What follows belongs to an exercise in optimizing a design on an open flow for small area, a short achievable clock period and few clock cycles; a production flow would make more cautious choices. The RTL was checked by simulation tests, not by an equivalence proof against the original design. Not every run is shown, and edits may drop behaviour that the tests do not exercise.

==> flow/design.v <==
module top (
	input		start,
	input		reset,
	input 	clk,
	input			load,
	input	[5:0]	load_addr,
	input	[7:0]	a_data,
	input	[7:0]	b_data,
	input	[5:0]	c_addr,
	output reg		done,
	output	[18:0]	c_data
	);
	reg [7:0] wa [0:63];
	reg [7:0] wb [0:63];
	reg [7:0] xa [0:63];
	reg [7:0] xb [0:63];
	reg busy;
	integer n;
	always @(posedge clk) begin
		if (load) begin
			wa[load_addr] <= a_data;
			wb[load_addr] <= b_data;
		end
		if (start)
			for (n = 0; n < 64; n = n + 1) begin
				xa[n] <= wa[n];
				xb[n] <= wb[n];
			end
	end
	always @(posedge clk) begin
		if (reset) begin
			done <= 1'b0;
			busy <= 1'b0;
		end else if (start) begin
			done <= 1'b0;
			busy <= 1'b1;
		end else if (busy) begin
			done <= 1'b1;
			busy <= 1'b0;
		end
	end
	wire [2:0] k = c_addr[2:0];
	wire [2:0] j = c_addr[5:3];
	reg signed [7:0] ra [0:7];
	reg signed [7:0] rb [0:7];
	reg signed [15:0] p [0:7];
	integer i;
	always @(*)
		for (i = 0; i < 8; i = i + 1) begin
			ra[i] = xa[{i[2:0], k}];
			rb[i] = xb[{j, i[2:0]}];
		end
	always @(posedge clk)
		for (i = 0; i < 8; i = i + 1)
			p[i] <= ra[i] * rb[i];
	assign c_data = p[0] + p[1] + p[2] + p[3] + p[4] + p[5] + p[6] + p[7];
endmodule
==> flow/run.sh <==
#!/bin/bash
# synth_recipe.tcl (not shown) runs the flow's synth.tcl, then flattens the netlist and writes it again
# the make line also repeats each setting of config.mk as NAME=value (left out here)
make -C /OpenROAD-flow-scripts/flow DESIGN_CONFIG=/design/flow/config.mk WORK_HOME=/design/flow/orfs CLKGATE_MAP_FILE= SYNTH_SCRIPT=/design/flow/synth_recipe.tcl finish
==> flow/config.mk <==
export PLATFORM = sky130hd
export DESIGN_NAME = top
export DESIGN_NICKNAME = top
export VERILOG_FILES = /design/flow/design.v
export SDC_FILE = /design/flow/constraint.sdc
export NUM_CORES = 4
export LEC_CHECK = 0
export CAP_MARGIN = 20
export CORE_MARGIN = 2
export CORE_UTILIZATION = 40
export SLEW_MARGIN = 20
==> flow/constraint.sdc <==
create_clock -name core_clock -period 7.0 [get_ports {clk}]
set_input_delay 1.4000 -clock core_clock [delete_from_list [all_inputs] [get_ports {clk}]]
set_output_delay 1.4000 -clock core_clock [all_outputs]
set_load 0.01 [all_outputs]
**Run 1: gate-type map**

Scale bar: 100 µm.
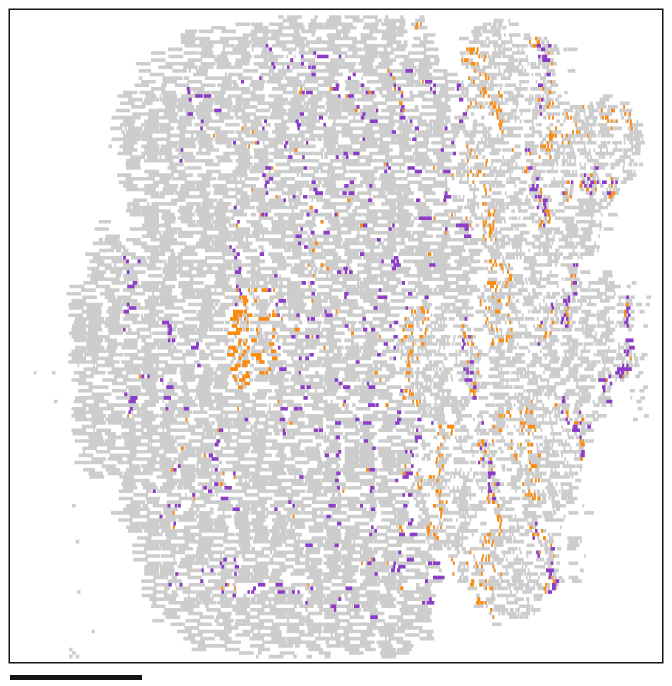
orange -> NOR gates  # cells 680
purple -> inverting AOI/OAI gates  # cells 552
multi-input combinational area share: 25.2%
Non-Filler Instances: 9978

**Run 1: the clock tree on the layout**

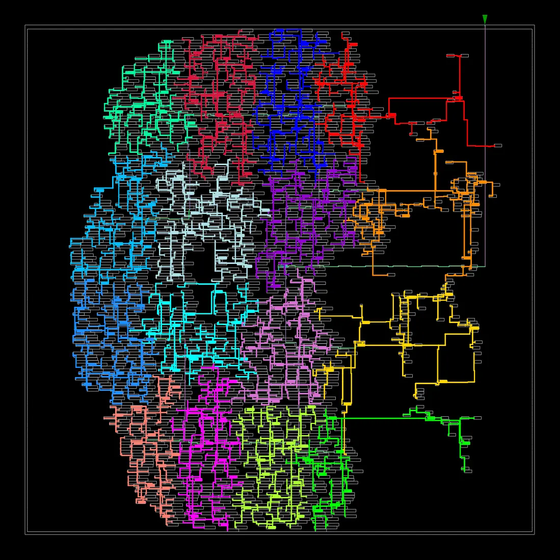
H-tree levels: 4
FFs & Latches: 2178

==> impl_metrics.json, run 1 <==
{
  "gp_congestion": 0.874,
  "layout.nets": 7448,
  "num_rows": 179,
  "overflow": 0,
  "drt-vias-per-instance": 5.06,
  "synthArstFlopShare_pct": 0,
  "multi_input_area_mm2": 0.0283,
  "antenna_cells": 5,
  "timing.final.crit_share_pct": 96.0,
  "drv_cap": 0,
  "nWellTaps": 3167,
  "end_kind": "output port",
  "yosysMostFrequentCell": "edfxtp_1",
  "hpwl_mm": 168,
  "numCtsBuffers": 206,
  "hold_slack_ns": 0.395,
  "startpoint": "p[1][3]$_DFF_P_",
  "cp.depth": 14,
  "sh_seq_area_pct": 57.2,
  "antenna_left": 0,
  "clk_path_buf_depth": 3,
  "ys_seq_elements": 2178,
  "synthTopCellsByArea": "edfxtp_1 (64%), fa_1 (11%), ha_1 (3.2%), inv_1 (3.1%), dfxtp_1 (2.7%)",
  "arrival_ns": 5.32,
  "ios": 52,
  "postPlaceCellArea_mm2": 0.105,
  "whs_path_depth": 0,
  "hold_buffers": 0,
  "yosys.area_share.simple_pct": 4.87,
  "setup_viol": 0,
  "rsz0062_at_grt": "true",
  "critPathMostFrequentCell": "fa_1",
  "core-area_mm2": 0.238,
  "ys_seq_area_share_pct": 66.9,
  "synth_edf_count": 2048,
  "hold_class": "reg -> reg",
  "synth_compound_area_share_pct": 4.78,
  "tns_ns": 0,
  "final-seq-area_mm2": 0.0641,
  "r2r_start": "xb[57][0]$_DFFE_PP_",
  "synth_warnings": 6,
  "drtIter0Drc": 5337,
  "buffers": 651,
  "path_class": "reg -> out",
  "critPathMaxFanout": 3,
  "path_cells": "fa_1, inv_1, fa_1, fa_1, fa_2, inv_1, ha_1, a211oi_2, o21a_2, a21oi_4, a41oi_2, o2bb2ai_1, xnor2_1, clkdlybuf4s50_1",
  "ys_top_cells_by_count": "edfxtp_1 (2048), inv_1 (781), nor2_1 (549)",
  "synth_area_mm2": 0.0959,
  "holdPathEnd": "xb[41][5]$_DFFE_PP_",
  "r2r_cells": 20,
  "postSynthAreaPerCell_um2": 16.2,
  "drc": 0,
  "bufAreaShareNonClock_pct": 5.07,
  "status": "finished clean",
  "drive_above_1_share_pct": 19.7
}
Testbench counts for the RTL of run 1, summed over its fixed seeds: cycles 3,680.
**Run 1: signal wires on met2**

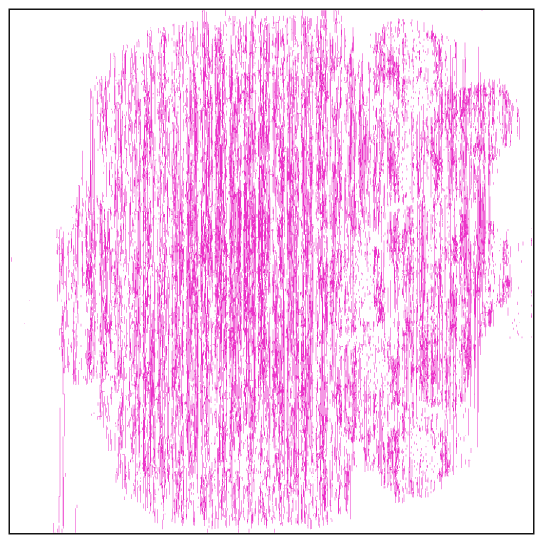
main direction = vertical
wire length on this layer = 117 mm
longest straight run = 198 µm
nets with wire on the layer = 6132
share of all routed wire = 48%

**Run 1: metal layers overlaid**

Two of the layers only.
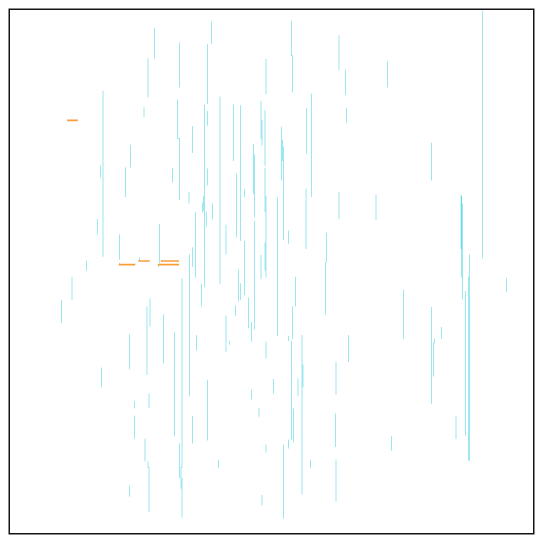
orange -> met5  # wire length 65.3 µm
cyan -> met4  # wire length 5790 µm

## Run 2: files that changed since run 1, shown whole
==> flow/design.v <==
module top (
	input		start,
	input		reset,
	input 	clk,
	input			load,
	input	[5:0]	load_addr,
	input	[7:0]	a_data,
	input	[7:0]	b_data,
	input	[5:0]	c_addr,
	output reg		done,
	output	[18:0]	c_data
	);
	reg [7:0] wa [0:63];
	reg [7:0] wb [0:63];
	reg [7:0] xa [0:63];
	reg [7:0] xb [0:63];
	reg busy;
	integer n;
	always @(posedge clk) begin
		if (load) begin
			wa[load_addr] <= a_data;
			wb[load_addr] <= b_data;
		end
		if (start)
			for (n = 0; n < 64; n = n + 1) begin
				xa[n] <= wa[n];
				xb[n] <= wb[n];
			end
	end
	always @(posedge clk) begin
		if (reset) begin
			done <= 1'b0;
			busy <= 1'b0;
		end else if (start) begin
			done <= 1'b0;
			busy <= 1'b1;
		end else if (busy) begin
			done <= 1'b1;
			busy <= 1'b0;
		end
	end
	wire [2:0] k = c_addr[2:0];
	wire [2:0] j = c_addr[5:3];
	wire [7:0] ra0 = xa[{3'd0, k}], ra1 = xa[{3'd1, k}], ra2 = xa[{3'd2, k}], ra3 = xa[{3'd3, k}];
	wire [7:0] ra4 = xa[{3'd4, k}], ra5 = xa[{3'd5, k}], ra6 = xa[{3'd6, k}], ra7 = xa[{3'd7, k}];
	wire [7:0] rb0 = xb[{j, 3'd0}], rb1 = xb[{j, 3'd1}], rb2 = xb[{j, 3'd2}], rb3 = xb[{j, 3'd3}];
	wire [7:0] rb4 = xb[{j, 3'd4}], rb5 = xb[{j, 3'd5}], rb6 = xb[{j, 3'd6}], rb7 = xb[{j, 3'd7}];
	wire [8:0] pp0_0, pp0_1, pp0_2, pp0_3;
	wire [3:0] ng0;
	booth_row br0 (.a(ra0), .b(rb0), .p0(pp0_0), .p1(pp0_1), .p2(pp0_2), .p3(pp0_3), .ng(ng0));
	wire [8:0] pp1_0, pp1_1, pp1_2, pp1_3;
	wire [3:0] ng1;
	booth_row br1 (.a(ra1), .b(rb1), .p0(pp1_0), .p1(pp1_1), .p2(pp1_2), .p3(pp1_3), .ng(ng1));
	wire [8:0] pp2_0, pp2_1, pp2_2, pp2_3;
	wire [3:0] ng2;
	booth_row br2 (.a(ra2), .b(rb2), .p0(pp2_0), .p1(pp2_1), .p2(pp2_2), .p3(pp2_3), .ng(ng2));
	wire [8:0] pp3_0, pp3_1, pp3_2, pp3_3;
	wire [3:0] ng3;
	booth_row br3 (.a(ra3), .b(rb3), .p0(pp3_0), .p1(pp3_1), .p2(pp3_2), .p3(pp3_3), .ng(ng3));
	wire [8:0] pp4_0, pp4_1, pp4_2, pp4_3;
	wire [3:0] ng4;
	booth_row br4 (.a(ra4), .b(rb4), .p0(pp4_0), .p1(pp4_1), .p2(pp4_2), .p3(pp4_3), .ng(ng4));
	wire [8:0] pp5_0, pp5_1, pp5_2, pp5_3;
	wire [3:0] ng5;
	booth_row br5 (.a(ra5), .b(rb5), .p0(pp5_0), .p1(pp5_1), .p2(pp5_2), .p3(pp5_3), .ng(ng5));
	wire [8:0] pp6_0, pp6_1, pp6_2, pp6_3;
	wire [3:0] ng6;
	booth_row br6 (.a(ra6), .b(rb6), .p0(pp6_0), .p1(pp6_1), .p2(pp6_2), .p3(pp6_3), .ng(ng6));
	wire [8:0] pp7_0, pp7_1, pp7_2, pp7_3;
	wire [3:0] ng7;
	booth_row br7 (.a(ra7), .b(rb7), .p0(pp7_0), .p1(pp7_1), .p2(pp7_2), .p3(pp7_3), .ng(ng7));
	wire s1 = pp0_0[0] ^ ng0[0] ^ pp1_0[0];
	wire k2 = (pp0_0[0] & ng0[0]) | (pp0_0[0] & pp1_0[0]) | (ng0[0] & pp1_0[0]);
	wire s3 = ng1[0] ^ pp2_0[0] ^ ng2[0];
	wire k4 = (ng1[0] & pp2_0[0]) | (ng1[0] & ng2[0]) | (pp2_0[0] & ng2[0]);
	wire s5 = pp3_0[0] ^ ng3[0] ^ pp4_0[0];
	wire k6 = (pp3_0[0] & ng3[0]) | (pp3_0[0] & pp4_0[0]) | (ng3[0] & pp4_0[0]);
	wire s7 = ng4[0] ^ pp5_0[0] ^ ng5[0];
	wire k8 = (ng4[0] & pp5_0[0]) | (ng4[0] & ng5[0]) | (pp5_0[0] & ng5[0]);
	wire s9 = pp6_0[0] ^ ng6[0] ^ pp7_0[0];
	wire k10 = (pp6_0[0] & ng6[0]) | (pp6_0[0] & pp7_0[0]) | (ng6[0] & pp7_0[0]);
	wire s11 = pp0_0[1] ^ pp1_0[1] ^ pp2_0[1];
	wire k12 = (pp0_0[1] & pp1_0[1]) | (pp0_0[1] & pp2_0[1]) | (pp1_0[1] & pp2_0[1]);
	wire s13 = pp3_0[1] ^ pp4_0[1] ^ pp5_0[1];
	wire k14 = (pp3_0[1] & pp4_0[1]) | (pp3_0[1] & pp5_0[1]) | (pp4_0[1] & pp5_0[1]);
	wire s15 = pp0_0[2] ^ pp0_1[0] ^ ng0[1];
	wire k16 = (pp0_0[2] & pp0_1[0]) | (pp0_0[2] & ng0[1]) | (pp0_1[0] & ng0[1]);
	wire s17 = pp1_0[2] ^ pp1_1[0] ^ ng1[1];
	wire k18 = (pp1_0[2] & pp1_1[0]) | (pp1_0[2] & ng1[1]) | (pp1_1[0] & ng1[1]);
	wire s19 = pp2_0[2] ^ pp2_1[0] ^ ng2[1];
	wire k20 = (pp2_0[2] & pp2_1[0]) | (pp2_0[2] & ng2[1]) | (pp2_1[0] & ng2[1]);
	wire s21 = pp3_0[2] ^ pp3_1[0] ^ ng3[1];
	wire k22 = (pp3_0[2] & pp3_1[0]) | (pp3_0[2] & ng3[1]) | (pp3_1[0] & ng3[1]);
	wire s23 = pp4_0[2] ^ pp4_1[0] ^ ng4[1];
	wire k24 = (pp4_0[2] & pp4_1[0]) | (pp4_0[2] & ng4[1]) | (pp4_1[0] & ng4[1]);
	wire s25 = pp5_0[2] ^ pp5_1[0] ^ ng5[1];
	wire k26 = (pp5_0[2] & pp5_1[0]) | (pp5_0[2] & ng5[1]) | (pp5_1[0] & ng5[1]);
	wire s27 = pp6_0[2] ^ pp6_1[0] ^ ng6[1];
	wire k28 = (pp6_0[2] & pp6_1[0]) | (pp6_0[2] & ng6[1]) | (pp6_1[0] & ng6[1]);
	wire s29 = pp7_0[2] ^ pp7_1[0] ^ ng7[1];
	wire k30 = (pp7_0[2] & pp7_1[0]) | (pp7_0[2] & ng7[1]) | (pp7_1[0] & ng7[1]);
	wire s31 = pp0_0[3] ^ pp0_1[1] ^ pp1_0[3];
	wire k32 = (pp0_0[3] & pp0_1[1]) | (pp0_0[3] & pp1_0[3]) | (pp0_1[1] & pp1_0[3]);
	wire s33 = pp1_1[1] ^ pp2_0[3] ^ pp2_1[1];
	wire k34 = (pp1_1[1] & pp2_0[3]) | (pp1_1[1] & pp2_1[1]) | (pp2_0[3] & pp2_1[1]);
	wire s35 = pp3_0[3] ^ pp3_1[1] ^ pp4_0[3];
	wire k36 = (pp3_0[3] & pp3_1[1]) | (pp3_0[3] & pp4_0[3]) | (pp3_1[1] & pp4_0[3]);
	wire s37 = pp4_1[1] ^ pp5_0[3] ^ pp5_1[1];
	wire k38 = (pp4_1[1] & pp5_0[3]) | (pp4_1[1] & pp5_1[1]) | (pp5_0[3] & pp5_1[1]);
	wire s39 = pp6_0[3] ^ pp6_1[1] ^ pp7_0[3];
	wire k40 = (pp6_0[3] & pp6_1[1]) | (pp6_0[3] & pp7_0[3]) | (pp6_1[1] & pp7_0[3]);
	wire s41 = pp0_0[4] ^ pp0_1[2] ^ pp0_2[0];
	wire k42 = (pp0_0[4] & pp0_1[2]) | (pp0_0[4] & pp0_2[0]) | (pp0_1[2] & pp0_2[0]);
	wire s43 = ng0[2] ^ pp1_0[4] ^ pp1_1[2];
	wire k44 = (ng0[2] & pp1_0[4]) | (ng0[2] & pp1_1[2]) | (pp1_0[4] & pp1_1[2]);
	wire s45 = pp1_2[0] ^ ng1[2] ^ pp2_0[4];
	wire k46 = (pp1_2[0] & ng1[2]) | (pp1_2[0] & pp2_0[4]) | (ng1[2] & pp2_0[4]);
	wire s47 = pp2_1[2] ^ pp2_2[0] ^ ng2[2];
	wire k48 = (pp2_1[2] & pp2_2[0]) | (pp2_1[2] & ng2[2]) | (pp2_2[0] & ng2[2]);
	wire s49 = pp3_0[4] ^ pp3_1[2] ^ pp3_2[0];
	wire k50 = (pp3_0[4] & pp3_1[2]) | (pp3_0[4] & pp3_2[0]) | (pp3_1[2] & pp3_2[0]);
	wire s51 = ng3[2] ^ pp4_0[4] ^ pp4_1[2];
	wire k52 = (ng3[2] & pp4_0[4]) | (ng3[2] & pp4_1[2]) | (pp4_0[4] & pp4_1[2]);
	wire s53 = pp4_2[0] ^ ng4[2] ^ pp5_0[4];
	wire k54 = (pp4_2[0] & ng4[2]) | (pp4_2[0] & pp5_0[4]) | (ng4[2] & pp5_0[4]);
	wire s55 = pp5_1[2] ^ pp5_2[0] ^ ng5[2];
	wire k56 = (pp5_1[2] & pp5_2[0]) | (pp5_1[2] & ng5[2]) | (pp5_2[0] & ng5[2]);
	wire s57 = pp6_0[4] ^ pp6_1[2] ^ pp6_2[0];
	wire k58 = (pp6_0[4] & pp6_1[2]) | (pp6_0[4] & pp6_2[0]) | (pp6_1[2] & pp6_2[0]);
	wire s59 = ng6[2] ^ pp7_0[4] ^ pp7_1[2];
	wire k60 = (ng6[2] & pp7_0[4]) | (ng6[2] & pp7_1[2]) | (pp7_0[4] & pp7_1[2]);
	wire s61 = pp0_0[5] ^ pp0_1[3] ^ pp0_2[1];
	wire k62 = (pp0_0[5] & pp0_1[3]) | (pp0_0[5] & pp0_2[1]) | (pp0_1[3] & pp0_2[1]);
	wire s63 = pp1_0[5] ^ pp1_1[3] ^ pp1_2[1];
	wire k64 = (pp1_0[5] & pp1_1[3]) | (pp1_0[5] & pp1_2[1]) | (pp1_1[3] & pp1_2[1]);
	wire s65 = pp2_0[5] ^ pp2_1[3] ^ pp2_2[1];
	wire k66 = (pp2_0[5] & pp2_1[3]) | (pp2_0[5] & pp2_2[1]) | (pp2_1[3] & pp2_2[1]);
	wire s67 = pp3_0[5] ^ pp3_1[3] ^ pp3_2[1];
	wire k68 = (pp3_0[5] & pp3_1[3]) | (pp3_0[5] & pp3_2[1]) | (pp3_1[3] & pp3_2[1]);
	wire s69 = pp4_0[5] ^ pp4_1[3] ^ pp4_2[1];
	wire k70 = (pp4_0[5] & pp4_1[3]) | (pp4_0[5] & pp4_2[1]) | (pp4_1[3] & pp4_2[1]);
	wire s71 = pp5_0[5] ^ pp5_1[3] ^ pp5_2[1];
	wire k72 = (pp5_0[5] & pp5_1[3]) | (pp5_0[5] & pp5_2[1]) | (pp5_1[3] & pp5_2[1]);
	wire s73 = pp6_0[5] ^ pp6_1[3] ^ pp6_2[1];
	wire k74 = (pp6_0[5] & pp6_1[3]) | (pp6_0[5] & pp6_2[1]) | (pp6_1[3] & pp6_2[1]);
	wire s75 = pp7_0[5] ^ pp7_1[3] ^ pp7_2[1];
	wire k76 = (pp7_0[5] & pp7_1[3]) | (pp7_0[5] & pp7_2[1]) | (pp7_1[3] & pp7_2[1]);
	wire s77 = pp0_0[6] ^ pp0_1[4] ^ pp0_2[2];
	wire k78 = (pp0_0[6] & pp0_1[4]) | (pp0_0[6] & pp0_2[2]) | (pp0_1[4] & pp0_2[2]);
	wire s79 = pp0_3[0] ^ ng0[3] ^ pp1_0[6];
	wire k80 = (pp0_3[0] & ng0[3]) | (pp0_3[0] & pp1_0[6]) | (ng0[3] & pp1_0[6]);
	wire s81 = pp1_1[4] ^ pp1_2[2] ^ pp1_3[0];
	wire k82 = (pp1_1[4] & pp1_2[2]) | (pp1_1[4] & pp1_3[0]) | (pp1_2[2] & pp1_3[0]);
	wire s83 = ng1[3] ^ pp2_0[6] ^ pp2_1[4];
	wire k84 = (ng1[3] & pp2_0[6]) | (ng1[3] & pp2_1[4]) | (pp2_0[6] & pp2_1[4]);
	wire s85 = pp2_2[2] ^ pp2_3[0] ^ ng2[3];
	wire k86 = (pp2_2[2] & pp2_3[0]) | (pp2_2[2] & ng2[3]) | (pp2_3[0] & ng2[3]);
	wire s87 = pp3_0[6] ^ pp3_1[4] ^ pp3_2[2];
	wire k88 = (pp3_0[6] & pp3_1[4]) | (pp3_0[6] & pp3_2[2]) | (pp3_1[4] & pp3_2[2]);
	wire s89 = pp3_3[0] ^ ng3[3] ^ pp4_0[6];
	wire k90 = (pp3_3[0] & ng3[3]) | (pp3_3[0] & pp4_0[6]) | (ng3[3] & pp4_0[6]);
	wire s91 = pp4_1[4] ^ pp4_2[2] ^ pp4_3[0];
	wire k92 = (pp4_1[4] & pp4_2[2]) | (pp4_1[4] & pp4_3[0]) | (pp4_2[2] & pp4_3[0]);
	wire s93 = ng4[3] ^ pp5_0[6] ^ pp5_1[4];
	wire k94 = (ng4[3] & pp5_0[6]) | (ng4[3] & pp5_1[4]) | (pp5_0[6] & pp5_1[4]);
	wire s95 = pp5_2[2] ^ pp5_3[0] ^ ng5[3];
	wire k96 = (pp5_2[2] & pp5_3[0]) | (pp5_2[2] & ng5[3]) | (pp5_3[0] & ng5[3]);
	wire s97 = pp6_0[6] ^ pp6_1[4] ^ pp6_2[2];
	wire k98 = (pp6_0[6] & pp6_1[4]) | (pp6_0[6] & pp6_2[2]) | (pp6_1[4] & pp6_2[2]);
	wire s99 = pp6_3[0] ^ ng6[3] ^ pp7_0[6];
	wire k100 = (pp6_3[0] & ng6[3]) | (pp6_3[0] & pp7_0[6]) | (ng6[3] & pp7_0[6]);
	wire s101 = pp7_1[4] ^ pp7_2[2] ^ pp7_3[0];
	wire k102 = (pp7_1[4] & pp7_2[2]) | (pp7_1[4] & pp7_3[0]) | (pp7_2[2] & pp7_3[0]);
	wire s103 = pp0_0[7] ^ pp0_1[5] ^ pp0_2[3];
	wire k104 = (pp0_0[7] & pp0_1[5]) | (pp0_0[7] & pp0_2[3]) | (pp0_1[5] & pp0_2[3]);
	wire s105 = pp0_3[1] ^ pp1_0[7] ^ pp1_1[5];
	wire k106 = (pp0_3[1] & pp1_0[7]) | (pp0_3[1] & pp1_1[5]) | (pp1_0[7] & pp1_1[5]);
	wire s107 = pp1_2[3] ^ pp1_3[1] ^ pp2_0[7];
	wire k108 = (pp1_2[3] & pp1_3[1]) | (pp1_2[3] & pp2_0[7]) | (pp1_3[1] & pp2_0[7]);
	wire s109 = pp2_1[5] ^ pp2_2[3] ^ pp2_3[1];
	wire k110 = (pp2_1[5] & pp2_2[3]) | (pp2_1[5] & pp2_3[1]) | (pp2_2[3] & pp2_3[1]);
	wire s111 = pp3_0[7] ^ pp3_1[5] ^ pp3_2[3];
	wire k112 = (pp3_0[7] & pp3_1[5]) | (pp3_0[7] & pp3_2[3]) | (pp3_1[5] & pp3_2[3]);
	wire s113 = pp3_3[1] ^ pp4_0[7] ^ pp4_1[5];
	wire k114 = (pp3_3[1] & pp4_0[7]) | (pp3_3[1] & pp4_1[5]) | (pp4_0[7] & pp4_1[5]);
	wire s115 = pp4_2[3] ^ pp4_3[1] ^ pp5_0[7];
	wire k116 = (pp4_2[3] & pp4_3[1]) | (pp4_2[3] & pp5_0[7]) | (pp4_3[1] & pp5_0[7]);
	wire s117 = pp5_1[5] ^ pp5_2[3] ^ pp5_3[1];
	wire k118 = (pp5_1[5] & pp5_2[3]) | (pp5_1[5] & pp5_3[1]) | (pp5_2[3] & pp5_3[1]);
	wire s119 = pp6_0[7] ^ pp6_1[5] ^ pp6_2[3];
	wire k120 = (pp6_0[7] & pp6_1[5]) | (pp6_0[7] & pp6_2[3]) | (pp6_1[5] & pp6_2[3]);
	wire s121 = pp6_3[1] ^ pp7_0[7] ^ pp7_1[5];
	wire k122 = (pp6_3[1] & pp7_0[7]) | (pp6_3[1] & pp7_1[5]) | (pp7_0[7] & pp7_1[5]);
	wire s123 = ~pp0_0[8] ^ pp0_1[6] ^ pp0_2[4];
	wire k124 = (~pp0_0[8] & pp0_1[6]) | (~pp0_0[8] & pp0_2[4]) | (pp0_1[6] & pp0_2[4]);
	wire s125 = pp0_3[2] ^ ~pp1_0[8] ^ pp1_1[6];
	wire k126 = (pp0_3[2] & ~pp1_0[8]) | (pp0_3[2] & pp1_1[6]) | (~pp1_0[8] & pp1_1[6]);
	wire s127 = pp1_2[4] ^ pp1_3[2] ^ ~pp2_0[8];
	wire k128 = (pp1_2[4] & pp1_3[2]) | (pp1_2[4] & ~pp2_0[8]) | (pp1_3[2] & ~pp2_0[8]);
	wire s129 = pp2_1[6] ^ pp2_2[4] ^ pp2_3[2];
	wire k130 = (pp2_1[6] & pp2_2[4]) | (pp2_1[6] & pp2_3[2]) | (pp2_2[4] & pp2_3[2]);
	wire s131 = ~pp3_0[8] ^ pp3_1[6] ^ pp3_2[4];
	wire k132 = (~pp3_0[8] & pp3_1[6]) | (~pp3_0[8] & pp3_2[4]) | (pp3_1[6] & pp3_2[4]);
	wire s133 = pp3_3[2] ^ ~pp4_0[8] ^ pp4_1[6];
	wire k134 = (pp3_3[2] & ~pp4_0[8]) | (pp3_3[2] & pp4_1[6]) | (~pp4_0[8] & pp4_1[6]);
	wire s135 = pp4_2[4] ^ pp4_3[2] ^ ~pp5_0[8];
	wire k136 = (pp4_2[4] & pp4_3[2]) | (pp4_2[4] & ~pp5_0[8]) | (pp4_3[2] & ~pp5_0[8]);
	wire s137 = pp5_1[6] ^ pp5_2[4] ^ pp5_3[2];
	wire k138 = (pp5_1[6] & pp5_2[4]) | (pp5_1[6] & pp5_3[2]) | (pp5_2[4] & pp5_3[2]);
	wire s139 = ~pp6_0[8] ^ pp6_1[6] ^ pp6_2[4];
	wire k140 = (~pp6_0[8] & pp6_1[6]) | (~pp6_0[8] & pp6_2[4]) | (pp6_1[6] & pp6_2[4]);
	wire s141 = pp6_3[2] ^ ~pp7_0[8] ^ pp7_1[6];
	wire k142 = (pp6_3[2] & ~pp7_0[8]) | (pp6_3[2] & pp7_1[6]) | (~pp7_0[8] & pp7_1[6]);
	wire s143 = pp0_1[7] ^ pp0_2[5] ^ pp0_3[3];
	wire k144 = (pp0_1[7] & pp0_2[5]) | (pp0_1[7] & pp0_3[3]) | (pp0_2[5] & pp0_3[3]);
	wire s145 = pp1_1[7] ^ pp1_2[5] ^ pp1_3[3];
	wire k146 = (pp1_1[7] & pp1_2[5]) | (pp1_1[7] & pp1_3[3]) | (pp1_2[5] & pp1_3[3]);
	wire s147 = pp2_1[7] ^ pp2_2[5] ^ pp2_3[3];
	wire k148 = (pp2_1[7] & pp2_2[5]) | (pp2_1[7] & pp2_3[3]) | (pp2_2[5] & pp2_3[3]);
	wire s149 = pp3_1[7] ^ pp3_2[5] ^ pp3_3[3];
	wire k150 = (pp3_1[7] & pp3_2[5]) | (pp3_1[7] & pp3_3[3]) | (pp3_2[5] & pp3_3[3]);
	wire s151 = pp4_1[7] ^ pp4_2[5] ^ pp4_3[3];
	wire k152 = (pp4_1[7] & pp4_2[5]) | (pp4_1[7] & pp4_3[3]) | (pp4_2[5] & pp4_3[3]);
	wire s153 = pp5_1[7] ^ pp5_2[5] ^ pp5_3[3];
	wire k154 = (pp5_1[7] & pp5_2[5]) | (pp5_1[7] & pp5_3[3]) | (pp5_2[5] & pp5_3[3]);
	wire s155 = pp6_1[7] ^ pp6_2[5] ^ pp6_3[3];
	wire k156 = (pp6_1[7] & pp6_2[5]) | (pp6_1[7] & pp6_3[3]) | (pp6_2[5] & pp6_3[3]);
	wire s157 = pp7_1[7] ^ pp7_2[5] ^ pp7_3[3];
	wire k158 = (pp7_1[7] & pp7_2[5]) | (pp7_1[7] & pp7_3[3]) | (pp7_2[5] & pp7_3[3]);
	wire s159 = ~pp0_1[8] ^ pp0_2[6] ^ pp0_3[4];
	wire k160 = (~pp0_1[8] & pp0_2[6]) | (~pp0_1[8] & pp0_3[4]) | (pp0_2[6] & pp0_3[4]);
	wire s161 = ~pp1_1[8] ^ pp1_2[6] ^ pp1_3[4];
	wire k162 = (~pp1_1[8] & pp1_2[6]) | (~pp1_1[8] & pp1_3[4]) | (pp1_2[6] & pp1_3[4]);
	wire s163 = ~pp2_1[8] ^ pp2_2[6] ^ pp2_3[4];
	wire k164 = (~pp2_1[8] & pp2_2[6]) | (~pp2_1[8] & pp2_3[4]) | (pp2_2[6] & pp2_3[4]);
	wire s165 = ~pp3_1[8] ^ pp3_2[6] ^ pp3_3[4];
	wire k166 = (~pp3_1[8] & pp3_2[6]) | (~pp3_1[8] & pp3_3[4]) | (pp3_2[6] & pp3_3[4]);
	wire s167 = ~pp4_1[8] ^ pp4_2[6] ^ pp4_3[4];
	wire k168 = (~pp4_1[8] & pp4_2[6]) | (~pp4_1[8] & pp4_3[4]) | (pp4_2[6] & pp4_3[4]);
	wire s169 = ~pp5_1[8] ^ pp5_2[6] ^ pp5_3[4];
	wire k170 = (~pp5_1[8] & pp5_2[6]) | (~pp5_1[8] & pp5_3[4]) | (pp5_2[6] & pp5_3[4]);
	wire s171 = ~pp6_1[8] ^ pp6_2[6] ^ pp6_3[4];
	wire k172 = (~pp6_1[8] & pp6_2[6]) | (~pp6_1[8] & pp6_3[4]) | (pp6_2[6] & pp6_3[4]);
	wire s173 = ~pp7_1[8] ^ pp7_2[6] ^ pp7_3[4];
	wire k174 = (~pp7_1[8] & pp7_2[6]) | (~pp7_1[8] & pp7_3[4]) | (pp7_2[6] & pp7_3[4]);
	wire s175 = pp0_2[7] ^ pp0_3[5] ^ pp1_2[7];
	wire k176 = (pp0_2[7] & pp0_3[5]) | (pp0_2[7] & pp1_2[7]) | (pp0_3[5] & pp1_2[7]);
	wire s177 = pp1_3[5] ^ pp2_2[7] ^ pp2_3[5];
	wire k178 = (pp1_3[5] & pp2_2[7]) | (pp1_3[5] & pp2_3[5]) | (pp2_2[7] & pp2_3[5]);
	wire s179 = pp3_2[7] ^ pp3_3[5] ^ pp4_2[7];
	wire k180 = (pp3_2[7] & pp3_3[5]) | (pp3_2[7] & pp4_2[7]) | (pp3_3[5] & pp4_2[7]);
	wire s181 = pp4_3[5] ^ pp5_2[7] ^ pp5_3[5];
	wire k182 = (pp4_3[5] & pp5_2[7]) | (pp4_3[5] & pp5_3[5]) | (pp5_2[7] & pp5_3[5]);
	wire s183 = pp6_2[7] ^ pp6_3[5] ^ pp7_2[7];
	wire k184 = (pp6_2[7] & pp6_3[5]) | (pp6_2[7] & pp7_2[7]) | (pp6_3[5] & pp7_2[7]);
	wire s185 = ~pp0_2[8] ^ pp0_3[6] ^ ~pp1_2[8];
	wire k186 = (~pp0_2[8] & pp0_3[6]) | (~pp0_2[8] & ~pp1_2[8]) | (pp0_3[6] & ~pp1_2[8]);
	wire s187 = pp1_3[6] ^ ~pp2_2[8] ^ pp2_3[6];
	wire k188 = (pp1_3[6] & ~pp2_2[8]) | (pp1_3[6] & pp2_3[6]) | (~pp2_2[8] & pp2_3[6]);
	wire s189 = ~pp3_2[8] ^ pp3_3[6] ^ ~pp4_2[8];
	wire k190 = (~pp3_2[8] & pp3_3[6]) | (~pp3_2[8] & ~pp4_2[8]) | (pp3_3[6] & ~pp4_2[8]);
	wire s191 = pp4_3[6] ^ ~pp5_2[8] ^ pp5_3[6];
	wire k192 = (pp4_3[6] & ~pp5_2[8]) | (pp4_3[6] & pp5_3[6]) | (~pp5_2[8] & pp5_3[6]);
	wire s193 = ~pp6_2[8] ^ pp6_3[6] ^ ~pp7_2[8];
	wire k194 = (~pp6_2[8] & pp6_3[6]) | (~pp6_2[8] & ~pp7_2[8]) | (pp6_3[6] & ~pp7_2[8]);
	wire s195 = pp0_3[7] ^ pp1_3[7] ^ pp2_3[7];
	wire k196 = (pp0_3[7] & pp1_3[7]) | (pp0_3[7] & pp2_3[7]) | (pp1_3[7] & pp2_3[7]);
	wire s197 = pp3_3[7] ^ pp4_3[7] ^ pp5_3[7];
	wire k198 = (pp3_3[7] & pp4_3[7]) | (pp3_3[7] & pp5_3[7]) | (pp4_3[7] & pp5_3[7]);
	wire s199 = ~pp0_3[8] ^ ~pp1_3[8] ^ ~pp2_3[8];
	wire k200 = (~pp0_3[8] & ~pp1_3[8]) | (~pp0_3[8] & ~pp2_3[8]) | (~pp1_3[8] & ~pp2_3[8]);
	wire s201 = ~pp3_3[8] ^ ~pp4_3[8] ^ ~pp5_3[8];
	wire k202 = (~pp3_3[8] & ~pp4_3[8]) | (~pp3_3[8] & ~pp5_3[8]) | (~pp4_3[8] & ~pp5_3[8]);
	wire s203 = ~pp6_3[8] ^ ~pp7_3[8] ^ 1'b1;
	wire k204 = (~pp6_3[8] & ~pp7_3[8]) | (~pp6_3[8] & 1'b1) | (~pp7_3[8] & 1'b1);
	wire s205 = s1 ^ s3 ^ s5;
	wire k206 = (s1 & s3) | (s1 & s5) | (s3 & s5);
	wire s207 = s7 ^ s9 ^ ng7[0];
	wire k208 = (s7 & s9) | (s7 & ng7[0]) | (s9 & ng7[0]);
	wire s209 = k2 ^ k4 ^ k6;
	wire k210 = (k2 & k4) | (k2 & k6) | (k4 & k6);
	wire s211 = k8 ^ k10 ^ s11;
	wire k212 = (k8 & k10) | (k8 & s11) | (k10 & s11);
	wire s213 = s13 ^ pp6_0[1] ^ pp7_0[1];
	wire k214 = (s13 & pp6_0[1]) | (s13 & pp7_0[1]) | (pp6_0[1] & pp7_0[1]);
	wire s215 = k12 ^ k14 ^ s15;
	wire k216 = (k12 & k14) | (k12 & s15) | (k14 & s15);
	wire s217 = s17 ^ s19 ^ s21;
	wire k218 = (s17 & s19) | (s17 & s21) | (s19 & s21);
	wire s219 = s23 ^ s25 ^ s27;
	wire k220 = (s23 & s25) | (s23 & s27) | (s25 & s27);
	wire s221 = k16 ^ k18 ^ k20;
	wire k222 = (k16 & k18) | (k16 & k20) | (k18 & k20);
	wire s223 = k22 ^ k24 ^ k26;
	wire k224 = (k22 & k24) | (k22 & k26) | (k24 & k26);
	wire s225 = k28 ^ k30 ^ s31;
	wire k226 = (k28 & k30) | (k28 & s31) | (k30 & s31);
	wire s227 = s33 ^ s35 ^ s37;
	wire k228 = (s33 & s35) | (s33 & s37) | (s35 & s37);
	wire s229 = k32 ^ k34 ^ k36;
	wire k230 = (k32 & k34) | (k32 & k36) | (k34 & k36);
	wire s231 = k38 ^ k40 ^ s41;
	wire k232 = (k38 & k40) | (k38 & s41) | (k40 & s41);
	wire s233 = s43 ^ s45 ^ s47;
	wire k234 = (s43 & s45) | (s43 & s47) | (s45 & s47);
	wire s235 = s49 ^ s51 ^ s53;
	wire k236 = (s49 & s51) | (s49 & s53) | (s51 & s53);
	wire s237 = s55 ^ s57 ^ s59;
	wire k238 = (s55 & s57) | (s55 & s59) | (s57 & s59);
	wire s239 = k42 ^ k44 ^ k46;
	wire k240 = (k42 & k44) | (k42 & k46) | (k44 & k46);
	wire s241 = k48 ^ k50 ^ k52;
	wire k242 = (k48 & k50) | (k48 & k52) | (k50 & k52);
	wire s243 = k54 ^ k56 ^ k58;
	wire k244 = (k54 & k56) | (k54 & k58) | (k56 & k58);
	wire s245 = k60 ^ s61 ^ s63;
	wire k246 = (k60 & s61) | (k60 & s63) | (s61 & s63);
	wire s247 = s65 ^ s67 ^ s69;
	wire k248 = (s65 & s67) | (s65 & s69) | (s67 & s69);
	wire s249 = s71 ^ s73 ^ s75;
	wire k250 = (s71 & s73) | (s71 & s75) | (s73 & s75);
	wire s251 = k62 ^ k64 ^ k66;
	wire k252 = (k62 & k64) | (k62 & k66) | (k64 & k66);
	wire s253 = k68 ^ k70 ^ k72;
	wire k254 = (k68 & k70) | (k68 & k72) | (k70 & k72);
	wire s255 = k74 ^ k76 ^ s77;
	wire k256 = (k74 & k76) | (k74 & s77) | (k76 & s77);
	wire s257 = s79 ^ s81 ^ s83;
	wire k258 = (s79 & s81) | (s79 & s83) | (s81 & s83);
	wire s259 = s85 ^ s87 ^ s89;
	wire k260 = (s85 & s87) | (s85 & s89) | (s87 & s89);
	wire s261 = s91 ^ s93 ^ s95;
	wire k262 = (s91 & s93) | (s91 & s95) | (s93 & s95);
	wire s263 = s97 ^ s99 ^ s101;
	wire k264 = (s97 & s99) | (s97 & s101) | (s99 & s101);
	wire s265 = k78 ^ k80 ^ k82;
	wire k266 = (k78 & k80) | (k78 & k82) | (k80 & k82);
	wire s267 = k84 ^ k86 ^ k88;
	wire k268 = (k84 & k86) | (k84 & k88) | (k86 & k88);
	wire s269 = k90 ^ k92 ^ k94;
	wire k270 = (k90 & k92) | (k90 & k94) | (k92 & k94);
	wire s271 = k96 ^ k98 ^ k100;
	wire k272 = (k96 & k98) | (k96 & k100) | (k98 & k100);
	wire s273 = k102 ^ s103 ^ s105;
	wire k274 = (k102 & s103) | (k102 & s105) | (s103 & s105);
	wire s275 = s107 ^ s109 ^ s111;
	wire k276 = (s107 & s109) | (s107 & s111) | (s109 & s111);
	wire s277 = s113 ^ s115 ^ s117;
	wire k278 = (s113 & s115) | (s113 & s117) | (s115 & s117);
	wire s279 = s119 ^ s121 ^ pp7_2[3];
	wire k280 = (s119 & s121) | (s119 & pp7_2[3]) | (s121 & pp7_2[3]);
	wire s281 = k104 ^ k106 ^ k108;
	wire k282 = (k104 & k106) | (k104 & k108) | (k106 & k108);
	wire s283 = k110 ^ k112 ^ k114;
	wire k284 = (k110 & k112) | (k110 & k114) | (k112 & k114);
	wire s285 = k116 ^ k118 ^ k120;
	wire k286 = (k116 & k118) | (k116 & k120) | (k118 & k120);
	wire s287 = k122 ^ s123 ^ s125;
	wire k288 = (k122 & s123) | (k122 & s125) | (s123 & s125);
	wire s289 = s127 ^ s129 ^ s131;
	wire k290 = (s127 & s129) | (s127 & s131) | (s129 & s131);
	wire s291 = s133 ^ s135 ^ s137;
	wire k292 = (s133 & s135) | (s133 & s137) | (s135 & s137);
	wire s293 = s139 ^ s141 ^ pp7_2[4];
	wire k294 = (s139 & s141) | (s139 & pp7_2[4]) | (s141 & pp7_2[4]);
	wire s295 = k124 ^ k126 ^ k128;
	wire k296 = (k124 & k126) | (k124 & k128) | (k126 & k128);
	wire s297 = k130 ^ k132 ^ k134;
	wire k298 = (k130 & k132) | (k130 & k134) | (k132 & k134);
	wire s299 = k136 ^ k138 ^ k140;
	wire k300 = (k136 & k138) | (k136 & k140) | (k138 & k140);
	wire s301 = k142 ^ s143 ^ s145;
	wire k302 = (k142 & s143) | (k142 & s145) | (s143 & s145);
	wire s303 = s147 ^ s149 ^ s151;
	wire k304 = (s147 & s149) | (s147 & s151) | (s149 & s151);
	wire s305 = s153 ^ s155 ^ s157;
	wire k306 = (s153 & s155) | (s153 & s157) | (s155 & s157);
	wire s307 = k144 ^ k146 ^ k148;
	wire k308 = (k144 & k146) | (k144 & k148) | (k146 & k148);
	wire s309 = k150 ^ k152 ^ k154;
	wire k310 = (k150 & k152) | (k150 & k154) | (k152 & k154);
	wire s311 = k156 ^ k158 ^ s159;
	wire k312 = (k156 & k158) | (k156 & s159) | (k158 & s159);
	wire s313 = s161 ^ s163 ^ s165;
	wire k314 = (s161 & s163) | (s161 & s165) | (s163 & s165);
	wire s315 = s167 ^ s169 ^ s171;
	wire k316 = (s167 & s169) | (s167 & s171) | (s169 & s171);
	wire s317 = k160 ^ k162 ^ k164;
	wire k318 = (k160 & k162) | (k160 & k164) | (k162 & k164);
	wire s319 = k166 ^ k168 ^ k170;
	wire k320 = (k166 & k168) | (k166 & k170) | (k168 & k170);
	wire s321 = k172 ^ k174 ^ s175;
	wire k322 = (k172 & k174) | (k172 & s175) | (k174 & s175);
	wire s323 = s177 ^ s179 ^ s181;
	wire k324 = (s177 & s179) | (s177 & s181) | (s179 & s181);
	wire s325 = s183 ^ pp7_3[5] ^ 1'b1;
	wire k326 = (s183 & pp7_3[5]) | (s183 & 1'b1) | (pp7_3[5] & 1'b1);
	wire s327 = k176 ^ k178 ^ k180;
	wire k328 = (k176 & k178) | (k176 & k180) | (k178 & k180);
	wire s329 = k182 ^ k184 ^ s185;
	wire k330 = (k182 & k184) | (k182 & s185) | (k184 & s185);
	wire s331 = s187 ^ s189 ^ s191;
	wire k332 = (s187 & s189) | (s187 & s191) | (s189 & s191);
	wire s333 = s193 ^ pp7_3[6] ^ 1'b1;
	wire k334 = (s193 & pp7_3[6]) | (s193 & 1'b1) | (pp7_3[6] & 1'b1);
	wire s335 = k186 ^ k188 ^ k190;
	wire k336 = (k186 & k188) | (k186 & k190) | (k188 & k190);
	wire s337 = k192 ^ k194 ^ s195;
	wire k338 = (k192 & k194) | (k192 & s195) | (k194 & s195);
	wire s339 = s197 ^ pp6_3[7] ^ pp7_3[7];
	wire k340 = (s197 & pp6_3[7]) | (s197 & pp7_3[7]) | (pp6_3[7] & pp7_3[7]);
	wire s341 = k196 ^ k198 ^ s199;
	wire k342 = (k196 & k198) | (k196 & s199) | (k198 & s199);
	wire s343 = k200 ^ k202 ^ k204;
	wire k344 = (k200 & k202) | (k200 & k204) | (k202 & k204);
	wire s345 = k206 ^ k208 ^ s209;
	wire k346 = (k206 & k208) | (k206 & s209) | (k208 & s209);
	wire s347 = k210 ^ k212 ^ k214;
	wire k348 = (k210 & k212) | (k210 & k214) | (k212 & k214);
	wire s349 = s215 ^ s217 ^ s219;
	wire k350 = (s215 & s217) | (s215 & s219) | (s217 & s219);
	wire s351 = k216 ^ k218 ^ k220;
	wire k352 = (k216 & k218) | (k216 & k220) | (k218 & k220);
	wire s353 = s221 ^ s223 ^ s225;
	wire k354 = (s221 & s223) | (s221 & s225) | (s223 & s225);
	wire s355 = s227 ^ s39 ^ pp7_1[1];
	wire k356 = (s227 & s39) | (s227 & pp7_1[1]) | (s39 & pp7_1[1]);
	wire s357 = k222 ^ k224 ^ k226;
	wire k358 = (k222 & k224) | (k222 & k226) | (k224 & k226);
	wire s359 = k228 ^ s229 ^ s231;
	wire k360 = (k228 & s229) | (k228 & s231) | (s229 & s231);
	wire s361 = s233 ^ s235 ^ s237;
	wire k362 = (s233 & s235) | (s233 & s237) | (s235 & s237);
	wire s363 = k230 ^ k232 ^ k234;
	wire k364 = (k230 & k232) | (k230 & k234) | (k232 & k234);
	wire s365 = k236 ^ k238 ^ s239;
	wire k366 = (k236 & k238) | (k236 & s239) | (k238 & s239);
	wire s367 = s241 ^ s243 ^ s245;
	wire k368 = (s241 & s243) | (s241 & s245) | (s243 & s245);
	wire s369 = k240 ^ k242 ^ k244;
	wire k370 = (k240 & k242) | (k240 & k244) | (k242 & k244);
	wire s371 = k246 ^ k248 ^ k250;
	wire k372 = (k246 & k248) | (k246 & k250) | (k248 & k250);
	wire s373 = s251 ^ s253 ^ s255;
	wire k374 = (s251 & s253) | (s251 & s255) | (s253 & s255);
	wire s375 = s257 ^ s259 ^ s261;
	wire k376 = (s257 & s259) | (s257 & s261) | (s259 & s261);
	wire s377 = k252 ^ k254 ^ k256;
	wire k378 = (k252 & k254) | (k252 & k256) | (k254 & k256);
	wire s379 = k258 ^ k260 ^ k262;
	wire k380 = (k258 & k260) | (k258 & k262) | (k260 & k262);
	wire s381 = k264 ^ s265 ^ s267;
	wire k382 = (k264 & s265) | (k264 & s267) | (s265 & s267);
	wire s383 = s269 ^ s271 ^ s273;
	wire k384 = (s269 & s271) | (s269 & s273) | (s271 & s273);
	wire s385 = s275 ^ s277 ^ s279;
	wire k386 = (s275 & s277) | (s275 & s279) | (s277 & s279);
	wire s387 = k266 ^ k268 ^ k270;
	wire k388 = (k266 & k268) | (k266 & k270) | (k268 & k270);
	wire s389 = k272 ^ k274 ^ k276;
	wire k390 = (k272 & k274) | (k272 & k276) | (k274 & k276);
	wire s391 = k278 ^ k280 ^ s281;
	wire k392 = (k278 & k280) | (k278 & s281) | (k280 & s281);
	wire s393 = s283 ^ s285 ^ s287;
	wire k394 = (s283 & s285) | (s283 & s287) | (s285 & s287);
	wire s395 = s289 ^ s291 ^ s293;
	wire k396 = (s289 & s291) | (s289 & s293) | (s291 & s293);
	wire s397 = k282 ^ k284 ^ k286;
	wire k398 = (k282 & k284) | (k282 & k286) | (k284 & k286);
	wire s399 = k288 ^ k290 ^ k292;
	wire k400 = (k288 & k290) | (k288 & k292) | (k290 & k292);
	wire s401 = k294 ^ s295 ^ s297;
	wire k402 = (k294 & s295) | (k294 & s297) | (s295 & s297);
	wire s403 = s299 ^ s301 ^ s303;
	wire k404 = (s299 & s301) | (s299 & s303) | (s301 & s303);
	wire s405 = k296 ^ k298 ^ k300;
	wire k406 = (k296 & k298) | (k296 & k300) | (k298 & k300);
	wire s407 = k302 ^ k304 ^ k306;
	wire k408 = (k302 & k304) | (k302 & k306) | (k304 & k306);
	wire s409 = s307 ^ s309 ^ s311;
	wire k410 = (s307 & s309) | (s307 & s311) | (s309 & s311);
	wire s411 = s313 ^ s315 ^ s173;
	wire k412 = (s313 & s315) | (s313 & s173) | (s315 & s173);
	wire s413 = k308 ^ k310 ^ k312;
	wire k414 = (k308 & k310) | (k308 & k312) | (k310 & k312);
	wire s415 = k314 ^ k316 ^ s317;
	wire k416 = (k314 & k316) | (k314 & s317) | (k316 & s317);
	wire s417 = s319 ^ s321 ^ s323;
	wire k418 = (s319 & s321) | (s319 & s323) | (s321 & s323);
	wire s419 = k318 ^ k320 ^ k322;
	wire k420 = (k318 & k320) | (k318 & k322) | (k320 & k322);
	wire s421 = k324 ^ k326 ^ s327;
	wire k422 = (k324 & k326) | (k324 & s327) | (k326 & s327);
	wire s423 = s329 ^ s331 ^ s333;
	wire k424 = (s329 & s331) | (s329 & s333) | (s331 & s333);
	wire s425 = k328 ^ k330 ^ k332;
	wire k426 = (k328 & k330) | (k328 & k332) | (k330 & k332);
	wire s427 = k334 ^ s335 ^ s337;
	wire k428 = (k334 & s335) | (k334 & s337) | (s335 & s337);
	wire s429 = k336 ^ k338 ^ k340;
	wire k430 = (k336 & k338) | (k336 & k340) | (k338 & k340);
	wire s431 = s341 ^ s201 ^ s203;
	wire k432 = (s341 & s201) | (s341 & s203) | (s201 & s203);
	wire s433 = s345 ^ s211 ^ s213;
	wire k434 = (s345 & s211) | (s345 & s213) | (s211 & s213);
	wire s435 = k346 ^ s347 ^ s349;
	wire k436 = (k346 & s347) | (k346 & s349) | (s347 & s349);
	wire s437 = k348 ^ k350 ^ s351;
	wire k438 = (k348 & k350) | (k348 & s351) | (k350 & s351);
	wire s439 = k352 ^ k354 ^ k356;
	wire k440 = (k352 & k354) | (k352 & k356) | (k354 & k356);
	wire s441 = s357 ^ s359 ^ s361;
	wire k442 = (s357 & s359) | (s357 & s361) | (s359 & s361);
	wire s443 = k358 ^ k360 ^ k362;
	wire k444 = (k358 & k360) | (k358 & k362) | (k360 & k362);
	wire s445 = s363 ^ s365 ^ s367;
	wire k446 = (s363 & s365) | (s363 & s367) | (s365 & s367);
	wire s447 = k364 ^ k366 ^ k368;
	wire k448 = (k364 & k366) | (k364 & k368) | (k366 & k368);
	wire s449 = s369 ^ s371 ^ s373;
	wire k450 = (s369 & s371) | (s369 & s373) | (s371 & s373);
	wire s451 = s375 ^ s263 ^ ng7[3];
	wire k452 = (s375 & s263) | (s375 & ng7[3]) | (s263 & ng7[3]);
	wire s453 = k370 ^ k372 ^ k374;
	wire k454 = (k370 & k372) | (k370 & k374) | (k372 & k374);
	wire s455 = k376 ^ s377 ^ s379;
	wire k456 = (k376 & s377) | (k376 & s379) | (s377 & s379);
	wire s457 = s381 ^ s383 ^ s385;
	wire k458 = (s381 & s383) | (s381 & s385) | (s383 & s385);
	wire s459 = k378 ^ k380 ^ k382;
	wire k460 = (k378 & k380) | (k378 & k382) | (k380 & k382);
	wire s461 = k384 ^ k386 ^ s387;
	wire k462 = (k384 & k386) | (k384 & s387) | (k386 & s387);
	wire s463 = s389 ^ s391 ^ s393;
	wire k464 = (s389 & s391) | (s389 & s393) | (s391 & s393);
	wire s465 = k388 ^ k390 ^ k392;
	wire k466 = (k388 & k390) | (k388 & k392) | (k390 & k392);
	wire s467 = k394 ^ k396 ^ s397;
	wire k468 = (k394 & k396) | (k394 & s397) | (k396 & s397);
	wire s469 = s399 ^ s401 ^ s403;
	wire k470 = (s399 & s401) | (s399 & s403) | (s401 & s403);
	wire s471 = k398 ^ k400 ^ k402;
	wire k472 = (k398 & k400) | (k398 & k402) | (k400 & k402);
	wire s473 = k404 ^ s405 ^ s407;
	wire k474 = (k404 & s405) | (k404 & s407) | (s405 & s407);
	wire s475 = k406 ^ k408 ^ k410;
	wire k476 = (k406 & k408) | (k406 & k410) | (k408 & k410);
	wire s477 = k412 ^ s413 ^ s415;
	wire k478 = (k412 & s413) | (k412 & s415) | (s413 & s415);
	wire s479 = k414 ^ k416 ^ k418;
	wire k480 = (k414 & k416) | (k414 & k418) | (k416 & k418);
	wire s481 = s419 ^ s421 ^ s423;
	wire k482 = (s419 & s421) | (s419 & s423) | (s421 & s423);
	wire s483 = k420 ^ k422 ^ k424;
	wire k484 = (k420 & k422) | (k420 & k424) | (k422 & k424);
	wire s485 = s425 ^ s427 ^ s339;
	wire k486 = (s425 & s427) | (s425 & s339) | (s427 & s339);
	wire s487 = k426 ^ k428 ^ s429;
	wire k488 = (k426 & k428) | (k426 & s429) | (k428 & s429);
	wire s489 = k430 ^ k432 ^ k342;
	wire k490 = (k430 & k432) | (k430 & k342) | (k432 & k342);
	wire s491 = k434 ^ s435 ^ s29;
	wire k492 = (k434 & s435) | (k434 & s29) | (s435 & s29);
	wire s493 = k436 ^ s437 ^ s353;
	wire k494 = (k436 & s437) | (k436 & s353) | (s437 & s353);
	wire s495 = k438 ^ s439 ^ s441;
	wire k496 = (k438 & s439) | (k438 & s441) | (s439 & s441);
	wire s497 = k440 ^ k442 ^ s443;
	wire k498 = (k440 & k442) | (k440 & s443) | (k442 & s443);
	wire s499 = s445 ^ s247 ^ s249;
	wire k500 = (s445 & s247) | (s445 & s249) | (s247 & s249);
	wire s501 = k444 ^ k446 ^ s447;
	wire k502 = (k444 & k446) | (k444 & s447) | (k446 & s447);
	wire s503 = k448 ^ k450 ^ k452;
	wire k504 = (k448 & k450) | (k448 & k452) | (k450 & k452);
	wire s505 = s453 ^ s455 ^ s457;
	wire k506 = (s453 & s455) | (s453 & s457) | (s455 & s457);
	wire s507 = k454 ^ k456 ^ k458;
	wire k508 = (k454 & k456) | (k454 & k458) | (k456 & k458);
	wire s509 = s459 ^ s461 ^ s463;
	wire k510 = (s459 & s461) | (s459 & s463) | (s461 & s463);
	wire s511 = k460 ^ k462 ^ k464;
	wire k512 = (k460 & k462) | (k460 & k464) | (k462 & k464);
	wire s513 = s465 ^ s467 ^ s469;
	wire k514 = (s465 & s467) | (s465 & s469) | (s467 & s469);
	wire s515 = k466 ^ k468 ^ k470;
	wire k516 = (k466 & k468) | (k466 & k470) | (k468 & k470);
	wire s517 = s471 ^ s473 ^ s409;
	wire k518 = (s471 & s473) | (s471 & s409) | (s473 & s409);
	wire s519 = k472 ^ k474 ^ s475;
	wire k520 = (k472 & k474) | (k472 & s475) | (k474 & s475);
	wire s521 = s477 ^ s417 ^ s325;
	wire k522 = (s477 & s417) | (s477 & s325) | (s417 & s325);
	wire s523 = k476 ^ k478 ^ s479;
	wire k524 = (k476 & k478) | (k476 & s479) | (k478 & s479);
	wire s525 = k480 ^ k482 ^ s483;
	wire k526 = (k480 & k482) | (k480 & s483) | (k482 & s483);
	wire s527 = k484 ^ k486 ^ s487;
	wire k528 = (k484 & k486) | (k484 & s487) | (k486 & s487);
	wire s529 = k488 ^ s489 ^ s343;
	wire k530 = (k488 & s489) | (k488 & s343) | (s489 & s343);
	wire s531 = k490 ^ k344 ^ 1'b1;
	wire k532 = (k490 & k344) | (k490 & 1'b1) | (k344 & 1'b1);
	reg q0;
	reg q1;
	reg q2;
	reg q3;
	reg q4;
	reg q5;
	reg q6;
	reg q7;
	reg q8;
	reg q9;
	reg q10;
	reg q11;
	reg q12;
	reg q13;
	reg q14;
	reg q15;
	reg q16;
	reg q17;
	reg q18;
	reg q19;
	reg q20;
	reg q21;
	reg q22;
	reg q23;
	reg q24;
	reg q25;
	reg q26;
	reg q27;
	reg q28;
	reg q29;
	reg q30;
	reg q31;
	reg q32;
	reg q33;
	reg q34;
	reg q35;
	reg q36;
	reg q37;
	reg q38;
	reg q39;
	reg q40;
	reg q41;
	reg q42;
	reg q43;
	reg q44;
	reg q45;
	reg q46;
	reg q47;
	reg q48;
	reg q49;
	reg q50;
	reg q51;
	reg q52;
	reg q53;
	reg q54;
	reg q55;
	reg q56;
	reg q57;
	always @(posedge clk) begin
		q0 <= s205;
		q1 <= s207;
		q2 <= s433;
		q3 <= s491;
		q4 <= k492;
		q5 <= s493;
		q6 <= s355;
		q7 <= k494;
		q8 <= s495;
		q9 <= pp7_2[0];
		q10 <= ng7[2];
		q11 <= k496;
		q12 <= s497;
		q13 <= s499;
		q14 <= k498;
		q15 <= k500;
		q16 <= s501;
		q17 <= s449;
		q18 <= s451;
		q19 <= k502;
		q20 <= s503;
		q21 <= s505;
		q22 <= pp7_3[1];
		q23 <= k504;
		q24 <= k506;
		q25 <= s507;
		q26 <= s509;
		q27 <= s395;
		q28 <= pp7_3[2];
		q29 <= k508;
		q30 <= k510;
		q31 <= s511;
		q32 <= s513;
		q33 <= s305;
		q34 <= k512;
		q35 <= k514;
		q36 <= s515;
		q37 <= s517;
		q38 <= s411;
		q39 <= k516;
		q40 <= k518;
		q41 <= s519;
		q42 <= s521;
		q43 <= k520;
		q44 <= k522;
		q45 <= s523;
		q46 <= s481;
		q47 <= k524;
		q48 <= s525;
		q49 <= s485;
		q50 <= k526;
		q51 <= s527;
		q52 <= s431;
		q53 <= k528;
		q54 <= s529;
		q55 <= k530;
		q56 <= s531;
		q57 <= k532;
	end
	wire s533 = q14 ^ q15;
	wire k534 = q14 & q15;
	wire s535 = q19 ^ q20;
	wire k536 = q19 & q20;
	wire s537 = q23 ^ q24 ^ q25;
	wire k538 = (q23 & q24) | (q23 & q25) | (q24 & q25);
	wire s539 = q26 ^ q27;
	wire k540 = q26 & q27;
	wire s541 = q29 ^ q30 ^ q31;
	wire k542 = (q29 & q30) | (q29 & q31) | (q30 & q31);
	wire s543 = q32 ^ q33;
	wire k544 = q32 & q33;
	wire s545 = q34 ^ q35 ^ q36;
	wire k546 = (q34 & q35) | (q34 & q36) | (q35 & q36);
	wire s547 = q37 ^ q38;
	wire k548 = q37 & q38;
	wire s549 = q39 ^ q40 ^ q41;
	wire k550 = (q39 & q40) | (q39 & q41) | (q40 & q41);
	wire s551 = q43 ^ q44;
	wire k552 = q43 & q44;
	wire s553 = q7 ^ q8;
	wire k554 = q7 & q8;
	wire s555 = q11 ^ q12;
	wire k556 = q11 & q12;
	wire s557 = s533 ^ q16 ^ q17;
	wire k558 = (s533 & q16) | (s533 & q17) | (q16 & q17);
	wire s559 = k534 ^ s535 ^ q21;
	wire k560 = (k534 & s535) | (k534 & q21) | (s535 & q21);
	wire s561 = k536 ^ s537 ^ s539;
	wire k562 = (k536 & s537) | (k536 & s539) | (s537 & s539);
	wire s563 = k538 ^ k540 ^ s541;
	wire k564 = (k538 & k540) | (k538 & s541) | (k540 & s541);
	wire s565 = k542 ^ k544 ^ s545;
	wire k566 = (k542 & k544) | (k542 & s545) | (k544 & s545);
	wire s567 = k546 ^ k548 ^ s549;
	wire k568 = (k546 & k548) | (k546 & s549) | (k548 & s549);
	wire s569 = k550 ^ s551 ^ q45;
	wire k570 = (k550 & s551) | (k550 & q45) | (s551 & q45);
	wire s571 = k552 ^ q47 ^ q48;
	wire k572 = (k552 & q47) | (k552 & q48) | (q47 & q48);
	wire s573 = q50 ^ q51;
	wire k574 = q50 & q51;
	wire s575 = q4 ^ q5;
	wire k576 = q4 & q5;
	wire s577 = s553 ^ q9 ^ q10;
	wire k578 = (s553 & q9) | (s553 & q10) | (q9 & q10);
	wire s579 = k554 ^ s555 ^ q13;
	wire k580 = (k554 & s555) | (k554 & q13) | (s555 & q13);
	wire s581 = k556 ^ s557 ^ q18;
	wire k582 = (k556 & s557) | (k556 & q18) | (s557 & q18);
	wire s583 = k558 ^ s559 ^ q22;
	wire k584 = (k558 & s559) | (k558 & q22) | (s559 & q22);
	wire s585 = k560 ^ s561 ^ q28;
	wire k586 = (k560 & s561) | (k560 & q28) | (s561 & q28);
	wire s587 = k562 ^ s563 ^ s543;
	wire k588 = (k562 & s563) | (k562 & s543) | (s563 & s543);
	wire s589 = k564 ^ s565 ^ s547;
	wire k590 = (k564 & s565) | (k564 & s547) | (s565 & s547);
	wire s591 = k566 ^ s567 ^ q42;
	wire k592 = (k566 & s567) | (k566 & q42) | (s567 & q42);
	wire s593 = k568 ^ s569 ^ q46;
	wire k594 = (k568 & s569) | (k568 & q46) | (s569 & q46);
	wire s595 = k570 ^ s571 ^ q49;
	wire k596 = (k570 & s571) | (k570 & q49) | (s571 & q49);
	wire s597 = k572 ^ s573 ^ q52;
	wire k598 = (k572 & s573) | (k572 & q52) | (s573 & q52);
	wire s599 = k574 ^ q53 ^ q54;
	wire k600 = (k574 & q53) | (k574 & q54) | (q53 & q54);
	wire s601 = q55 ^ q56;
	wire k602 = q55 & q56;
	assign c_data = {1'b1, k602, k600, k598, k596, k594, k592, k590, k588, k586, k584, k582, k580, k578, k576, s575, q3, q2, q0} + {1'b0, q57, s601, s599, s597, s595, s593, s591, s589, s587, s585, s583, s581, s579, s577, q6, 1'b0, 1'b0, q1};
endmodule
module booth_row (
	input	[7:0]	a,
	input	[7:0]	b,
	output	[8:0]	p0, p1, p2, p3,
	output	[3:0]	ng
	);
	wire [8:0] b9 = {b, 1'b0};
	wire [8:0] a1 = {a[7], a};
	wire [8:0] a2 = {a, 1'b0};
	wire [8:0] p [0:3];
	genvar r;
	generate
		for (r = 0; r < 4; r = r + 1) begin : g
			wire lo = b9[2*r], mid = b9[2*r+1], hi = b9[2*r+2];
			wire one = lo ^ mid;
			wire two = (hi & ~mid & ~lo) | (~hi & mid & lo);
			wire [8:0] mag = one ? a1 : (two ? a2 : 9'd0);
			assign p[r] = mag ^ {9{hi}};
			assign ng[r] = hi;
		end
	endgenerate
	assign p0 = p[0];
	assign p1 = p[1];
	assign p2 = p[2];
	assign p3 = p[3];
endmodule
==> flow/config.mk <==
export PLATFORM = sky130hd
export DESIGN_NAME = top
export DESIGN_NICKNAME = top
export VERILOG_FILES = /design/flow/design.v
export SDC_FILE = /design/flow/constraint.sdc
export NUM_CORES = 4
export LEC_CHECK = 0
export CAP_MARGIN = 20
export CORE_MARGIN = 2
export CORE_UTILIZATION = 60
export CTS_BUF_LIST = sky130_fd_sc_hd__clkbuf_4 sky130_fd_sc_hd__clkbuf_8
export PLACE_DENSITY = 0.72
export SLEW_MARGIN = 20
**Run 2: full-chip view from the flow's report step**

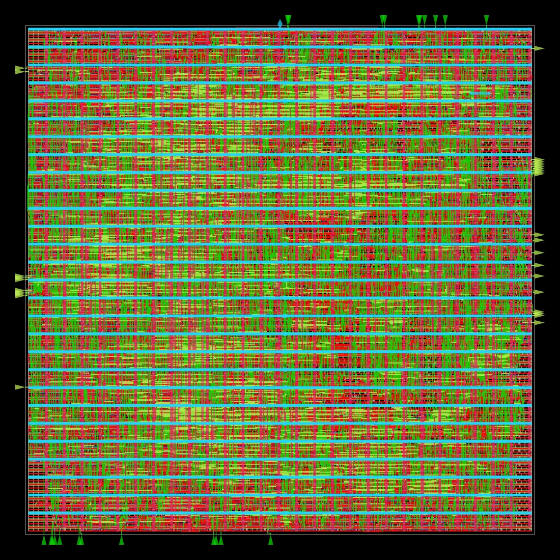
Post-Layout Inst Area: 0.101 mm²
Non-Filler Instances: 8165
DIE AREA: 0.149 mm²
post-detailed-routing wire length: 266 mm

**Run 2: signal wires on met2**

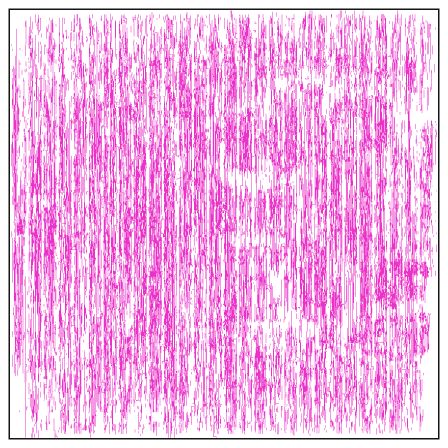
DR vias: 52900
grt met2 use: 53.3%

==> run 2 against run 1 <==
- via count increased by 4.8%
- non-clock buffer count fell by 18
- sequential share of layout area up 5.0 points
- synthesized area down 8.5%
- clock skew rose by 0.069 ns
- flip-flop and latch count shrank 70
- setup slack better by 0.25 ns
- utilization grew 22 points
- still clean
- hold slack lost 0.070 ns
- cell count shrank 18%
==> impl_metrics.json, run 2 <==
{
  "status": "finished clean",
  "r2r_cells": 16,
  "synth_nets": 5665,
  "drc": 0,
  "end_kind": "output port",
  "path_class": "reg -> out",
  "overflow": 0,
  "multi_input_area_mm2": 0.0229,
  "final-seq-area_mm2": 0.0627,
  "hold_buffers": 0,
  "drtIter0Drc": 8423,
  "postSynthAreaPerCell_um2": 16.4,
  "drv_cap": 0,
  "drt-vias-per-instance": 6.48,
  "whs_path_depth": 0,
  "yosys.area_share.simple_pct": 4.19,
  "yosysMostFrequentCell": "edfxtp_1",
  "sh_seq_area_pct": 62.2,
  "r2r_start": "xb[28][3]$_DFFE_PP_",
  "ys_seq_area_share_pct": 71.5,
  "dp_slack_ns": -0.0216,
  "synthArstFlopShare_pct": 0,
  "ctsHtreeMaxLevel": 5,
  "clk_path_buf_depth": 4,
  "core-area_mm2": 0.145,
  "antenna_left": 0,
  "ios": 52,
  "synth_cell_types": 95,
  "buffers": 633,
  "hold_slack_ns": 0.325,
  "postPlaceCellArea_mm2": 0.0945,
  "tns_ns": 0,
  "synth_compound_area_share_pct": 9.13,
  "ys_seq_elements": 2108,
  "synthTopCellsByArea": "edfxtp_1 (70%), fa_1 (6.0%), mux4_2 (1.9%), mux2i_1 (1.4%), dfxtp_1 (1.4%)",
  "drt_first_pass_iters": 6,
  "startpoint": "q34$_DFF_P_",
  "timing.final.crit_share_pct": 92.4,
  "layout.nets": 6347,
  "hpwl_mm": 186,
  "cp.depth": 14,
  "start_kind": "flop",
  "critPathMostFrequentCell": "fa_1",
  "synth_ff_type": "edfxtp_1",
  "seq_cells": 2108,
  "multi_input_cells": 2639,
  "rsz0062_at_grt": "false",
  "nWellTaps": 1917,
  "synth_warnings": 4,
  "largest_class": "sequential cells",
  "drive_above_1_share_pct": 22.4,
  "ys_top_cells_by_count": "edfxtp_1 (2048), inv_1 (293), nor2_1 (279)",
  "numCtsBuffers": 338,
  "path_cells": "fa_1, fa_1, inv_1, fa_1, inv_1, ha_1, a21o_1, a21o_1, a21oi_1, o21ai_0, a2111oi_0, nor3_1, xor2_1, clkdlybuf4s50_1",
  "setup_viol": 0
}
Testbench counts for the RTL of run 2, summed over its fixed seeds: cycles 3,680.
==> run 2 -> run 3 <==
--- a/flow/config.mk
+++ b/flow/config.mk
@@ -9,5 +9,4 @@
 export CORE_MARGIN = 2
-export CORE_UTILIZATION = 60
-export CTS_BUF_LIST = sky130_fd_sc_hd__clkbuf_4 sky130_fd_sc_hd__clkbuf_8
-export PLACE_DENSITY = 0.72
+export CORE_UTILIZATION = 40
+export SETUP_SLACK_MARGIN = 1.0
 export SLEW_MARGIN = 20
**Run 3: metal layers overlaid**

Two of the layers only.
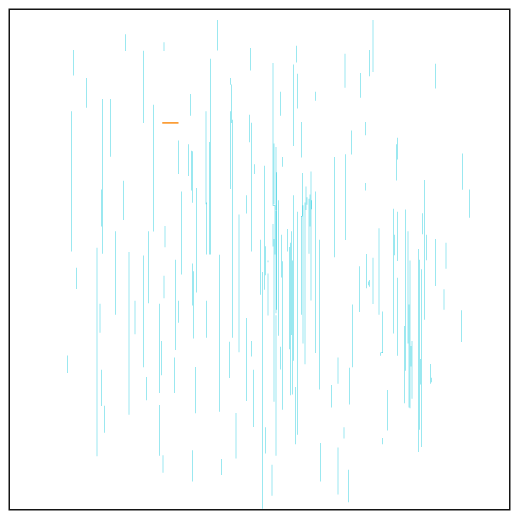
DR vias: 51200
post-detailed-routing wire length: 279 mm
total track usage: 24.7%
Routed WL per cell: 31.1 µm

**Run 3: full-chip view from the flow's report step**

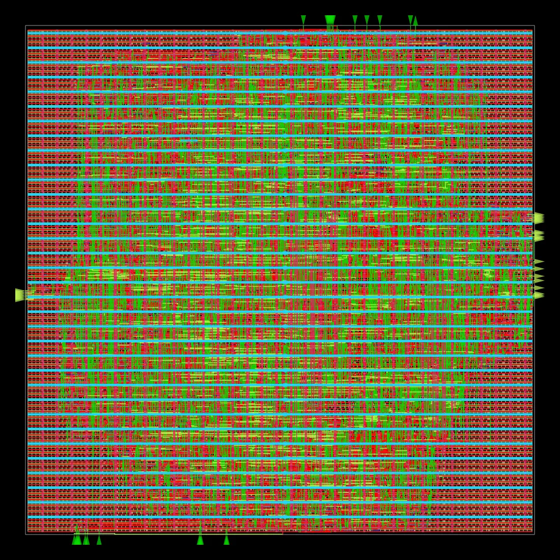
Rows: 171
Post-Layout Inst Area: 0.104 mm²
chip height: 472 µm
DIE AREA: 0.223 mm²

==> run 3 against run 2 <==
- cell area increased by 3.2%
- die area increased by 49%
- routed wire length increased by 4.9%
- setup slack improved by 0.51 ns
- global-route usage decreased by 11 points
- synthesized cell count unchanged
- non-clock buffer count increased by 63
- critical path type is now in -> reg
- highest routed layer unchanged
==> impl_metrics.json, run 3 <==
{
  "status": "finished clean",
  "dp_slack_ns": 0.0743,
  "path_cells": "clkbuf_8, buf_12, mux2i_4, o22ai_1, a221o_1, buf_12, nor2_2, buf_4, nor2_1, buf_4, o31ai_1, fa_1, inv_1, fa_1, fa_1, fa_1, inv_1, fa_1",
  "cp.depth": 18,
  "buffers": 696,
  "ys_top_cells_by_count": "edfxtp_1 (2048), inv_1 (293), nor2_1 (279)",
  "ys_seq_area_share_pct": 71.5,
  "yosys.area_share.simple_pct": 4.19,
  "end_kind": "flop",
  "layout.nets": 6273,
  "clk_path_buf_depth": 3,
  "synthTopCellsByArea": "edfxtp_1 (70%), fa_1 (6.0%), mux4_2 (1.9%), mux2i_1 (1.4%), dfxtp_1 (1.4%)",
  "core-area_mm2": 0.218,
  "r2r_start": "xb[18][5]$_DFFE_PP_",
  "whs_path_depth": 0,
  "tns_ns": 0,
  "numCtsBuffers": 201,
  "ctsHtreeMaxLevel": 4,
  "antenna_left": 0,
  "maxSlewViolCount": 0,
  "synth_area_mm2": 0.0877,
  "yosysMostFrequentCell": "edfxtp_1",
  "critPathMostFrequentCell": "fa_1",
  "overflow": 0,
  "max_slew_margin_pct": 21.0,
  "multi_input_area_mm2": 0.0236,
  "synth_ff_type": "edfxtp_1",
  "start_kind": "primary input",
  "seq_cells": 2108,
  "nWellTaps": 2854,
  "ys_seq_elements": 2108,
  "drc": 0,
  "postSynthAreaPerCell_um2": 16.4,
  "drv_cap": 0,
  "final-seq-area_mm2": 0.0627,
  "r2r_cells": 16,
  "gr-usage-met2_pct": 38.7,
  "drt-vias-per-instance": 5.70,
  "synth_nets": 5665,
  "sh_seq_area_pct": 60.3,
  "synth_cell_types": 95,
  "hold_slack_ns": 0.400,
  "rsz0062_at_grt": "true",
  "drtIter0Drc": 6260,
  "ios": 52,
  "startpoint": "c_addr[3]",
  "multi_input_cells": 2639
}
==> run 3 -> run 4 <==
--- a/flow/config.mk
+++ b/flow/config.mk
@@ -10,3 +10,3 @@
 export CORE_UTILIZATION = 40
-export SETUP_SLACK_MARGIN = 1.0
+export SETUP_SLACK_MARGIN = 2.0
 export SLEW_MARGIN = 20
**Run 4: gate-type map**

Scale bar: 100 µm.
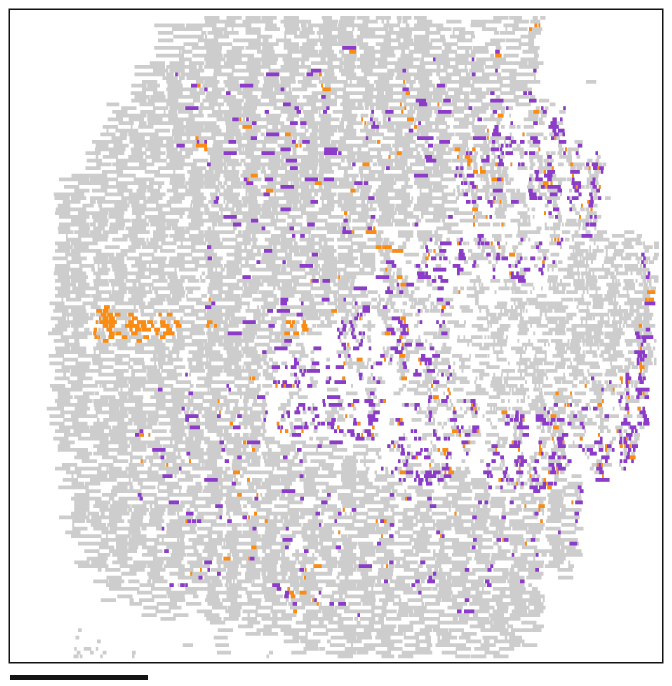
orange -> NOR gates  # cells 353
purple -> inverting AOI/OAI gates  # cells 937

**Run 4: layout detail**

Region (93, 329) to (143, 379) µm. Cells in gray, sequential cells in the stronger gray; small squares are vias.
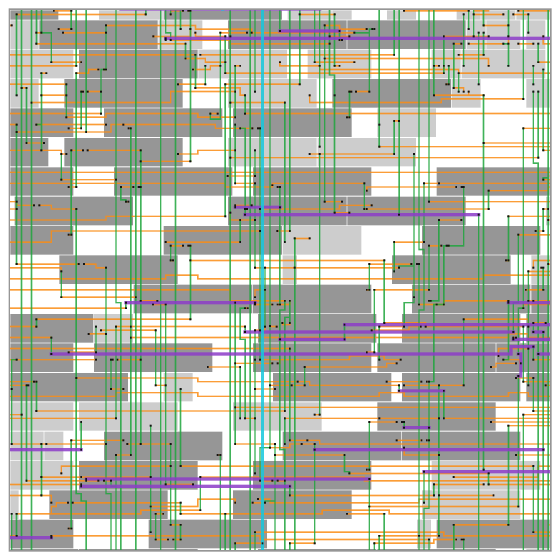
orange -> met1
cyan -> met4
green -> met2
purple -> met3
netlist names of flops here include = `xb` (22), `wb` (20), `wa` (2)
sequential cells in the window = 46
cells with their middle in the window = 73
most frequent = edfxtp_1 (46), mux2i_4 (4), clkbuf_16 (4)

==> run 4 against run 3 <==
- flip-flop and latch count unchanged
- critical path depth up 3
- maximum frequency up 4.3%
==> impl_metrics.json, run 4 <==
{
  "path_cells": "clkbuf_16, buf_12, buf_12, buf_16, mux2i_4, mux4_2, nand2_4, nand2b_4, buf_6, buf_6, o21ai_2, nor2_1, a221o_1, fa_2, inv_2, fa_2, fa_2, inv_2, fa_2, inv_1, fa_2",
  "ys_top_cells_by_count": "edfxtp_1 (2048), inv_1 (293), nor2_1 (279)",
  "multi_input_area_mm2": 0.0268,
  "ys_seq_elements": 2108,
  "multi_input_cells": 2640,
  "die-area_mm2": 0.223,
  "seq_cells": 2108,
  "num_rows": 171,
  "final-seq-area_mm2": 0.0627,
  "fin_area_mm2": 0.110,
  "tns_ns": 0,
  "synth_area_mm2": 0.0877,
  "synth_cell_types": 95,
  "yosysMostFrequentCell": "edfxtp_1",
  "synthTopCellsByArea": "edfxtp_1 (70%), fa_1 (6.0%), mux4_2 (1.9%), mux2i_1 (1.4%), dfxtp_1 (1.4%)",
  "startpoint": "c_addr[3]",
  "ys_seq_area_share_pct": 71.5,
  "buffers": 902,
  "whs_path_depth": 0,
  "r2r_cells": 17,
  "status": "finished clean",
  "end_kind": "flop",
  "nWellTaps": 2854,
  "postSynthAreaPerCell_um2": 16.4,
  "clkbuf_count": 247,
  "postRouteWirelength_mm": 294,
  "maxSlewViolCount": 0,
  "layout.nets": 6482,
  "clk_path_buf_depth": 3,
  "core-area_mm2": 0.218,
  "yosys.area_share.simple_pct": 4.19,
  "max_slew_margin_pct": 19.5,
  "sh_seq_area_pct": 56.8,
  "ctsHtreeMaxLevel": 4,
  "overflow": 0,
  "drt-vias-per-instance": 5.78,
  "detail_route.wl_per_cell_um": 32.0,
  "numCtsBuffers": 203,
  "synth_nets": 5665,
  "drtIter0Drc": 6928,
  "hold_slack_ns": 0.393,
  "cp.depth": 21,
  "dp_slack_ns": -0.258,
  "synth_ff_type": "edfxtp_1",
  "drc": 0,
  "ios": 52,
  "grt_usage_pct": 25.9,
  "drv_cap": 0,
  "vias": 53100,
  "antenna_left": 0,
  "die_h_um": 472
}
==> run 4 -> run 5 <==
--- a/flow/config.mk
+++ b/flow/config.mk
@@ -10,3 +10,2 @@
 export CORE_UTILIZATION = 40
-export SETUP_SLACK_MARGIN = 2.0
 export SLEW_MARGIN = 20
**Run 5: metal layers overlaid**

Two of the layers only.
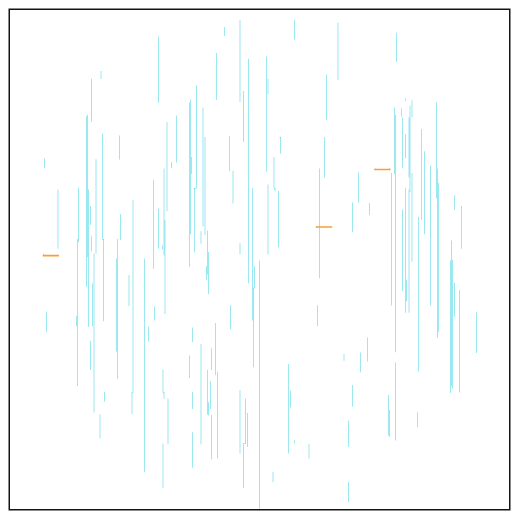
orange -> met5  # wire length 41.4 µm
cyan -> met4  # wire length 8520 µm

**Run 5: gate-type map**

Scale bar: 100 µm.
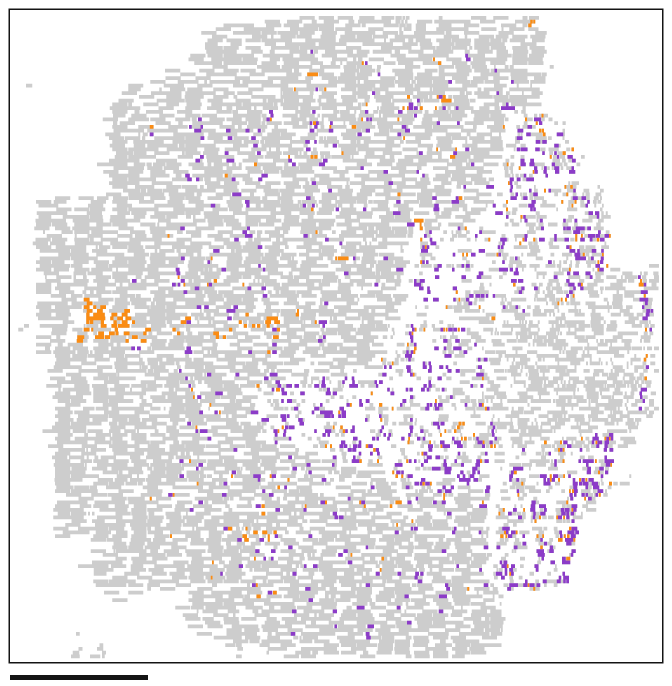
commonest non-fill, non-tap cell in the layout: edfxtp_1
multi-input combinational area share: 22.2%
Non-Filler Instances: 8933

==> run 5 against run 4 <==
- non-clock buffer count shrank 249
- register-to-register slack worse by 0.35 ns
- cell area down 6.5%
- clock skew grew 0.0062 ns
==> impl_metrics.json, run 5 <==
{
  "postSynthAreaPerCell_um2": 16.4,
  "yosys.area_share.simple_pct": 4.19,
  "ys_top_cells_by_count": "edfxtp_1 (2048), inv_1 (293), nor2_1 (279)",
  "drc": 0,
  "yosysMostFrequentCell": "edfxtp_1",
  "seq_cells": 2108,
  "layout.nets": 6232,
  "max_slew_margin_pct": 19.7,
  "detail_route.wl_per_cell_um": 31.0,
  "antenna_left": 0,
  "die_h_um": 472,
  "cp.depth": 14,
  "ctsHtreeMaxLevel": 4,
  "vias": 51000,
  "synth_ff_type": "edfxtp_1",
  "postRouteWirelength_mm": 277,
  "synth_cell_types": 95,
  "hold_slack_ns": 0.367,
  "multi_input_area_mm2": 0.0229,
  "r2r_cells": 16,
  "fin_area_mm2": 0.103,
  "path_cells": "fa_1, fa_1, inv_1, fa_1, inv_1, ha_1, a21o_1, a21o_1, a21oi_1, o21ai_0, a2111oi_0, nor3_1, xor2_1, clkdlybuf4s50_1",
  "ys_seq_elements": 2108,
  "maxSlewViolCount": 0,
  "synth_nets": 5665,
  "startpoint": "q34$_DFF_P_",
  "status": "finished clean",
  "drv_cap": 0,
  "synth_area_mm2": 0.0877,
  "clk_path_buf_depth": 3,
  "sh_seq_area_pct": 60.8,
  "num_rows": 171,
  "overflow": 0,
  "dp_slack_ns": -0.142
}
==> run 5 -> run 6 <==
--- a/flow/config.mk
+++ b/flow/config.mk
@@ -10,2 +10,5 @@
 export CORE_UTILIZATION = 40
+export CTS_CLUSTER_DIAMETER = 90
+export CTS_CLUSTER_SIZE = 28
+export SETUP_SLACK_MARGIN = 1.0
 export SLEW_MARGIN = 20
**Run 6: metal layers overlaid**

Two of the layers only.
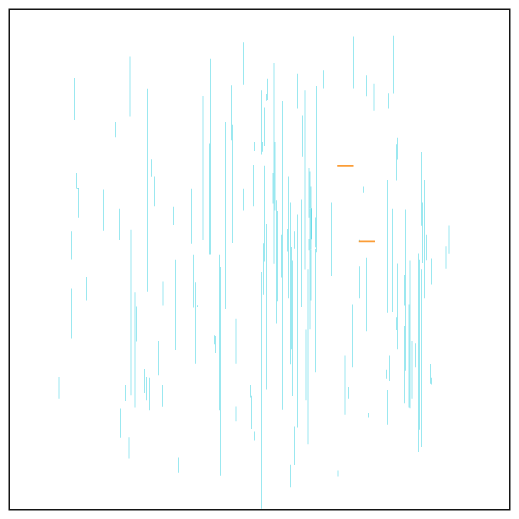
cyan -> met4  # wire length 8560 µm
orange -> met5  # wire length 27.6 µm

**Run 6: the clock tree on the layout**

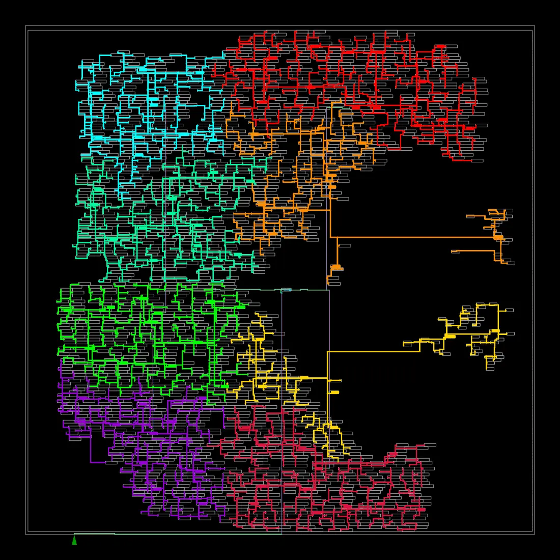
CTS Root Cell: clkbuf_16
# clock sinks: 2108
H-tree levels: 3

==> run 6 against run 5 <==
- clock skew rose by 0.014 ns
- sequential share of layout area rose by 1.8 points
- cell count fell by 2.4%
- flip-flop and latch count did not move
- routed wire length fell by 0.34%
- synthesized cell count did not move
- hold slack improved by 0.014 ns
- die area did not move
- via count fell by 1.2%
- critical path type is now in -> reg
==> impl_metrics.json, run 6 <==
{
  "r2r_cells": 17,
  "cp.depth": 17,
  "num_rows": 171,
  "postSynthAreaPerCell_um2": 16.4,
  "multi_input_area_mm2": 0.0237,
  "layout.nets": 6166,
  "drc": 0,
  "hold_slack_ns": 0.381,
  "multi_input_area_share_pct": 23.6,
  "vias": 50400,
  "ys_top_cells_by_count": "edfxtp_1 (2048), inv_1 (293), nor2_1 (279)",
  "path_cells": "buf_8, buf_12, buf_16, mux2_2, a221o_1, a221o_1, buf_12, xnor2_4, nand2_2, o221ai_2, buf_4, fa_2, fa_2, fa_1, fa_1, inv_1, fa_1",
  "ys_seq_elements": 2108,
  "fin_area_mm2": 0.100,
  "yosys.area_share.simple_pct": 4.19,
  "status": "finished clean",
  "synth-xor-area-share_pct": 0.919,
  "clk_path_buf_depth": 3,
  "tightest_slew_ns": 1.19,
  "maxSlewViolCount": 0,
  "max_slew_margin_pct": 20.9,
  "sh_seq_area_pct": 62.5,
  "layout_commonest_cell": "edfxtp_1",
  "r2r_start": "xb[18][5]$_DFFE_PP_",
  "layout.cells.non_filler": 8720,
  "synth_nets": 5665,
  "yosysMostFrequentCell": "edfxtp_1",
  "detail_route.wl_per_cell_um": 31.7,
  "antenna_left": 0,
  "synth_ff_type": "edfxtp_1",
  "synth_area_mm2": 0.0877,
  "startpoint": "c_addr[3]",
  "die_h_um": 472,
  "postRouteWirelength_mm": 276,
  "dp_slack_ns": 0.0743,
  "overflow": 0,
  "seq_cells": 2108
}
==> run 6 -> run 7 <==
==> flow/flow/run.sh (new file) <==
#!/bin/bash
# The standard layout, with Yosys's synth run without its early ABC pass
# (-noabc). That pass remaps the compressor tree before extract_fa and leaves
# inverters between the full-adder cells; the flow's own later ABC pass still
# maps all remaining logic. Everything else is the standard flow.
set -euo pipefail
bash standard.sh SYNTH_ARGS=-noabc finish > standard_flow.log 2>&1
==> flow/standard.sh (new file) <==
#!/bin/bash
# synth_recipe.tcl (not shown) runs the flow's synth.tcl, then flattens the netlist and writes it again
# the make line also repeats each setting of config.mk as NAME=value (left out here)
make -C /OpenROAD-flow-scripts/flow DESIGN_CONFIG=/design/flow/config.mk WORK_HOME=/design/flow/orfs CLKGATE_MAP_FILE= SYNTH_SCRIPT=/design/flow/synth_recipe.tcl "${@:-finish}"
--- a/flow/config.mk
+++ b/flow/config.mk
@@ -10,4 +10,2 @@
 export CORE_UTILIZATION = 40
-export CTS_CLUSTER_DIAMETER = 90
-export CTS_CLUSTER_SIZE = 28
 export SETUP_SLACK_MARGIN = 1.0
removed: flow/run.sh
**Run 7: metal layers overlaid**

Two of the layers only.
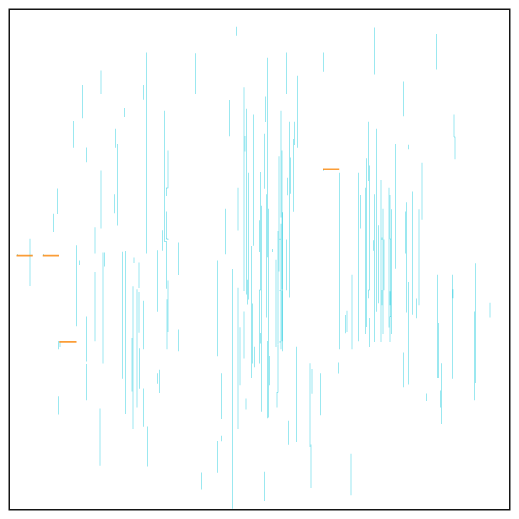
DR vias: 50300
post-detailed-routing wire length: 275 mm

**Run 7: layout detail**

Region (93, 329) to (143, 379) µm. Cells in gray, sequential cells in the stronger gray; small squares are vias.
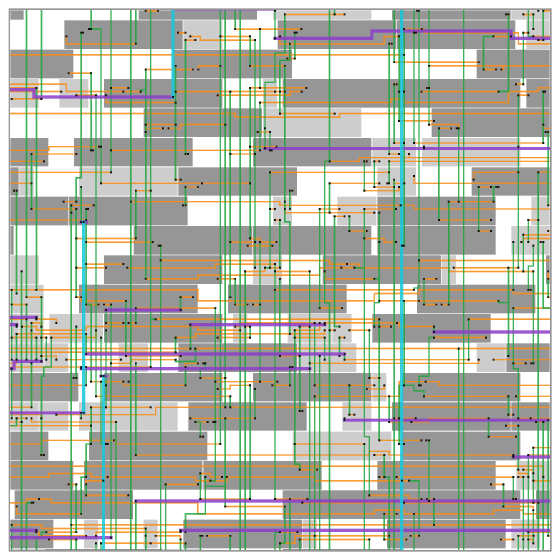

==> run 7 against run 6 <==
- non-clock buffer count down 61
- synthesized cell count down 4.6%
- setup slack worse by 0.042 ns
- synthesized area down 0.14%
- cell area up 2.3%
- critical endpoint unchanged
- sequential share of layout area down 1.4 points
- register-to-register slack worse by 0.08 ns
- critical path depth down 1
- global-route usage up 0.077 points
==> impl_metrics.json, run 7 <==
{
  "tightest_slew_ns": 1.15,
  "clk_path_buf_depth": 3,
  "synth_area_mm2": 0.0876,
  "path_cells": "buf_4, buf_12, buf_12, mux2i_1, o22ai_1, or3_1, buf_4, xnor2_1, and2_1, a211oi_1, buf_4, fa_1, fa_1, fa_1, fa_1, fa_1",
  "synth-xor-area-share_pct": 0.447,
  "max_slew_margin_pct": 23.3,
  "multi_input_area_mm2": 0.0236,
  "num_rows": 171,
  "fin_area_mm2": 0.103,
  "drc": 0,
  "synth_nets": 5462,
  "dp_slack_ns": -0.197,
  "status": "finished clean",
  "hold_slack_ns": 0.390,
  "overflow": 0,
  "startpoint": "c_addr[4]",
  "die_h_um": 472,
  "layout.nets": 6033,
  "yosysMostFrequentCell": "edfxtp_1",
  "ys_seq_elements": 2108,
  "ys_top_cells_by_count": "edfxtp_1 (2048), fa_1 (286), nand2_1 (209)",
  "layout.cells.non_filler": 8694,
  "yosys.area_share.simple_pct": 4.03,
  "postSynthAreaPerCell_um2": 17.2,
  "seq_cells": 2108,
  "cts_root_buf": "clkbuf_16",
  "layout_commonest_cell": "edfxtp_1"
}
==> run 7 -> run 8 <==
--- a/flow/config.mk
+++ b/flow/config.mk
@@ -10,2 +10,4 @@
 export CORE_UTILIZATION = 40
+export CTS_CLUSTER_DIAMETER = 90
+export CTS_CLUSTER_SIZE = 28
 export SETUP_SLACK_MARGIN = 1.0
**Run 8: full-chip view from the flow's report step**

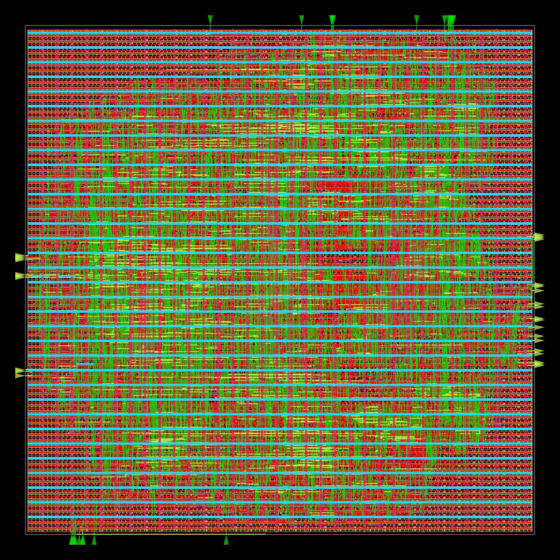
Non-Filler Instances: 8443
Die X-Extent: 472 µm
chip height: 472 µm

**Run 8: the clock tree on the layout**

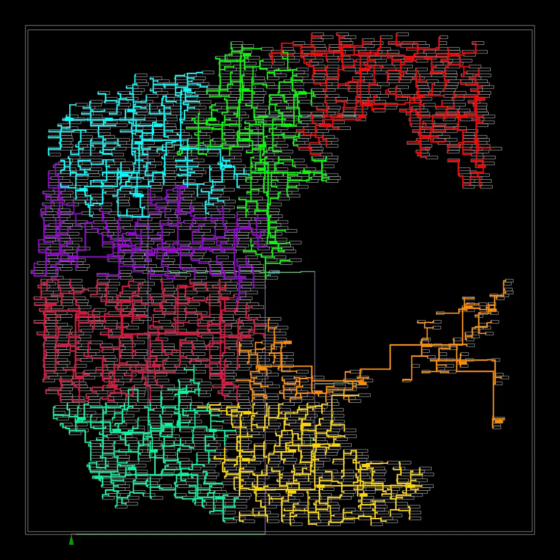
FFs & Latches: 2108
clock buffer count from CTS: 92

==> run 8 against run 7 <==
- via count shrank 1.7%
- synthesized cell count stayed put
- sequential share of layout area is 2.2 points higher
- synthesized area is the same
- critical path type unchanged
- setup slack improved by 0.075 ns
- cell area decreased by 3.5%
- utilization decreased by 1.7 points
- clock skew grew 0.017 ns
- critical path depth decreased by 2
==> impl_metrics.json, run 8 <==
{
  "grt_pass1_wl_mm": 376,
  "ys_seq_elements": 2108,
  "overflow": 0,
  "drt_first_pass_iters": 6,
  "ctsHtreeMaxLevel": 3,
  "postRouteWirelength_mm": 272,
  "drc": 0,
  "dr_wl_met3_mm": 18.7,
  "tightest_slew_ns": 1.16,
  "layout_commonest_cell": "edfxtp_1",
  "wl_met2_mm": 125,
  "fin_area_mm2": 0.0990,
  "drtIter0Drc": 6723,
  "vias": 49400,
  "cts_root_buf": "clkbuf_16",
  "synth-xor-area-share_pct": 0.447,
  "path_cells": "buf_6, buf_4, and2_1, buf_12, a22oi_1, o221ai_1, a21oi_1, a221oi_1, o221ai_1, fa_1, fa_1, fa_1, fa_1, fa_1",
  "multi_input_area_mm2": 0.0237,
  "status": "finished clean",
  "multi_input_area_share_pct": 24.0,
  "max_slew_margin_pct": 22.2,
  "hold_slack_ns": 0.385,
  "die-area_mm2": 0.223,
  "dp_slack_ns": -0.197,
  "buffers": 648,
  "layout.nets": 5928,
  "startpoint": "c_addr[1]",
  "num_rows": 171,
  "synth_edf_count": 2048,
  "dp_cells": 8299,
  "postSynthAreaPerCell_um2": 17.2,
  "synth_nets": 5462,
  "yosys.area_share.simple_pct": 4.03,
  "ys_top_cells_by_count": "edfxtp_1 (2048), fa_1 (286), nand2_1 (209)",
  "clk_path_buf_depth": 3
}
==> run 8 -> run 9 <==
--- a/flow/config.mk
+++ b/flow/config.mk
@@ -7,2 +7,3 @@
 export LEC_CHECK = 0
+export ABC_AREA = 1
 export CAP_MARGIN = 20
**Run 9: full-chip view from the flow's report step**

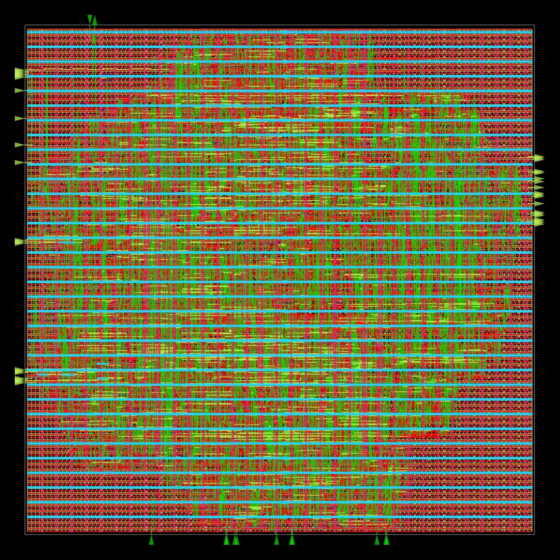
# IOs: 52
Die X-Extent: 472 µm
utilization after layout: 44.6%
Non-Filler Instances: 9805

**Run 9: the clock tree on the layout**

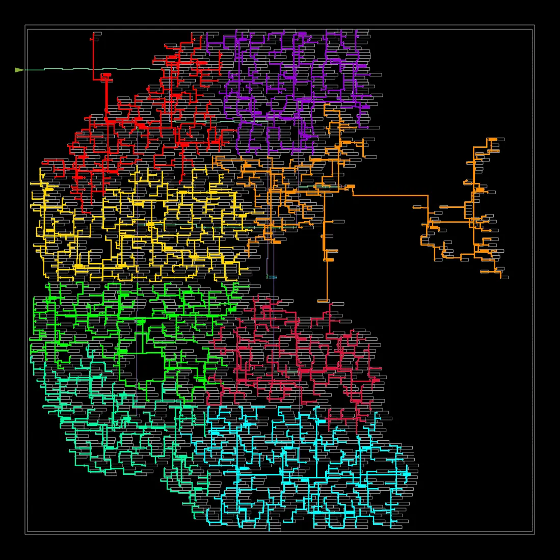
clock buffer count from CTS: 93

==> run 9 against run 8 <==
- count of clock-buffer cells in the layout grew 2
- maximum frequency grew 2.5%
- flip-flop and latch count is the same
- hold slack gained 0.0071 ns
- utilization shrank 0.97 points
- non-clock buffer count shrank 255
- sequential share of layout area grew 1.4 points
- synthesized cell count grew 30%
- first-iteration DRC count grew 0.51%
- critical path type unchanged
==> impl_metrics.json, run 9 <==
{
  "ys_top_cells_by_count": "nand2_1 (2078), edfxtp_1 (2048), nand3_1 (467)",
  "synth_nets": 6989,
  "ys_seq_area_share_pct": 71.6,
  "antenna_left": 0,
  "drtIter0Drc": 6757,
  "overflow": 0,
  "cts.repair.resized": 1,
  "highest_layer": "met5",
  "synth_edf_count": 2048,
  "vias": 52400,
  "cts_root_buf": "clkbuf_16",
  "hold_slack_ns": 0.392,
  "die-area_mm2": 0.223,
  "synth_ff_type": "edfxtp_1",
  "postRouteWirelength_mm": 258,
  "path_cells": "clkdlybuf4s50_1, nor2_1, nand2_1, inv_2, buf_12, nand2_1, nand2_1, nor2_1, nand2_2, buf_4, inv_1, nand2_1, nand3_1, nand2_1, fa_1, fa_1, fa_1, fa_1, fa_1",
  "synth_compound_area_share_pct": 1.54,
  "layout.nets": 7289,
  "status": "finished clean",
  "largest_class": "sequential cells",
  "postSynthAreaPerCell_um2": 13.2,
  "layout_commonest_cell": "nand2_1",
  "synthArstFlopShare_pct": 0,
  "fillers": 19300,
  "wl_met2_mm": 118,
  "grt_pass1_wl_mm": 366,
  "yosys.area_share.simple_pct": 16.6,
  "ys_seq_elements": 2108,
  "synth-xor-area-share_pct": 0.260,
  "drc": 0,
  "clk_path_buf_depth": 3,
  "hpwl_mm": 179,
  "ctsHtreeMaxLevel": 3,
  "holdPathEnd": "xb[50][3]$_DFFE_PP_",
  "multi_input_area_share_pct": 23.6,
  "drt_first_pass_iters": 6,
  "hold_class": "reg -> reg",
  "r2r_cells": 14,
  "dp_cells": 9674,
  "max_slew_margin_pct": 18.4,
  "multi_input_area_mm2": 0.0229,
  "nonClockInverterCount": 333,
  "finalCriticalPeriod_ns": 5.83,
  "fin_area_mm2": 0.0969,
  "tightest_slew_ns": 1.22,
  "num_rows": 171,
  "dp_slack_ns": 0.268,
  "drv_cap": 0,
  "path_class": "in -> reg",
  "startpoint": "c_addr[0]",
  "buffers": 393,
  "dr_wl_met3_mm": 18.9,
  "maxSlewViolCount": 0,
  "seq_cells": 2108
}
==> run 9 -> run 10 <==
--- a/flow/config.mk
+++ b/flow/config.mk
@@ -7,3 +7,2 @@
 export LEC_CHECK = 0
-export ABC_AREA = 1
 export CAP_MARGIN = 20
@@ -13,3 +12,3 @@
 export CTS_CLUSTER_SIZE = 28
-export SETUP_SLACK_MARGIN = 1.0
+export SETUP_SLACK_MARGIN = 1.4
 export SLEW_MARGIN = 20
**Run 10: metal layers overlaid**

Two of the layers only.
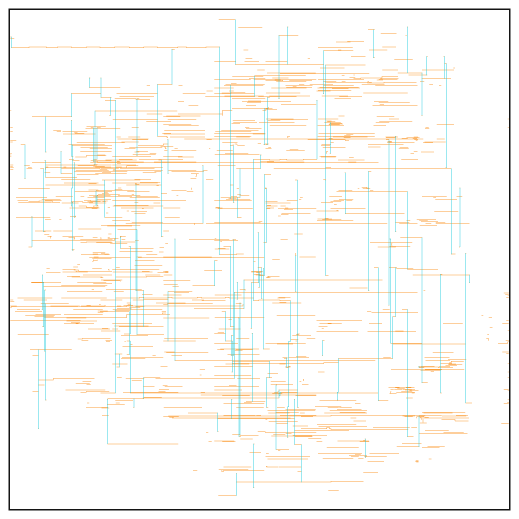
post-detailed-routing wire length: 288 mm
total track usage: 25.0%
Routed WL per cell: 33.6 µm
DR vias: 50200

**Run 10: signal wires on met2**

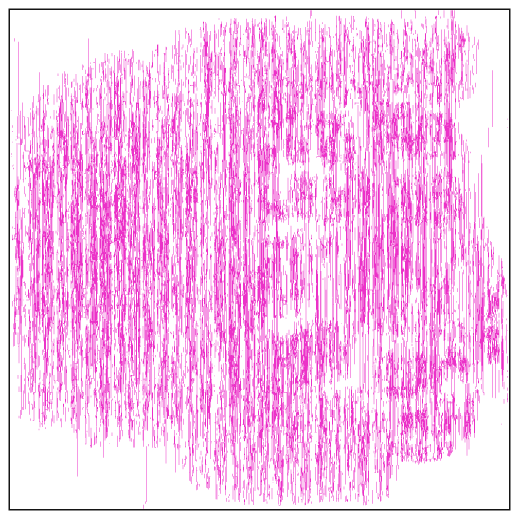
grt met2 use: 40.2%

==> run 10 against run 9 <==
- clock skew fell by 0.014 ns
- cell area grew 6.2%
- register-to-register slack got worse by 0.34 ns
- critical path type is now reg -> out
- still clean on timing, DRC and antenna
- synthesized area hardly changed
- maximum frequency about the same
- global-route usage rose by 2.0 points
- via count fell by 4.2%
- sequential share of layout area shrank 3.8 points
- largest cell class unchanged
- critical path depth shrank 7
- non-clock buffer count rose by 389
==> impl_metrics.json, run 10 <==
{
  "die-area_mm2": 0.223,
  "seq_cells": 2108,
  "multi_input_area_mm2": 0.0253,
  "ys_top_cells_by_count": "edfxtp_1 (2048), fa_1 (286), nand2_1 (209)",
  "wl_met2_mm": 136,
  "overflow": 0,
  "dp_slack_ns": 0.0394,
  "dr_wl_met3_mm": 19.8,
  "yosys.area_share.simple_pct": 4.03,
  "synth_edf_count": 2048,
  "synthArstFlopShare_pct": 0,
  "largest_class": "sequential cells",
  "dp_cells": 8311,
  "holdPathEnd": "xa[2][1]$_DFFE_PP_",
  "layout.cells.non_filler": 8583,
  "layout_commonest_cell": "edfxtp_1",
  "drt_first_pass_iters": 5,
  "multi_input_area_share_pct": 24.6,
  "buffers": 782,
  "max_slew_margin_pct": 17.7,
  "ios": 52,
  "postSynthAreaPerCell_um2": 17.2,
  "clk_path_buf_depth": 3,
  "drc": 0,
  "drtIter0Drc": 6467,
  "fillers": 18200,
  "status": "finished clean",
  "tightest_slew_ns": 1.23
}
==> run 10 -> run 11 <==
--- a/flow/config.mk
+++ b/flow/config.mk
@@ -7,3 +7,4 @@
 export LEC_CHECK = 0
-export CAP_MARGIN = 20
+export ABC_AREA = 1
+export CAP_MARGIN = 5
 export CORE_MARGIN = 2
@@ -12,3 +13,3 @@
 export CTS_CLUSTER_SIZE = 28
-export SETUP_SLACK_MARGIN = 1.4
-export SLEW_MARGIN = 20
+export SETUP_SLACK_MARGIN = 1.0
+export SLEW_MARGIN = 5
**Run 11: the clock tree on the layout**

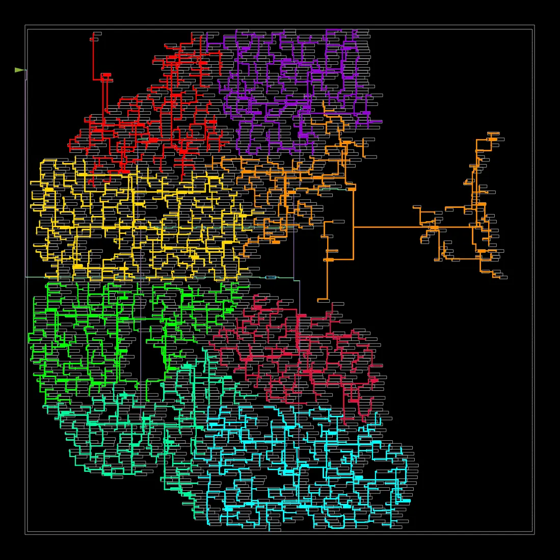
clock buffer count from CTS: 92

**Run 11: signal wires on met2**

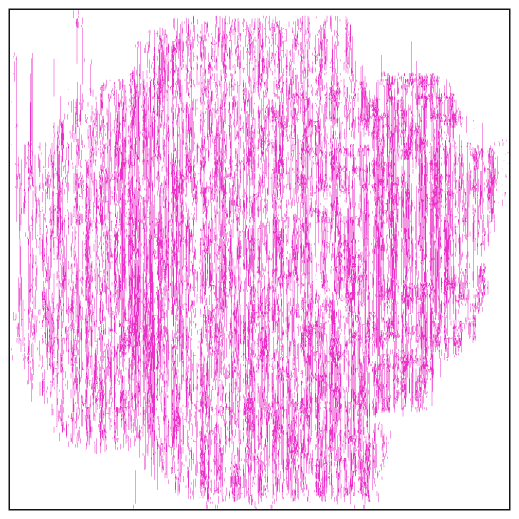
share of all routed wire = 46%
nets with wire on the layer = 5503

==> run 11 against run 10 <==
- maximum frequency down 1.1%
- routed wire length down 11%
- critical endpoint is now q51$_DFF_P_
- register-to-register slack better by 0.34 ns
==> impl_metrics.json, run 11 <==
{
  "hold_class": "reg -> reg",
  "drt_first_pass_iters": 8,
  "dr_wl_met3_mm": 20.0,
  "ys_seq_elements": 2108,
  "clk_path_buf_depth": 3,
  "startpoint": "c_addr[0]",
  "yosys.area_share.simple_pct": 16.6,
  "multi_input_area_mm2": 0.0229,
  "antenna_found_initial": 13,
  "postSynthAreaPerCell_um2": 13.2,
  "ys_top_cells_by_count": "nand2_1 (2078), edfxtp_1 (2048), nand3_1 (467)",
  "area_delta_synth_final_pct": 10.6,
  "ios": 52,
  "synth_warnings": 4,
  "grt_usage_pct": 23.0,
  "num_rows": 171,
  "detail_route.wl_per_cell_um": 26.3,
  "path_cells": "clkdlybuf4s50_1, nor2_1, nand2_1, inv_2, buf_12, buf_4, nand2_1, nand3b_1, buf_4, nand3_1, nand2_1, nand2_1, nand2_1, fa_1, fa_1, fa_1, fa_1, fa_1",
  "tightest_slew_ns": 1.34,
  "synth_compound_area_share_pct": 1.54,
  "dp_cells": 9674,
  "multi_input_area_share_pct": 23.6,
  "die-area_mm2": 0.223,
  "status": "finished clean",
  "drc": 0,
  "bufAreaShareNonClock_pct": 3.78,
  "fillers": 19300,
  "drv_cap": 0,
  "holdPathEnd": "xb[50][3]$_DFFE_PP_",
  "largest_class": "sequential cells",
  "vias": 52300,
  "seq_cells": 2108,
  "gp_congestion": 0.925,
  "grt-busiest-layer": "met2",
  "postRouteWirelength_mm": 258,
  "buffers": 391,
  "dp_slack_ns": 0.269,
  "synth_edf_count": 2048,
  "grt_pass1_wl_mm": 365,
  "wl_met2_mm": 118,
  "maxSlewViolCount": 0,
  "max_slew_margin_pct": 10.5,
  "r2r_cells": 15,
  "tritoncts": "yes",
  "start_kind": "primary input",
  "drtIter0Drc": 6966,
  "portBuffers": 51,
  "cpLargestDelayFamily": "adder cells",
  "layout.cells.non_filler": 9800,
  "gr-usage-met2_pct": 36.2,
  "r2r_start": "xb[1][1]$_DFFE_PP_",
  "layout_commonest_cell": "nand2_1",
  "synthArstFlopShare_pct": 0,
  "overflow": 0
}
==> run 11 -> run 12 <==
==> flow/config.mk (replaced) <==
export PLATFORM = sky130hd
export DESIGN_NAME = top
export DESIGN_NICKNAME = top
export VERILOG_FILES = /design/flow/design.v
export SDC_FILE = /design/flow/constraint.sdc
export NUM_CORES = 4
export LEC_CHECK = 0
export CAP_MARGIN = 20
export CORE_MARGIN = 2
export CORE_UTILIZATION = 55
export CTS_CLUSTER_DIAMETER = 90
export CTS_CLUSTER_SIZE = 28
export PLACE_DENSITY = 0.68
export SETUP_SLACK_MARGIN = 1.2
export SLEW_MARGIN = 20
**Run 12: full-chip view from the flow's report step**

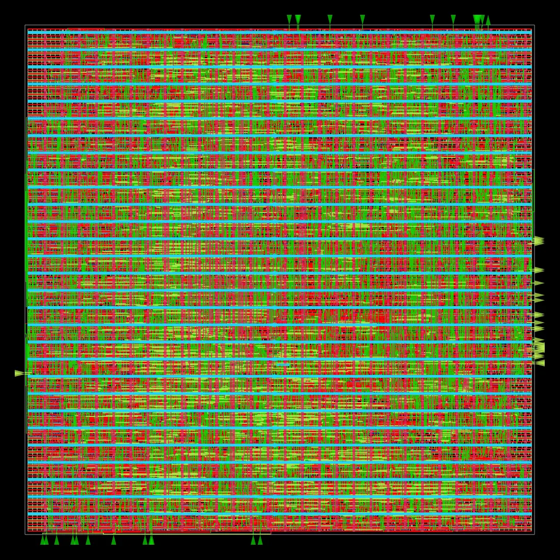
Post-Layout Inst Area: 0.0985 mm²
utilization after layout: 62.2%
post-detailed-routing wire length: 276 mm
DIE AREA: 0.162 mm²

**Run 12: layout detail**

Region (76, 277) to (126, 327) µm. Cells in gray, sequential cells in the stronger gray; small squares are vias.
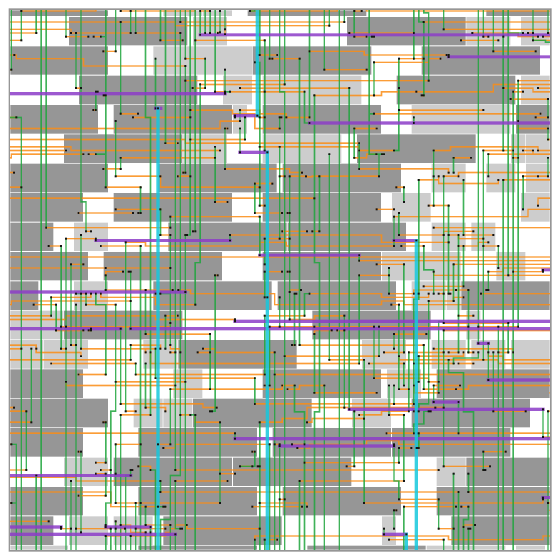

==> run 12 against run 11 <==
- still clean on timing, DRC and antenna
- first-iteration DRC count grew 11%
- critical path depth shrank 2
- cell area grew 1.7%
- via count shrank 3.7%
- register-to-register slack lost 0.52 ns
==> impl_metrics.json, run 12 <==
{
  "status": "finished clean",
  "area_delta_synth_final_pct": 12.4,
  "ys_top_cells_by_count": "edfxtp_1 (2048), fa_1 (286), nand2_1 (209)",
  "dr_wl_met3_mm": 25.6,
  "holdPathEnd": "xb[63][1]$_DFFE_PP_",
  "seq_cells": 2108,
  "num_rows": 146,
  "ios": 52,
  "grt_usage_pct": 33.8,
  "antenna_found_initial": 11,
  "path_cells": "buf_12, buf_4, buf_4, and4b_1, a2111oi_4, buf_6, a21o_1, and2_0, nor3_4, a221o_1, fa_1, inv_1, fa_1, fa_1, fa_1, fa_2",
  "grt-busiest-layer": "met2",
  "maxSlewViolCount": 0,
  "vias": 50400,
  "grt_pass1_wl_mm": 379,
  "gr-usage-met2_pct": 51.4,
  "clk_path_buf_depth": 3,
  "tritoncts": "yes",
  "multi_input_area_mm2": 0.0244,
  "core-area_mm2": 0.158,
  "startpoint": "c_addr[5]",
  "drc": 0,
  "cpLargestDelayFamily": "adder cells",
  "dp_cells": 7458,
  "detail_route.wl_per_cell_um": 36.3,
  "tightest_slew_ns": 1.18,
  "multi_input_area_share_pct": 24.8,
  "numCtsBuffers": 88,
  "layout.cells.non_filler": 7609,
  "overflow": 0,
  "buffers": 603,
  "bufAreaShareNonClock_pct": 5.75,
  "dp_slack_ns": -0.0631,
  "drv_cap": 0,
  "synthArstFlopShare_pct": 0,
  "ys_seq_elements": 2108,
  "layout_commonest_cell": "edfxtp_1",
  "r2r_cells": 13,
  "drt_first_pass_iters": 6,
  "start_kind": "primary input",
  "portBuffers": 51,
  "synth_edf_count": 2048,
  "postSynthAreaPerCell_um2": 17.2,
  "synth_warnings": 4,
  "yosys.area_share.simple_pct": 4.03,
  "wl_met2_mm": 125,
  "max_slew_margin_pct": 21.3,
  "drtIter0Drc": 7753,
  "largest_class": "sequential cells"
}
==> run 12 -> run 13 <==
==> flow/run.sh (new file) <==
#!/bin/bash
# synth_recipe.tcl (not shown) runs the flow's synth.tcl, then flattens the netlist and writes it again
# the make line also repeats each setting of config.mk as NAME=value (left out here)
make -C /OpenROAD-flow-scripts/flow DESIGN_CONFIG=/design/flow/config.mk WORK_HOME=/design/flow/orfs CLKGATE_MAP_FILE= SYNTH_SCRIPT=/design/flow/synth_recipe.tcl finish
--- a/flow/config.mk
+++ b/flow/config.mk
@@ -7,2 +7,3 @@
 export LEC_CHECK = 0
+export ABC_AREA = 1
 export CAP_MARGIN = 20
@@ -13,3 +14,3 @@
 export PLACE_DENSITY = 0.68
-export SETUP_SLACK_MARGIN = 1.2
+export SETUP_SLACK_MARGIN = 1.5
 export SLEW_MARGIN = 20
removed: flow/flow/run.sh
removed: flow/standard.sh
**Run 13: signal wires on met2**

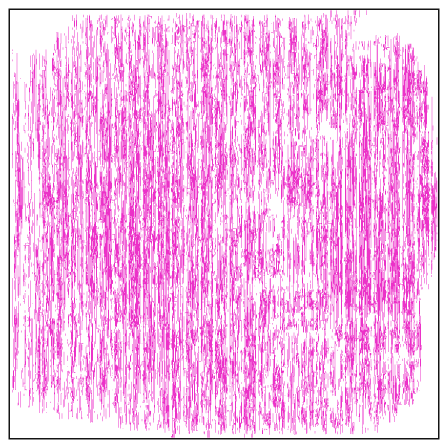
grt met2 use: 48.8%
post-detailed-routing wire length: 258 mm
DR vias: 53600

**Run 13: layout detail**

Region (76, 277) to (126, 327) µm. Cells in gray, sequential cells in the stronger gray; small squares are vias.
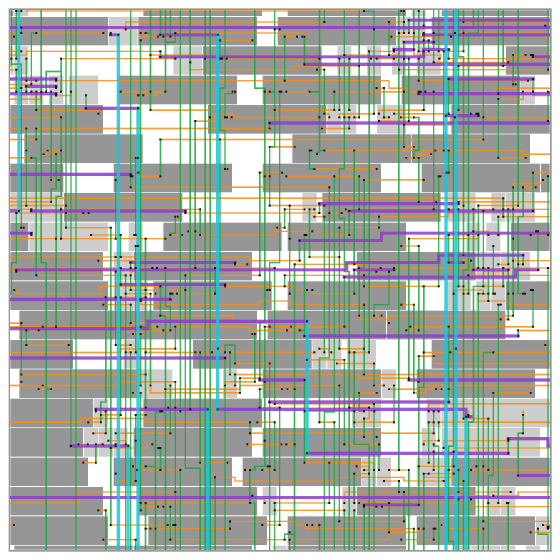
cyan -> met4
orange -> met1
green -> met2
purple -> met3
sequential cells in the window = 53
cells with their middle in the window = 110
most frequent = edfxtp_1 (53), nand2_1 (25)
netlist names of flops here include = `wb` (15), `wa` (14), `xb` (14)

==> run 13 against run 12 <==
- still clean on timing, DRC and antenna
- critical path depth is 1 higher
- cell area is 2.0% higher
- synthesized area is 0.12% higher
- largest cell class unchanged
- highest routed layer unchanged
==> impl_metrics.json, run 13 <==
{
  "layout.cells.non_filler": 9353,
  "largest_class": "sequential cells",
  "area_delta_synth_final_pct": 14.6,
  "wl_met2_mm": 117,
  "layout_commonest_cell": "edfxtp_1",
  "core-area_mm2": 0.158,
  "dp_cells": 9082,
  "buffers": 685,
  "antenna_found_initial": 6,
  "grt_usage_pct": 31.4,
  "postSynthAreaPerCell_um2": 13.2,
  "multi_input_area_share_pct": 22.9,
  "num_rows": 146,
  "bufAreaShareNonClock_pct": 6.70,
  "max_slew_margin_pct": 19.3,
  "ys_seq_elements": 2108,
  "dr_wl_met3_mm": 25.7,
  "maxSlewViolCount": 0,
  "status": "finished clean",
  "drc": 0,
  "tritoncts": "yes",
  "path_cells": "buf_4, inv_6, buf_4, nand3_4, inv_4, buf_12, buf_4, a21oi_1, nand4_1, buf_4, o211ai_1, fa_2, fa_1, fa_1, fa_1, inv_1, fa_1",
  "holdPathEnd": "xa[10][5]$_DFFE_PP_"
}
==> run 13 -> run 14 <==
==> flow/flow/run.sh (new file) <==
#!/bin/bash
# The standard layout with two changes to how it is made:
#  - Yosys's synth runs without its early ABC pass (-noabc), which otherwise
#    remaps the compressor tree before extract_fa and leaves inverters between
#    the full-adder cells (the flow's later ABC pass still maps the rest);
#  - the port buffers that placement inserts on every input and output are
#    buf_4 cells instead of the delay cells buffer_ports picks by default.
# Everything else, from floorplan to the final DEF, is the standard flow.
set -euo pipefail
bash standard.sh SYNTH_ARGS=-noabc "BUFFER_PORTS_ARGS=-buffer_cell sky130_fd_sc_hd__buf_4" finish > standard_flow.log 2>&1
==> flow/standard.sh (new file) <==
#!/bin/bash
# synth_recipe.tcl (not shown) runs the flow's synth.tcl, then flattens the netlist and writes it again
# the make line also repeats each setting of config.mk as NAME=value (left out here)
make -C /OpenROAD-flow-scripts/flow DESIGN_CONFIG=/design/flow/config.mk WORK_HOME=/design/flow/orfs CLKGATE_MAP_FILE= SYNTH_SCRIPT=/design/flow/synth_recipe.tcl "${@:-finish}"
--- a/flow/config.mk
+++ b/flow/config.mk
@@ -10,7 +10,6 @@
 export CORE_MARGIN = 2
-export CORE_UTILIZATION = 55
+export CORE_UTILIZATION = 40
 export CTS_CLUSTER_DIAMETER = 90
 export CTS_CLUSTER_SIZE = 28
-export PLACE_DENSITY = 0.68
-export SETUP_SLACK_MARGIN = 1.5
+export SETUP_SLACK_MARGIN = 1.0
 export SLEW_MARGIN = 20
removed: flow/run.sh
**Run 14: full-chip view from the flow's report step**

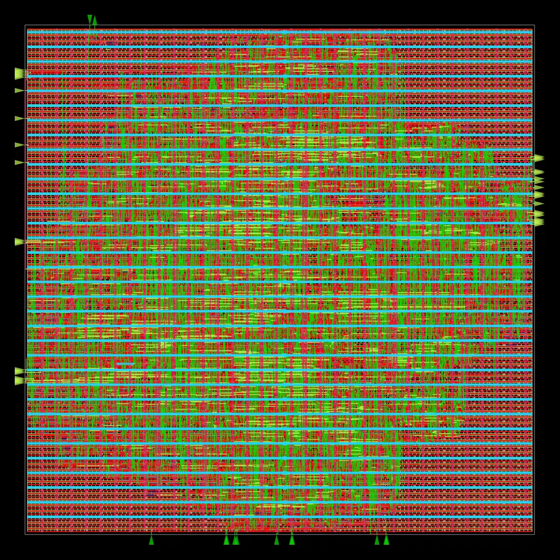
chip height: 472 µm
Post-Layout Inst Area: 0.0960 mm²
utilization after layout: 44.2%
post-detailed-routing wire length: 258 mm
Non-Filler Instances: 9730

**Run 14: gate-type map**

Scale bar: 100 µm.
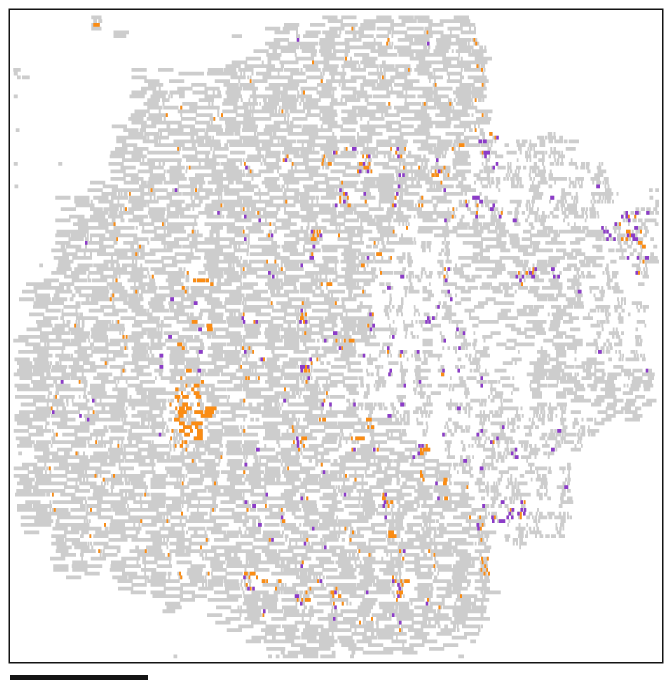
orange -> NOR gates  # cells 436
purple -> inverting AOI/OAI gates  # cells 244

==> run 14 against run 13 <==
- synthesized cell count shrank 0.47%
- global-route usage shrank 8.7 points
- maximum frequency shrank 5.2%
- routed wire length is essentially flat
- first-iteration DRC count grew 1.4%
==> impl_metrics.json, run 14 <==
{
  "status": "finished clean",
  "postSynthAreaPerCell_um2": 13.2,
  "buffers": 321,
  "synth_nets": 6989,
  "tritoncts": "yes",
  "wl_met2_mm": 120,
  "dr_wl_met3_mm": 19.0,
  "bufAreaShareNonClock_pct": 3.03,
  "multi_input_area_share_pct": 23.7,
  "holdPathEnd": "xb[53][7]$_DFFE_PP_",
  "gr-usage-met2_pct": 36.3,
  "layout_commonest_cell": "nand2_1",
  "vias": 52300,
  "maxSlewViolCount": 0,
  "num_rows": 171,
  "drc": 0,
  "grt_usage_pct": 22.8,
  "path_cells": "buf_6, inv_2, nand3_4, inv_2, buf_12, nand2_1, nand2_1, nor2_1, nand2_1, inv_1, buf_4, nand2_1, nand4_1, nand3_1, nand2_1, fa_1, fa_1, fa_1, fa_1, fa_1",
  "dp_cells": 9589,
  "antenna_found_initial": 5,
  "core-area_mm2": 0.217,
  "max_slew_margin_pct": 19.3,
  "area_delta_synth_final_pct": 9.72
}
==> run 14 -> run 15 <==
--- a/flow/config.mk
+++ b/flow/config.mk
@@ -10,6 +10,7 @@
 export CORE_MARGIN = 2
-export CORE_UTILIZATION = 40
+export CORE_UTILIZATION = 55
 export CTS_CLUSTER_DIAMETER = 90
 export CTS_CLUSTER_SIZE = 28
-export SETUP_SLACK_MARGIN = 1.0
+export PLACE_DENSITY = 0.68
+export SETUP_SLACK_MARGIN = 1.2
 export SLEW_MARGIN = 20
**Run 15: layout detail**

Region (76, 277) to (126, 327) µm. Cells in gray, sequential cells in the stronger gray; small squares are vias.
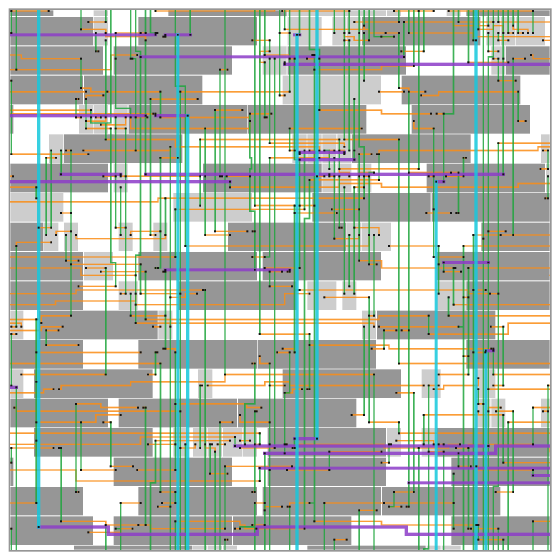

**Run 15: signal wires on met2**

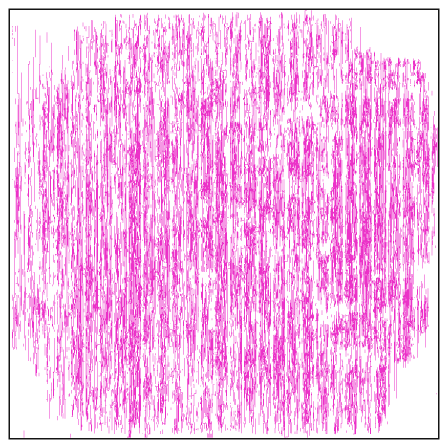
longest straight run = 244 µm
wire length on this layer = 112 mm
share of all routed wire = 45%
main direction = vertical

==> run 15 against run 14 <==
- still clean on timing, DRC and antenna
- first-iteration DRC count increased by 7.4%
- global-route usage increased by 7.8 points
- utilization increased by 16 points
- via count increased by 1.2%
- critical path depth decreased by 3
- setup slack improved by 0.17 ns
- cell area decreased by 0.92%
- hold slack improved by 0.015 ns
- largest cell class unchanged
==> impl_metrics.json, run 15 <==
{
  "status": "finished clean",
  "bufAreaShareNonClock_pct": 3.08,
  "finalCriticalPeriod_ns": 5.72,
  "vias": 52900,
  "overflow": 0,
  "layout.cells.non_filler": 8961,
  "sh_seq_area_pct": 65.9,
  "antenna_found_initial": 3,
  "area_delta_synth_final_pct": 8.71,
  "postRouteWirelength_mm": 247,
  "fmaxAchievable_mhz": 175,
  "postLayoutCoreUtil_pct": 60.1,
  "drive_above_1_share_pct": 10.0,
  "maxSlewViolCount": 0,
  "holdPathEnd": "xa[15][6]$_DFFE_PP_",
  "final-seq-area_mm2": 0.0627,
  "timing.final.crit_share_pct": 81.7,
  "path_cells": "buf_4, buf_12, buf_12, nand4_1, nand2_1, nor2_1, nand3_1, nand2_2, nand2_2, nand2_1, nand3_1, nand2_1, fa_1, fa_1, fa_1, fa_1, fa_1",
  "grt_max_degree": 167,
  "synth_nets": 6989,
  "buffers": 337,
  "highest_layer": "met5",
  "dp_cells": 8820,
  "max_slew_margin_pct": 19.8,
  "dr_wl_met3_mm": 23.9,
  "fin_area_mm2": 0.0952,
  "wl_met2_mm": 112,
  "postSynthAreaPerCell_um2": 13.2,
  "num_rows": 146,
  "die_x_um": 403,
  "initial_core_util_pct": 55.3,
  "core-area_mm2": 0.158,
  "drc": 0,
  "layout_commonest_cell": "nand2_1"
}
==> run 15 -> run 16 <==
--- a/flow/config.mk
+++ b/flow/config.mk
@@ -14,3 +14,3 @@
 export PLACE_DENSITY = 0.68
-export SETUP_SLACK_MARGIN = 1.2
+export SETUP_SLACK_MARGIN = 2.0
 export SLEW_MARGIN = 20
**Run 16: gate-type map**

Scale bar: 100 µm.
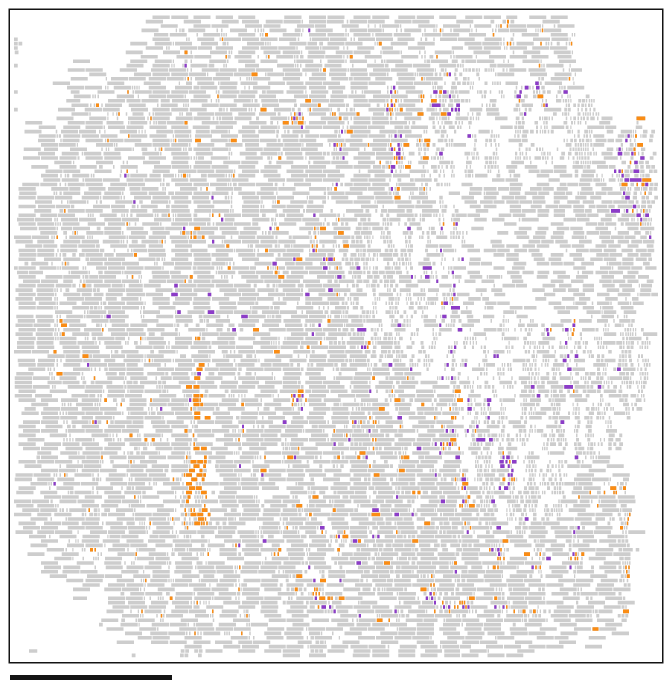
purple -> inverting AOI/OAI gates  # cells 244
orange -> NOR gates  # cells 436, where widely spread
Non-Filler Instances: 9234
multi-input combinational area share: 25.6%

**Run 16: the clock tree on the layout**

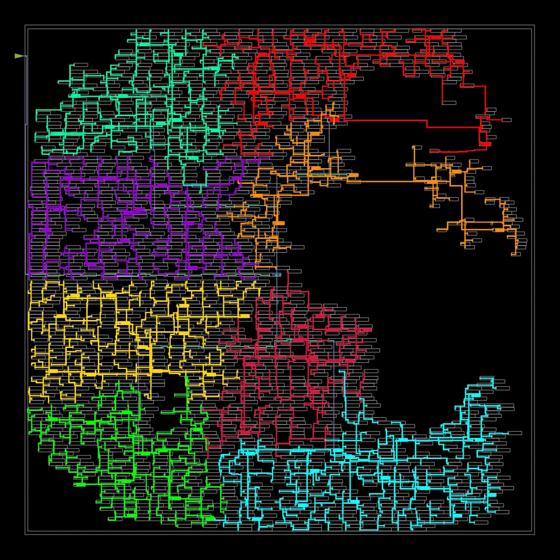
clock buffer count from CTS: 91

==> run 16 against run 15 <==
- still clean
- synthesized cell count stayed put
- via count is 4.9% higher
- sequential share of layout area decreased by 4.7 points
- cell area up 7.7%
- global-route usage increased by 1.6 points
==> impl_metrics.json, run 16 <==
{
  "finalCriticalPeriod_ns": 5.35,
  "num_rows": 146,
  "dr_wl_met3_mm": 27.9,
  "vias": 55500,
  "cts_root_buf": "clkbuf_16",
  "holdPathEnd": "xb[57][3]$_DFFE_PP_",
  "max_slew_margin_pct": 20.7,
  "layout_commonest_cell": "edfxtp_1",
  "status": "finished clean",
  "die_x_um": 403,
  "wl_met2_mm": 123,
  "overflow": 0,
  "timing.final.crit_share_pct": 76.4,
  "drc": 0,
  "synth_nets": 6989,
  "dp_cells": 8764,
  "core-area_mm2": 0.158,
  "postLayoutCoreUtil_pct": 64.8,
  "sh_seq_area_pct": 61.2,
  "final-seq-area_mm2": 0.0627,
  "postSynthAreaPerCell_um2": 13.2,
  "initial_core_util_pct": 55.3,
  "bufAreaShareNonClock_pct": 6.44,
  "fin_area_mm2": 0.102,
  "maxSlewViolCount": 0,
  "path_cells": "buf_16, buf_12, nor3_4, buf_12, buf_8, nand2_1, nand2_4, nor2_4, nand2_8, buf_12, nand2_8, nand2_4, nand2_1, ha_1, inv_1, fa_2, fa_1, fa_2, fa_2, fa_2",
  "grt_max_degree": 175,
  "area_delta_synth_final_pct": 17.1,
  "highest_layer": "met4"
}

==> what the ideal ports hide <==
No port has a modelled driver above. Below, the same layouts with a new extraction and two added sets of constraints. Step 1 assumes that a clkbuf_16 drives the clock port and a buf_2 every other input. Step 2 moves the port delays by t, midway between the first and last clock arrival at a register: inputs arrive t later, outputs are due t later. That takes back most of the time a late clock gives input paths. Three values: ideal, step 1, step 2; two values: the first two.
| run | shift t [ns] | slack for setup (ns) | worst register clock-pin slew, ns | worst slew at a driven data input, ns | pins driven straight from the clock port |
|---|---|---|---|---|---|
| run 1 | 0.938 | 0.283 / 0.184 / -0.173 | 0.07 / 0.07 | 0.17 | 1 |
| run 2 | 1.061 | 0.531 / 0.455 / -0.290 | 0.07 / 0.07 | 0.05 | 1 |
| run 3 | 0.939 | 1.037 / 1.004 / 0.144 | 0.08 / 0.08 | 0.05 | 1 |
| run 4 | 0.955 | 1.285 / 1.260 / 0.327 | 0.07 / 0.07 | 0.23 | 1 |
| run 5 | 0.933 | 0.537 / 0.453 / -0.198 | 0.07 / 0.07 | 0.07 | 1 |
| run 6 | 0.853 | 0.998 / 1.029 / 0.176 | 0.11 / 0.11 | 0.06 | 1 |
| run 7 | 0.927 | 0.956 / 0.966 / 0.039 | 0.09 / 0.09 | 0.07 | 1 |
| run 8 | 0.862 | 1.030 / 1.020 / 0.198 | 0.11 / 0.11 | 0.07 | 1 |
| run 9 | 0.847 | 1.175 / 1.113 / 0.351 | 0.11 / 0.11 | 0.12 | 1 |
| run 10 | 0.872 | 1.177 / 1.087 / 0.336 | 0.11 / 0.11 | 0.33 | 1 |
| run 11 | 0.851 | 1.114 / 1.129 / 0.278 | 0.11 / 0.11 | 0.11 | 1 |
| run 12 | 0.822 | 1.192 / 1.150 / 0.329 | 0.12 / 0.12 | 0.20 | 1 |
| run 13 | 0.842 | 1.421 / 1.476 / 0.634 | 0.11 / 0.11 | 0.05 | 1 |
| run 14 | 0.844 | 1.115 / 1.117 / 0.274 | 0.11 / 0.11 | 0.14 | 1 |
| run 15 | 0.824 | 1.282 / 1.336 / 0.513 | 0.11 / 0.11 | 0.05 | 1 |
| run 16 | 0.834 | 1.652 / 1.534 / 0.700 | 0.11 / 0.11 | 0.21 | 1 |
Met with ideal ports but missed after step 2: setup timing in run 1, run 2 and run 5. The setup slack of run 4, which loses most, moves by -0.025 ns with the drivers and by -0.958 ns with both steps.
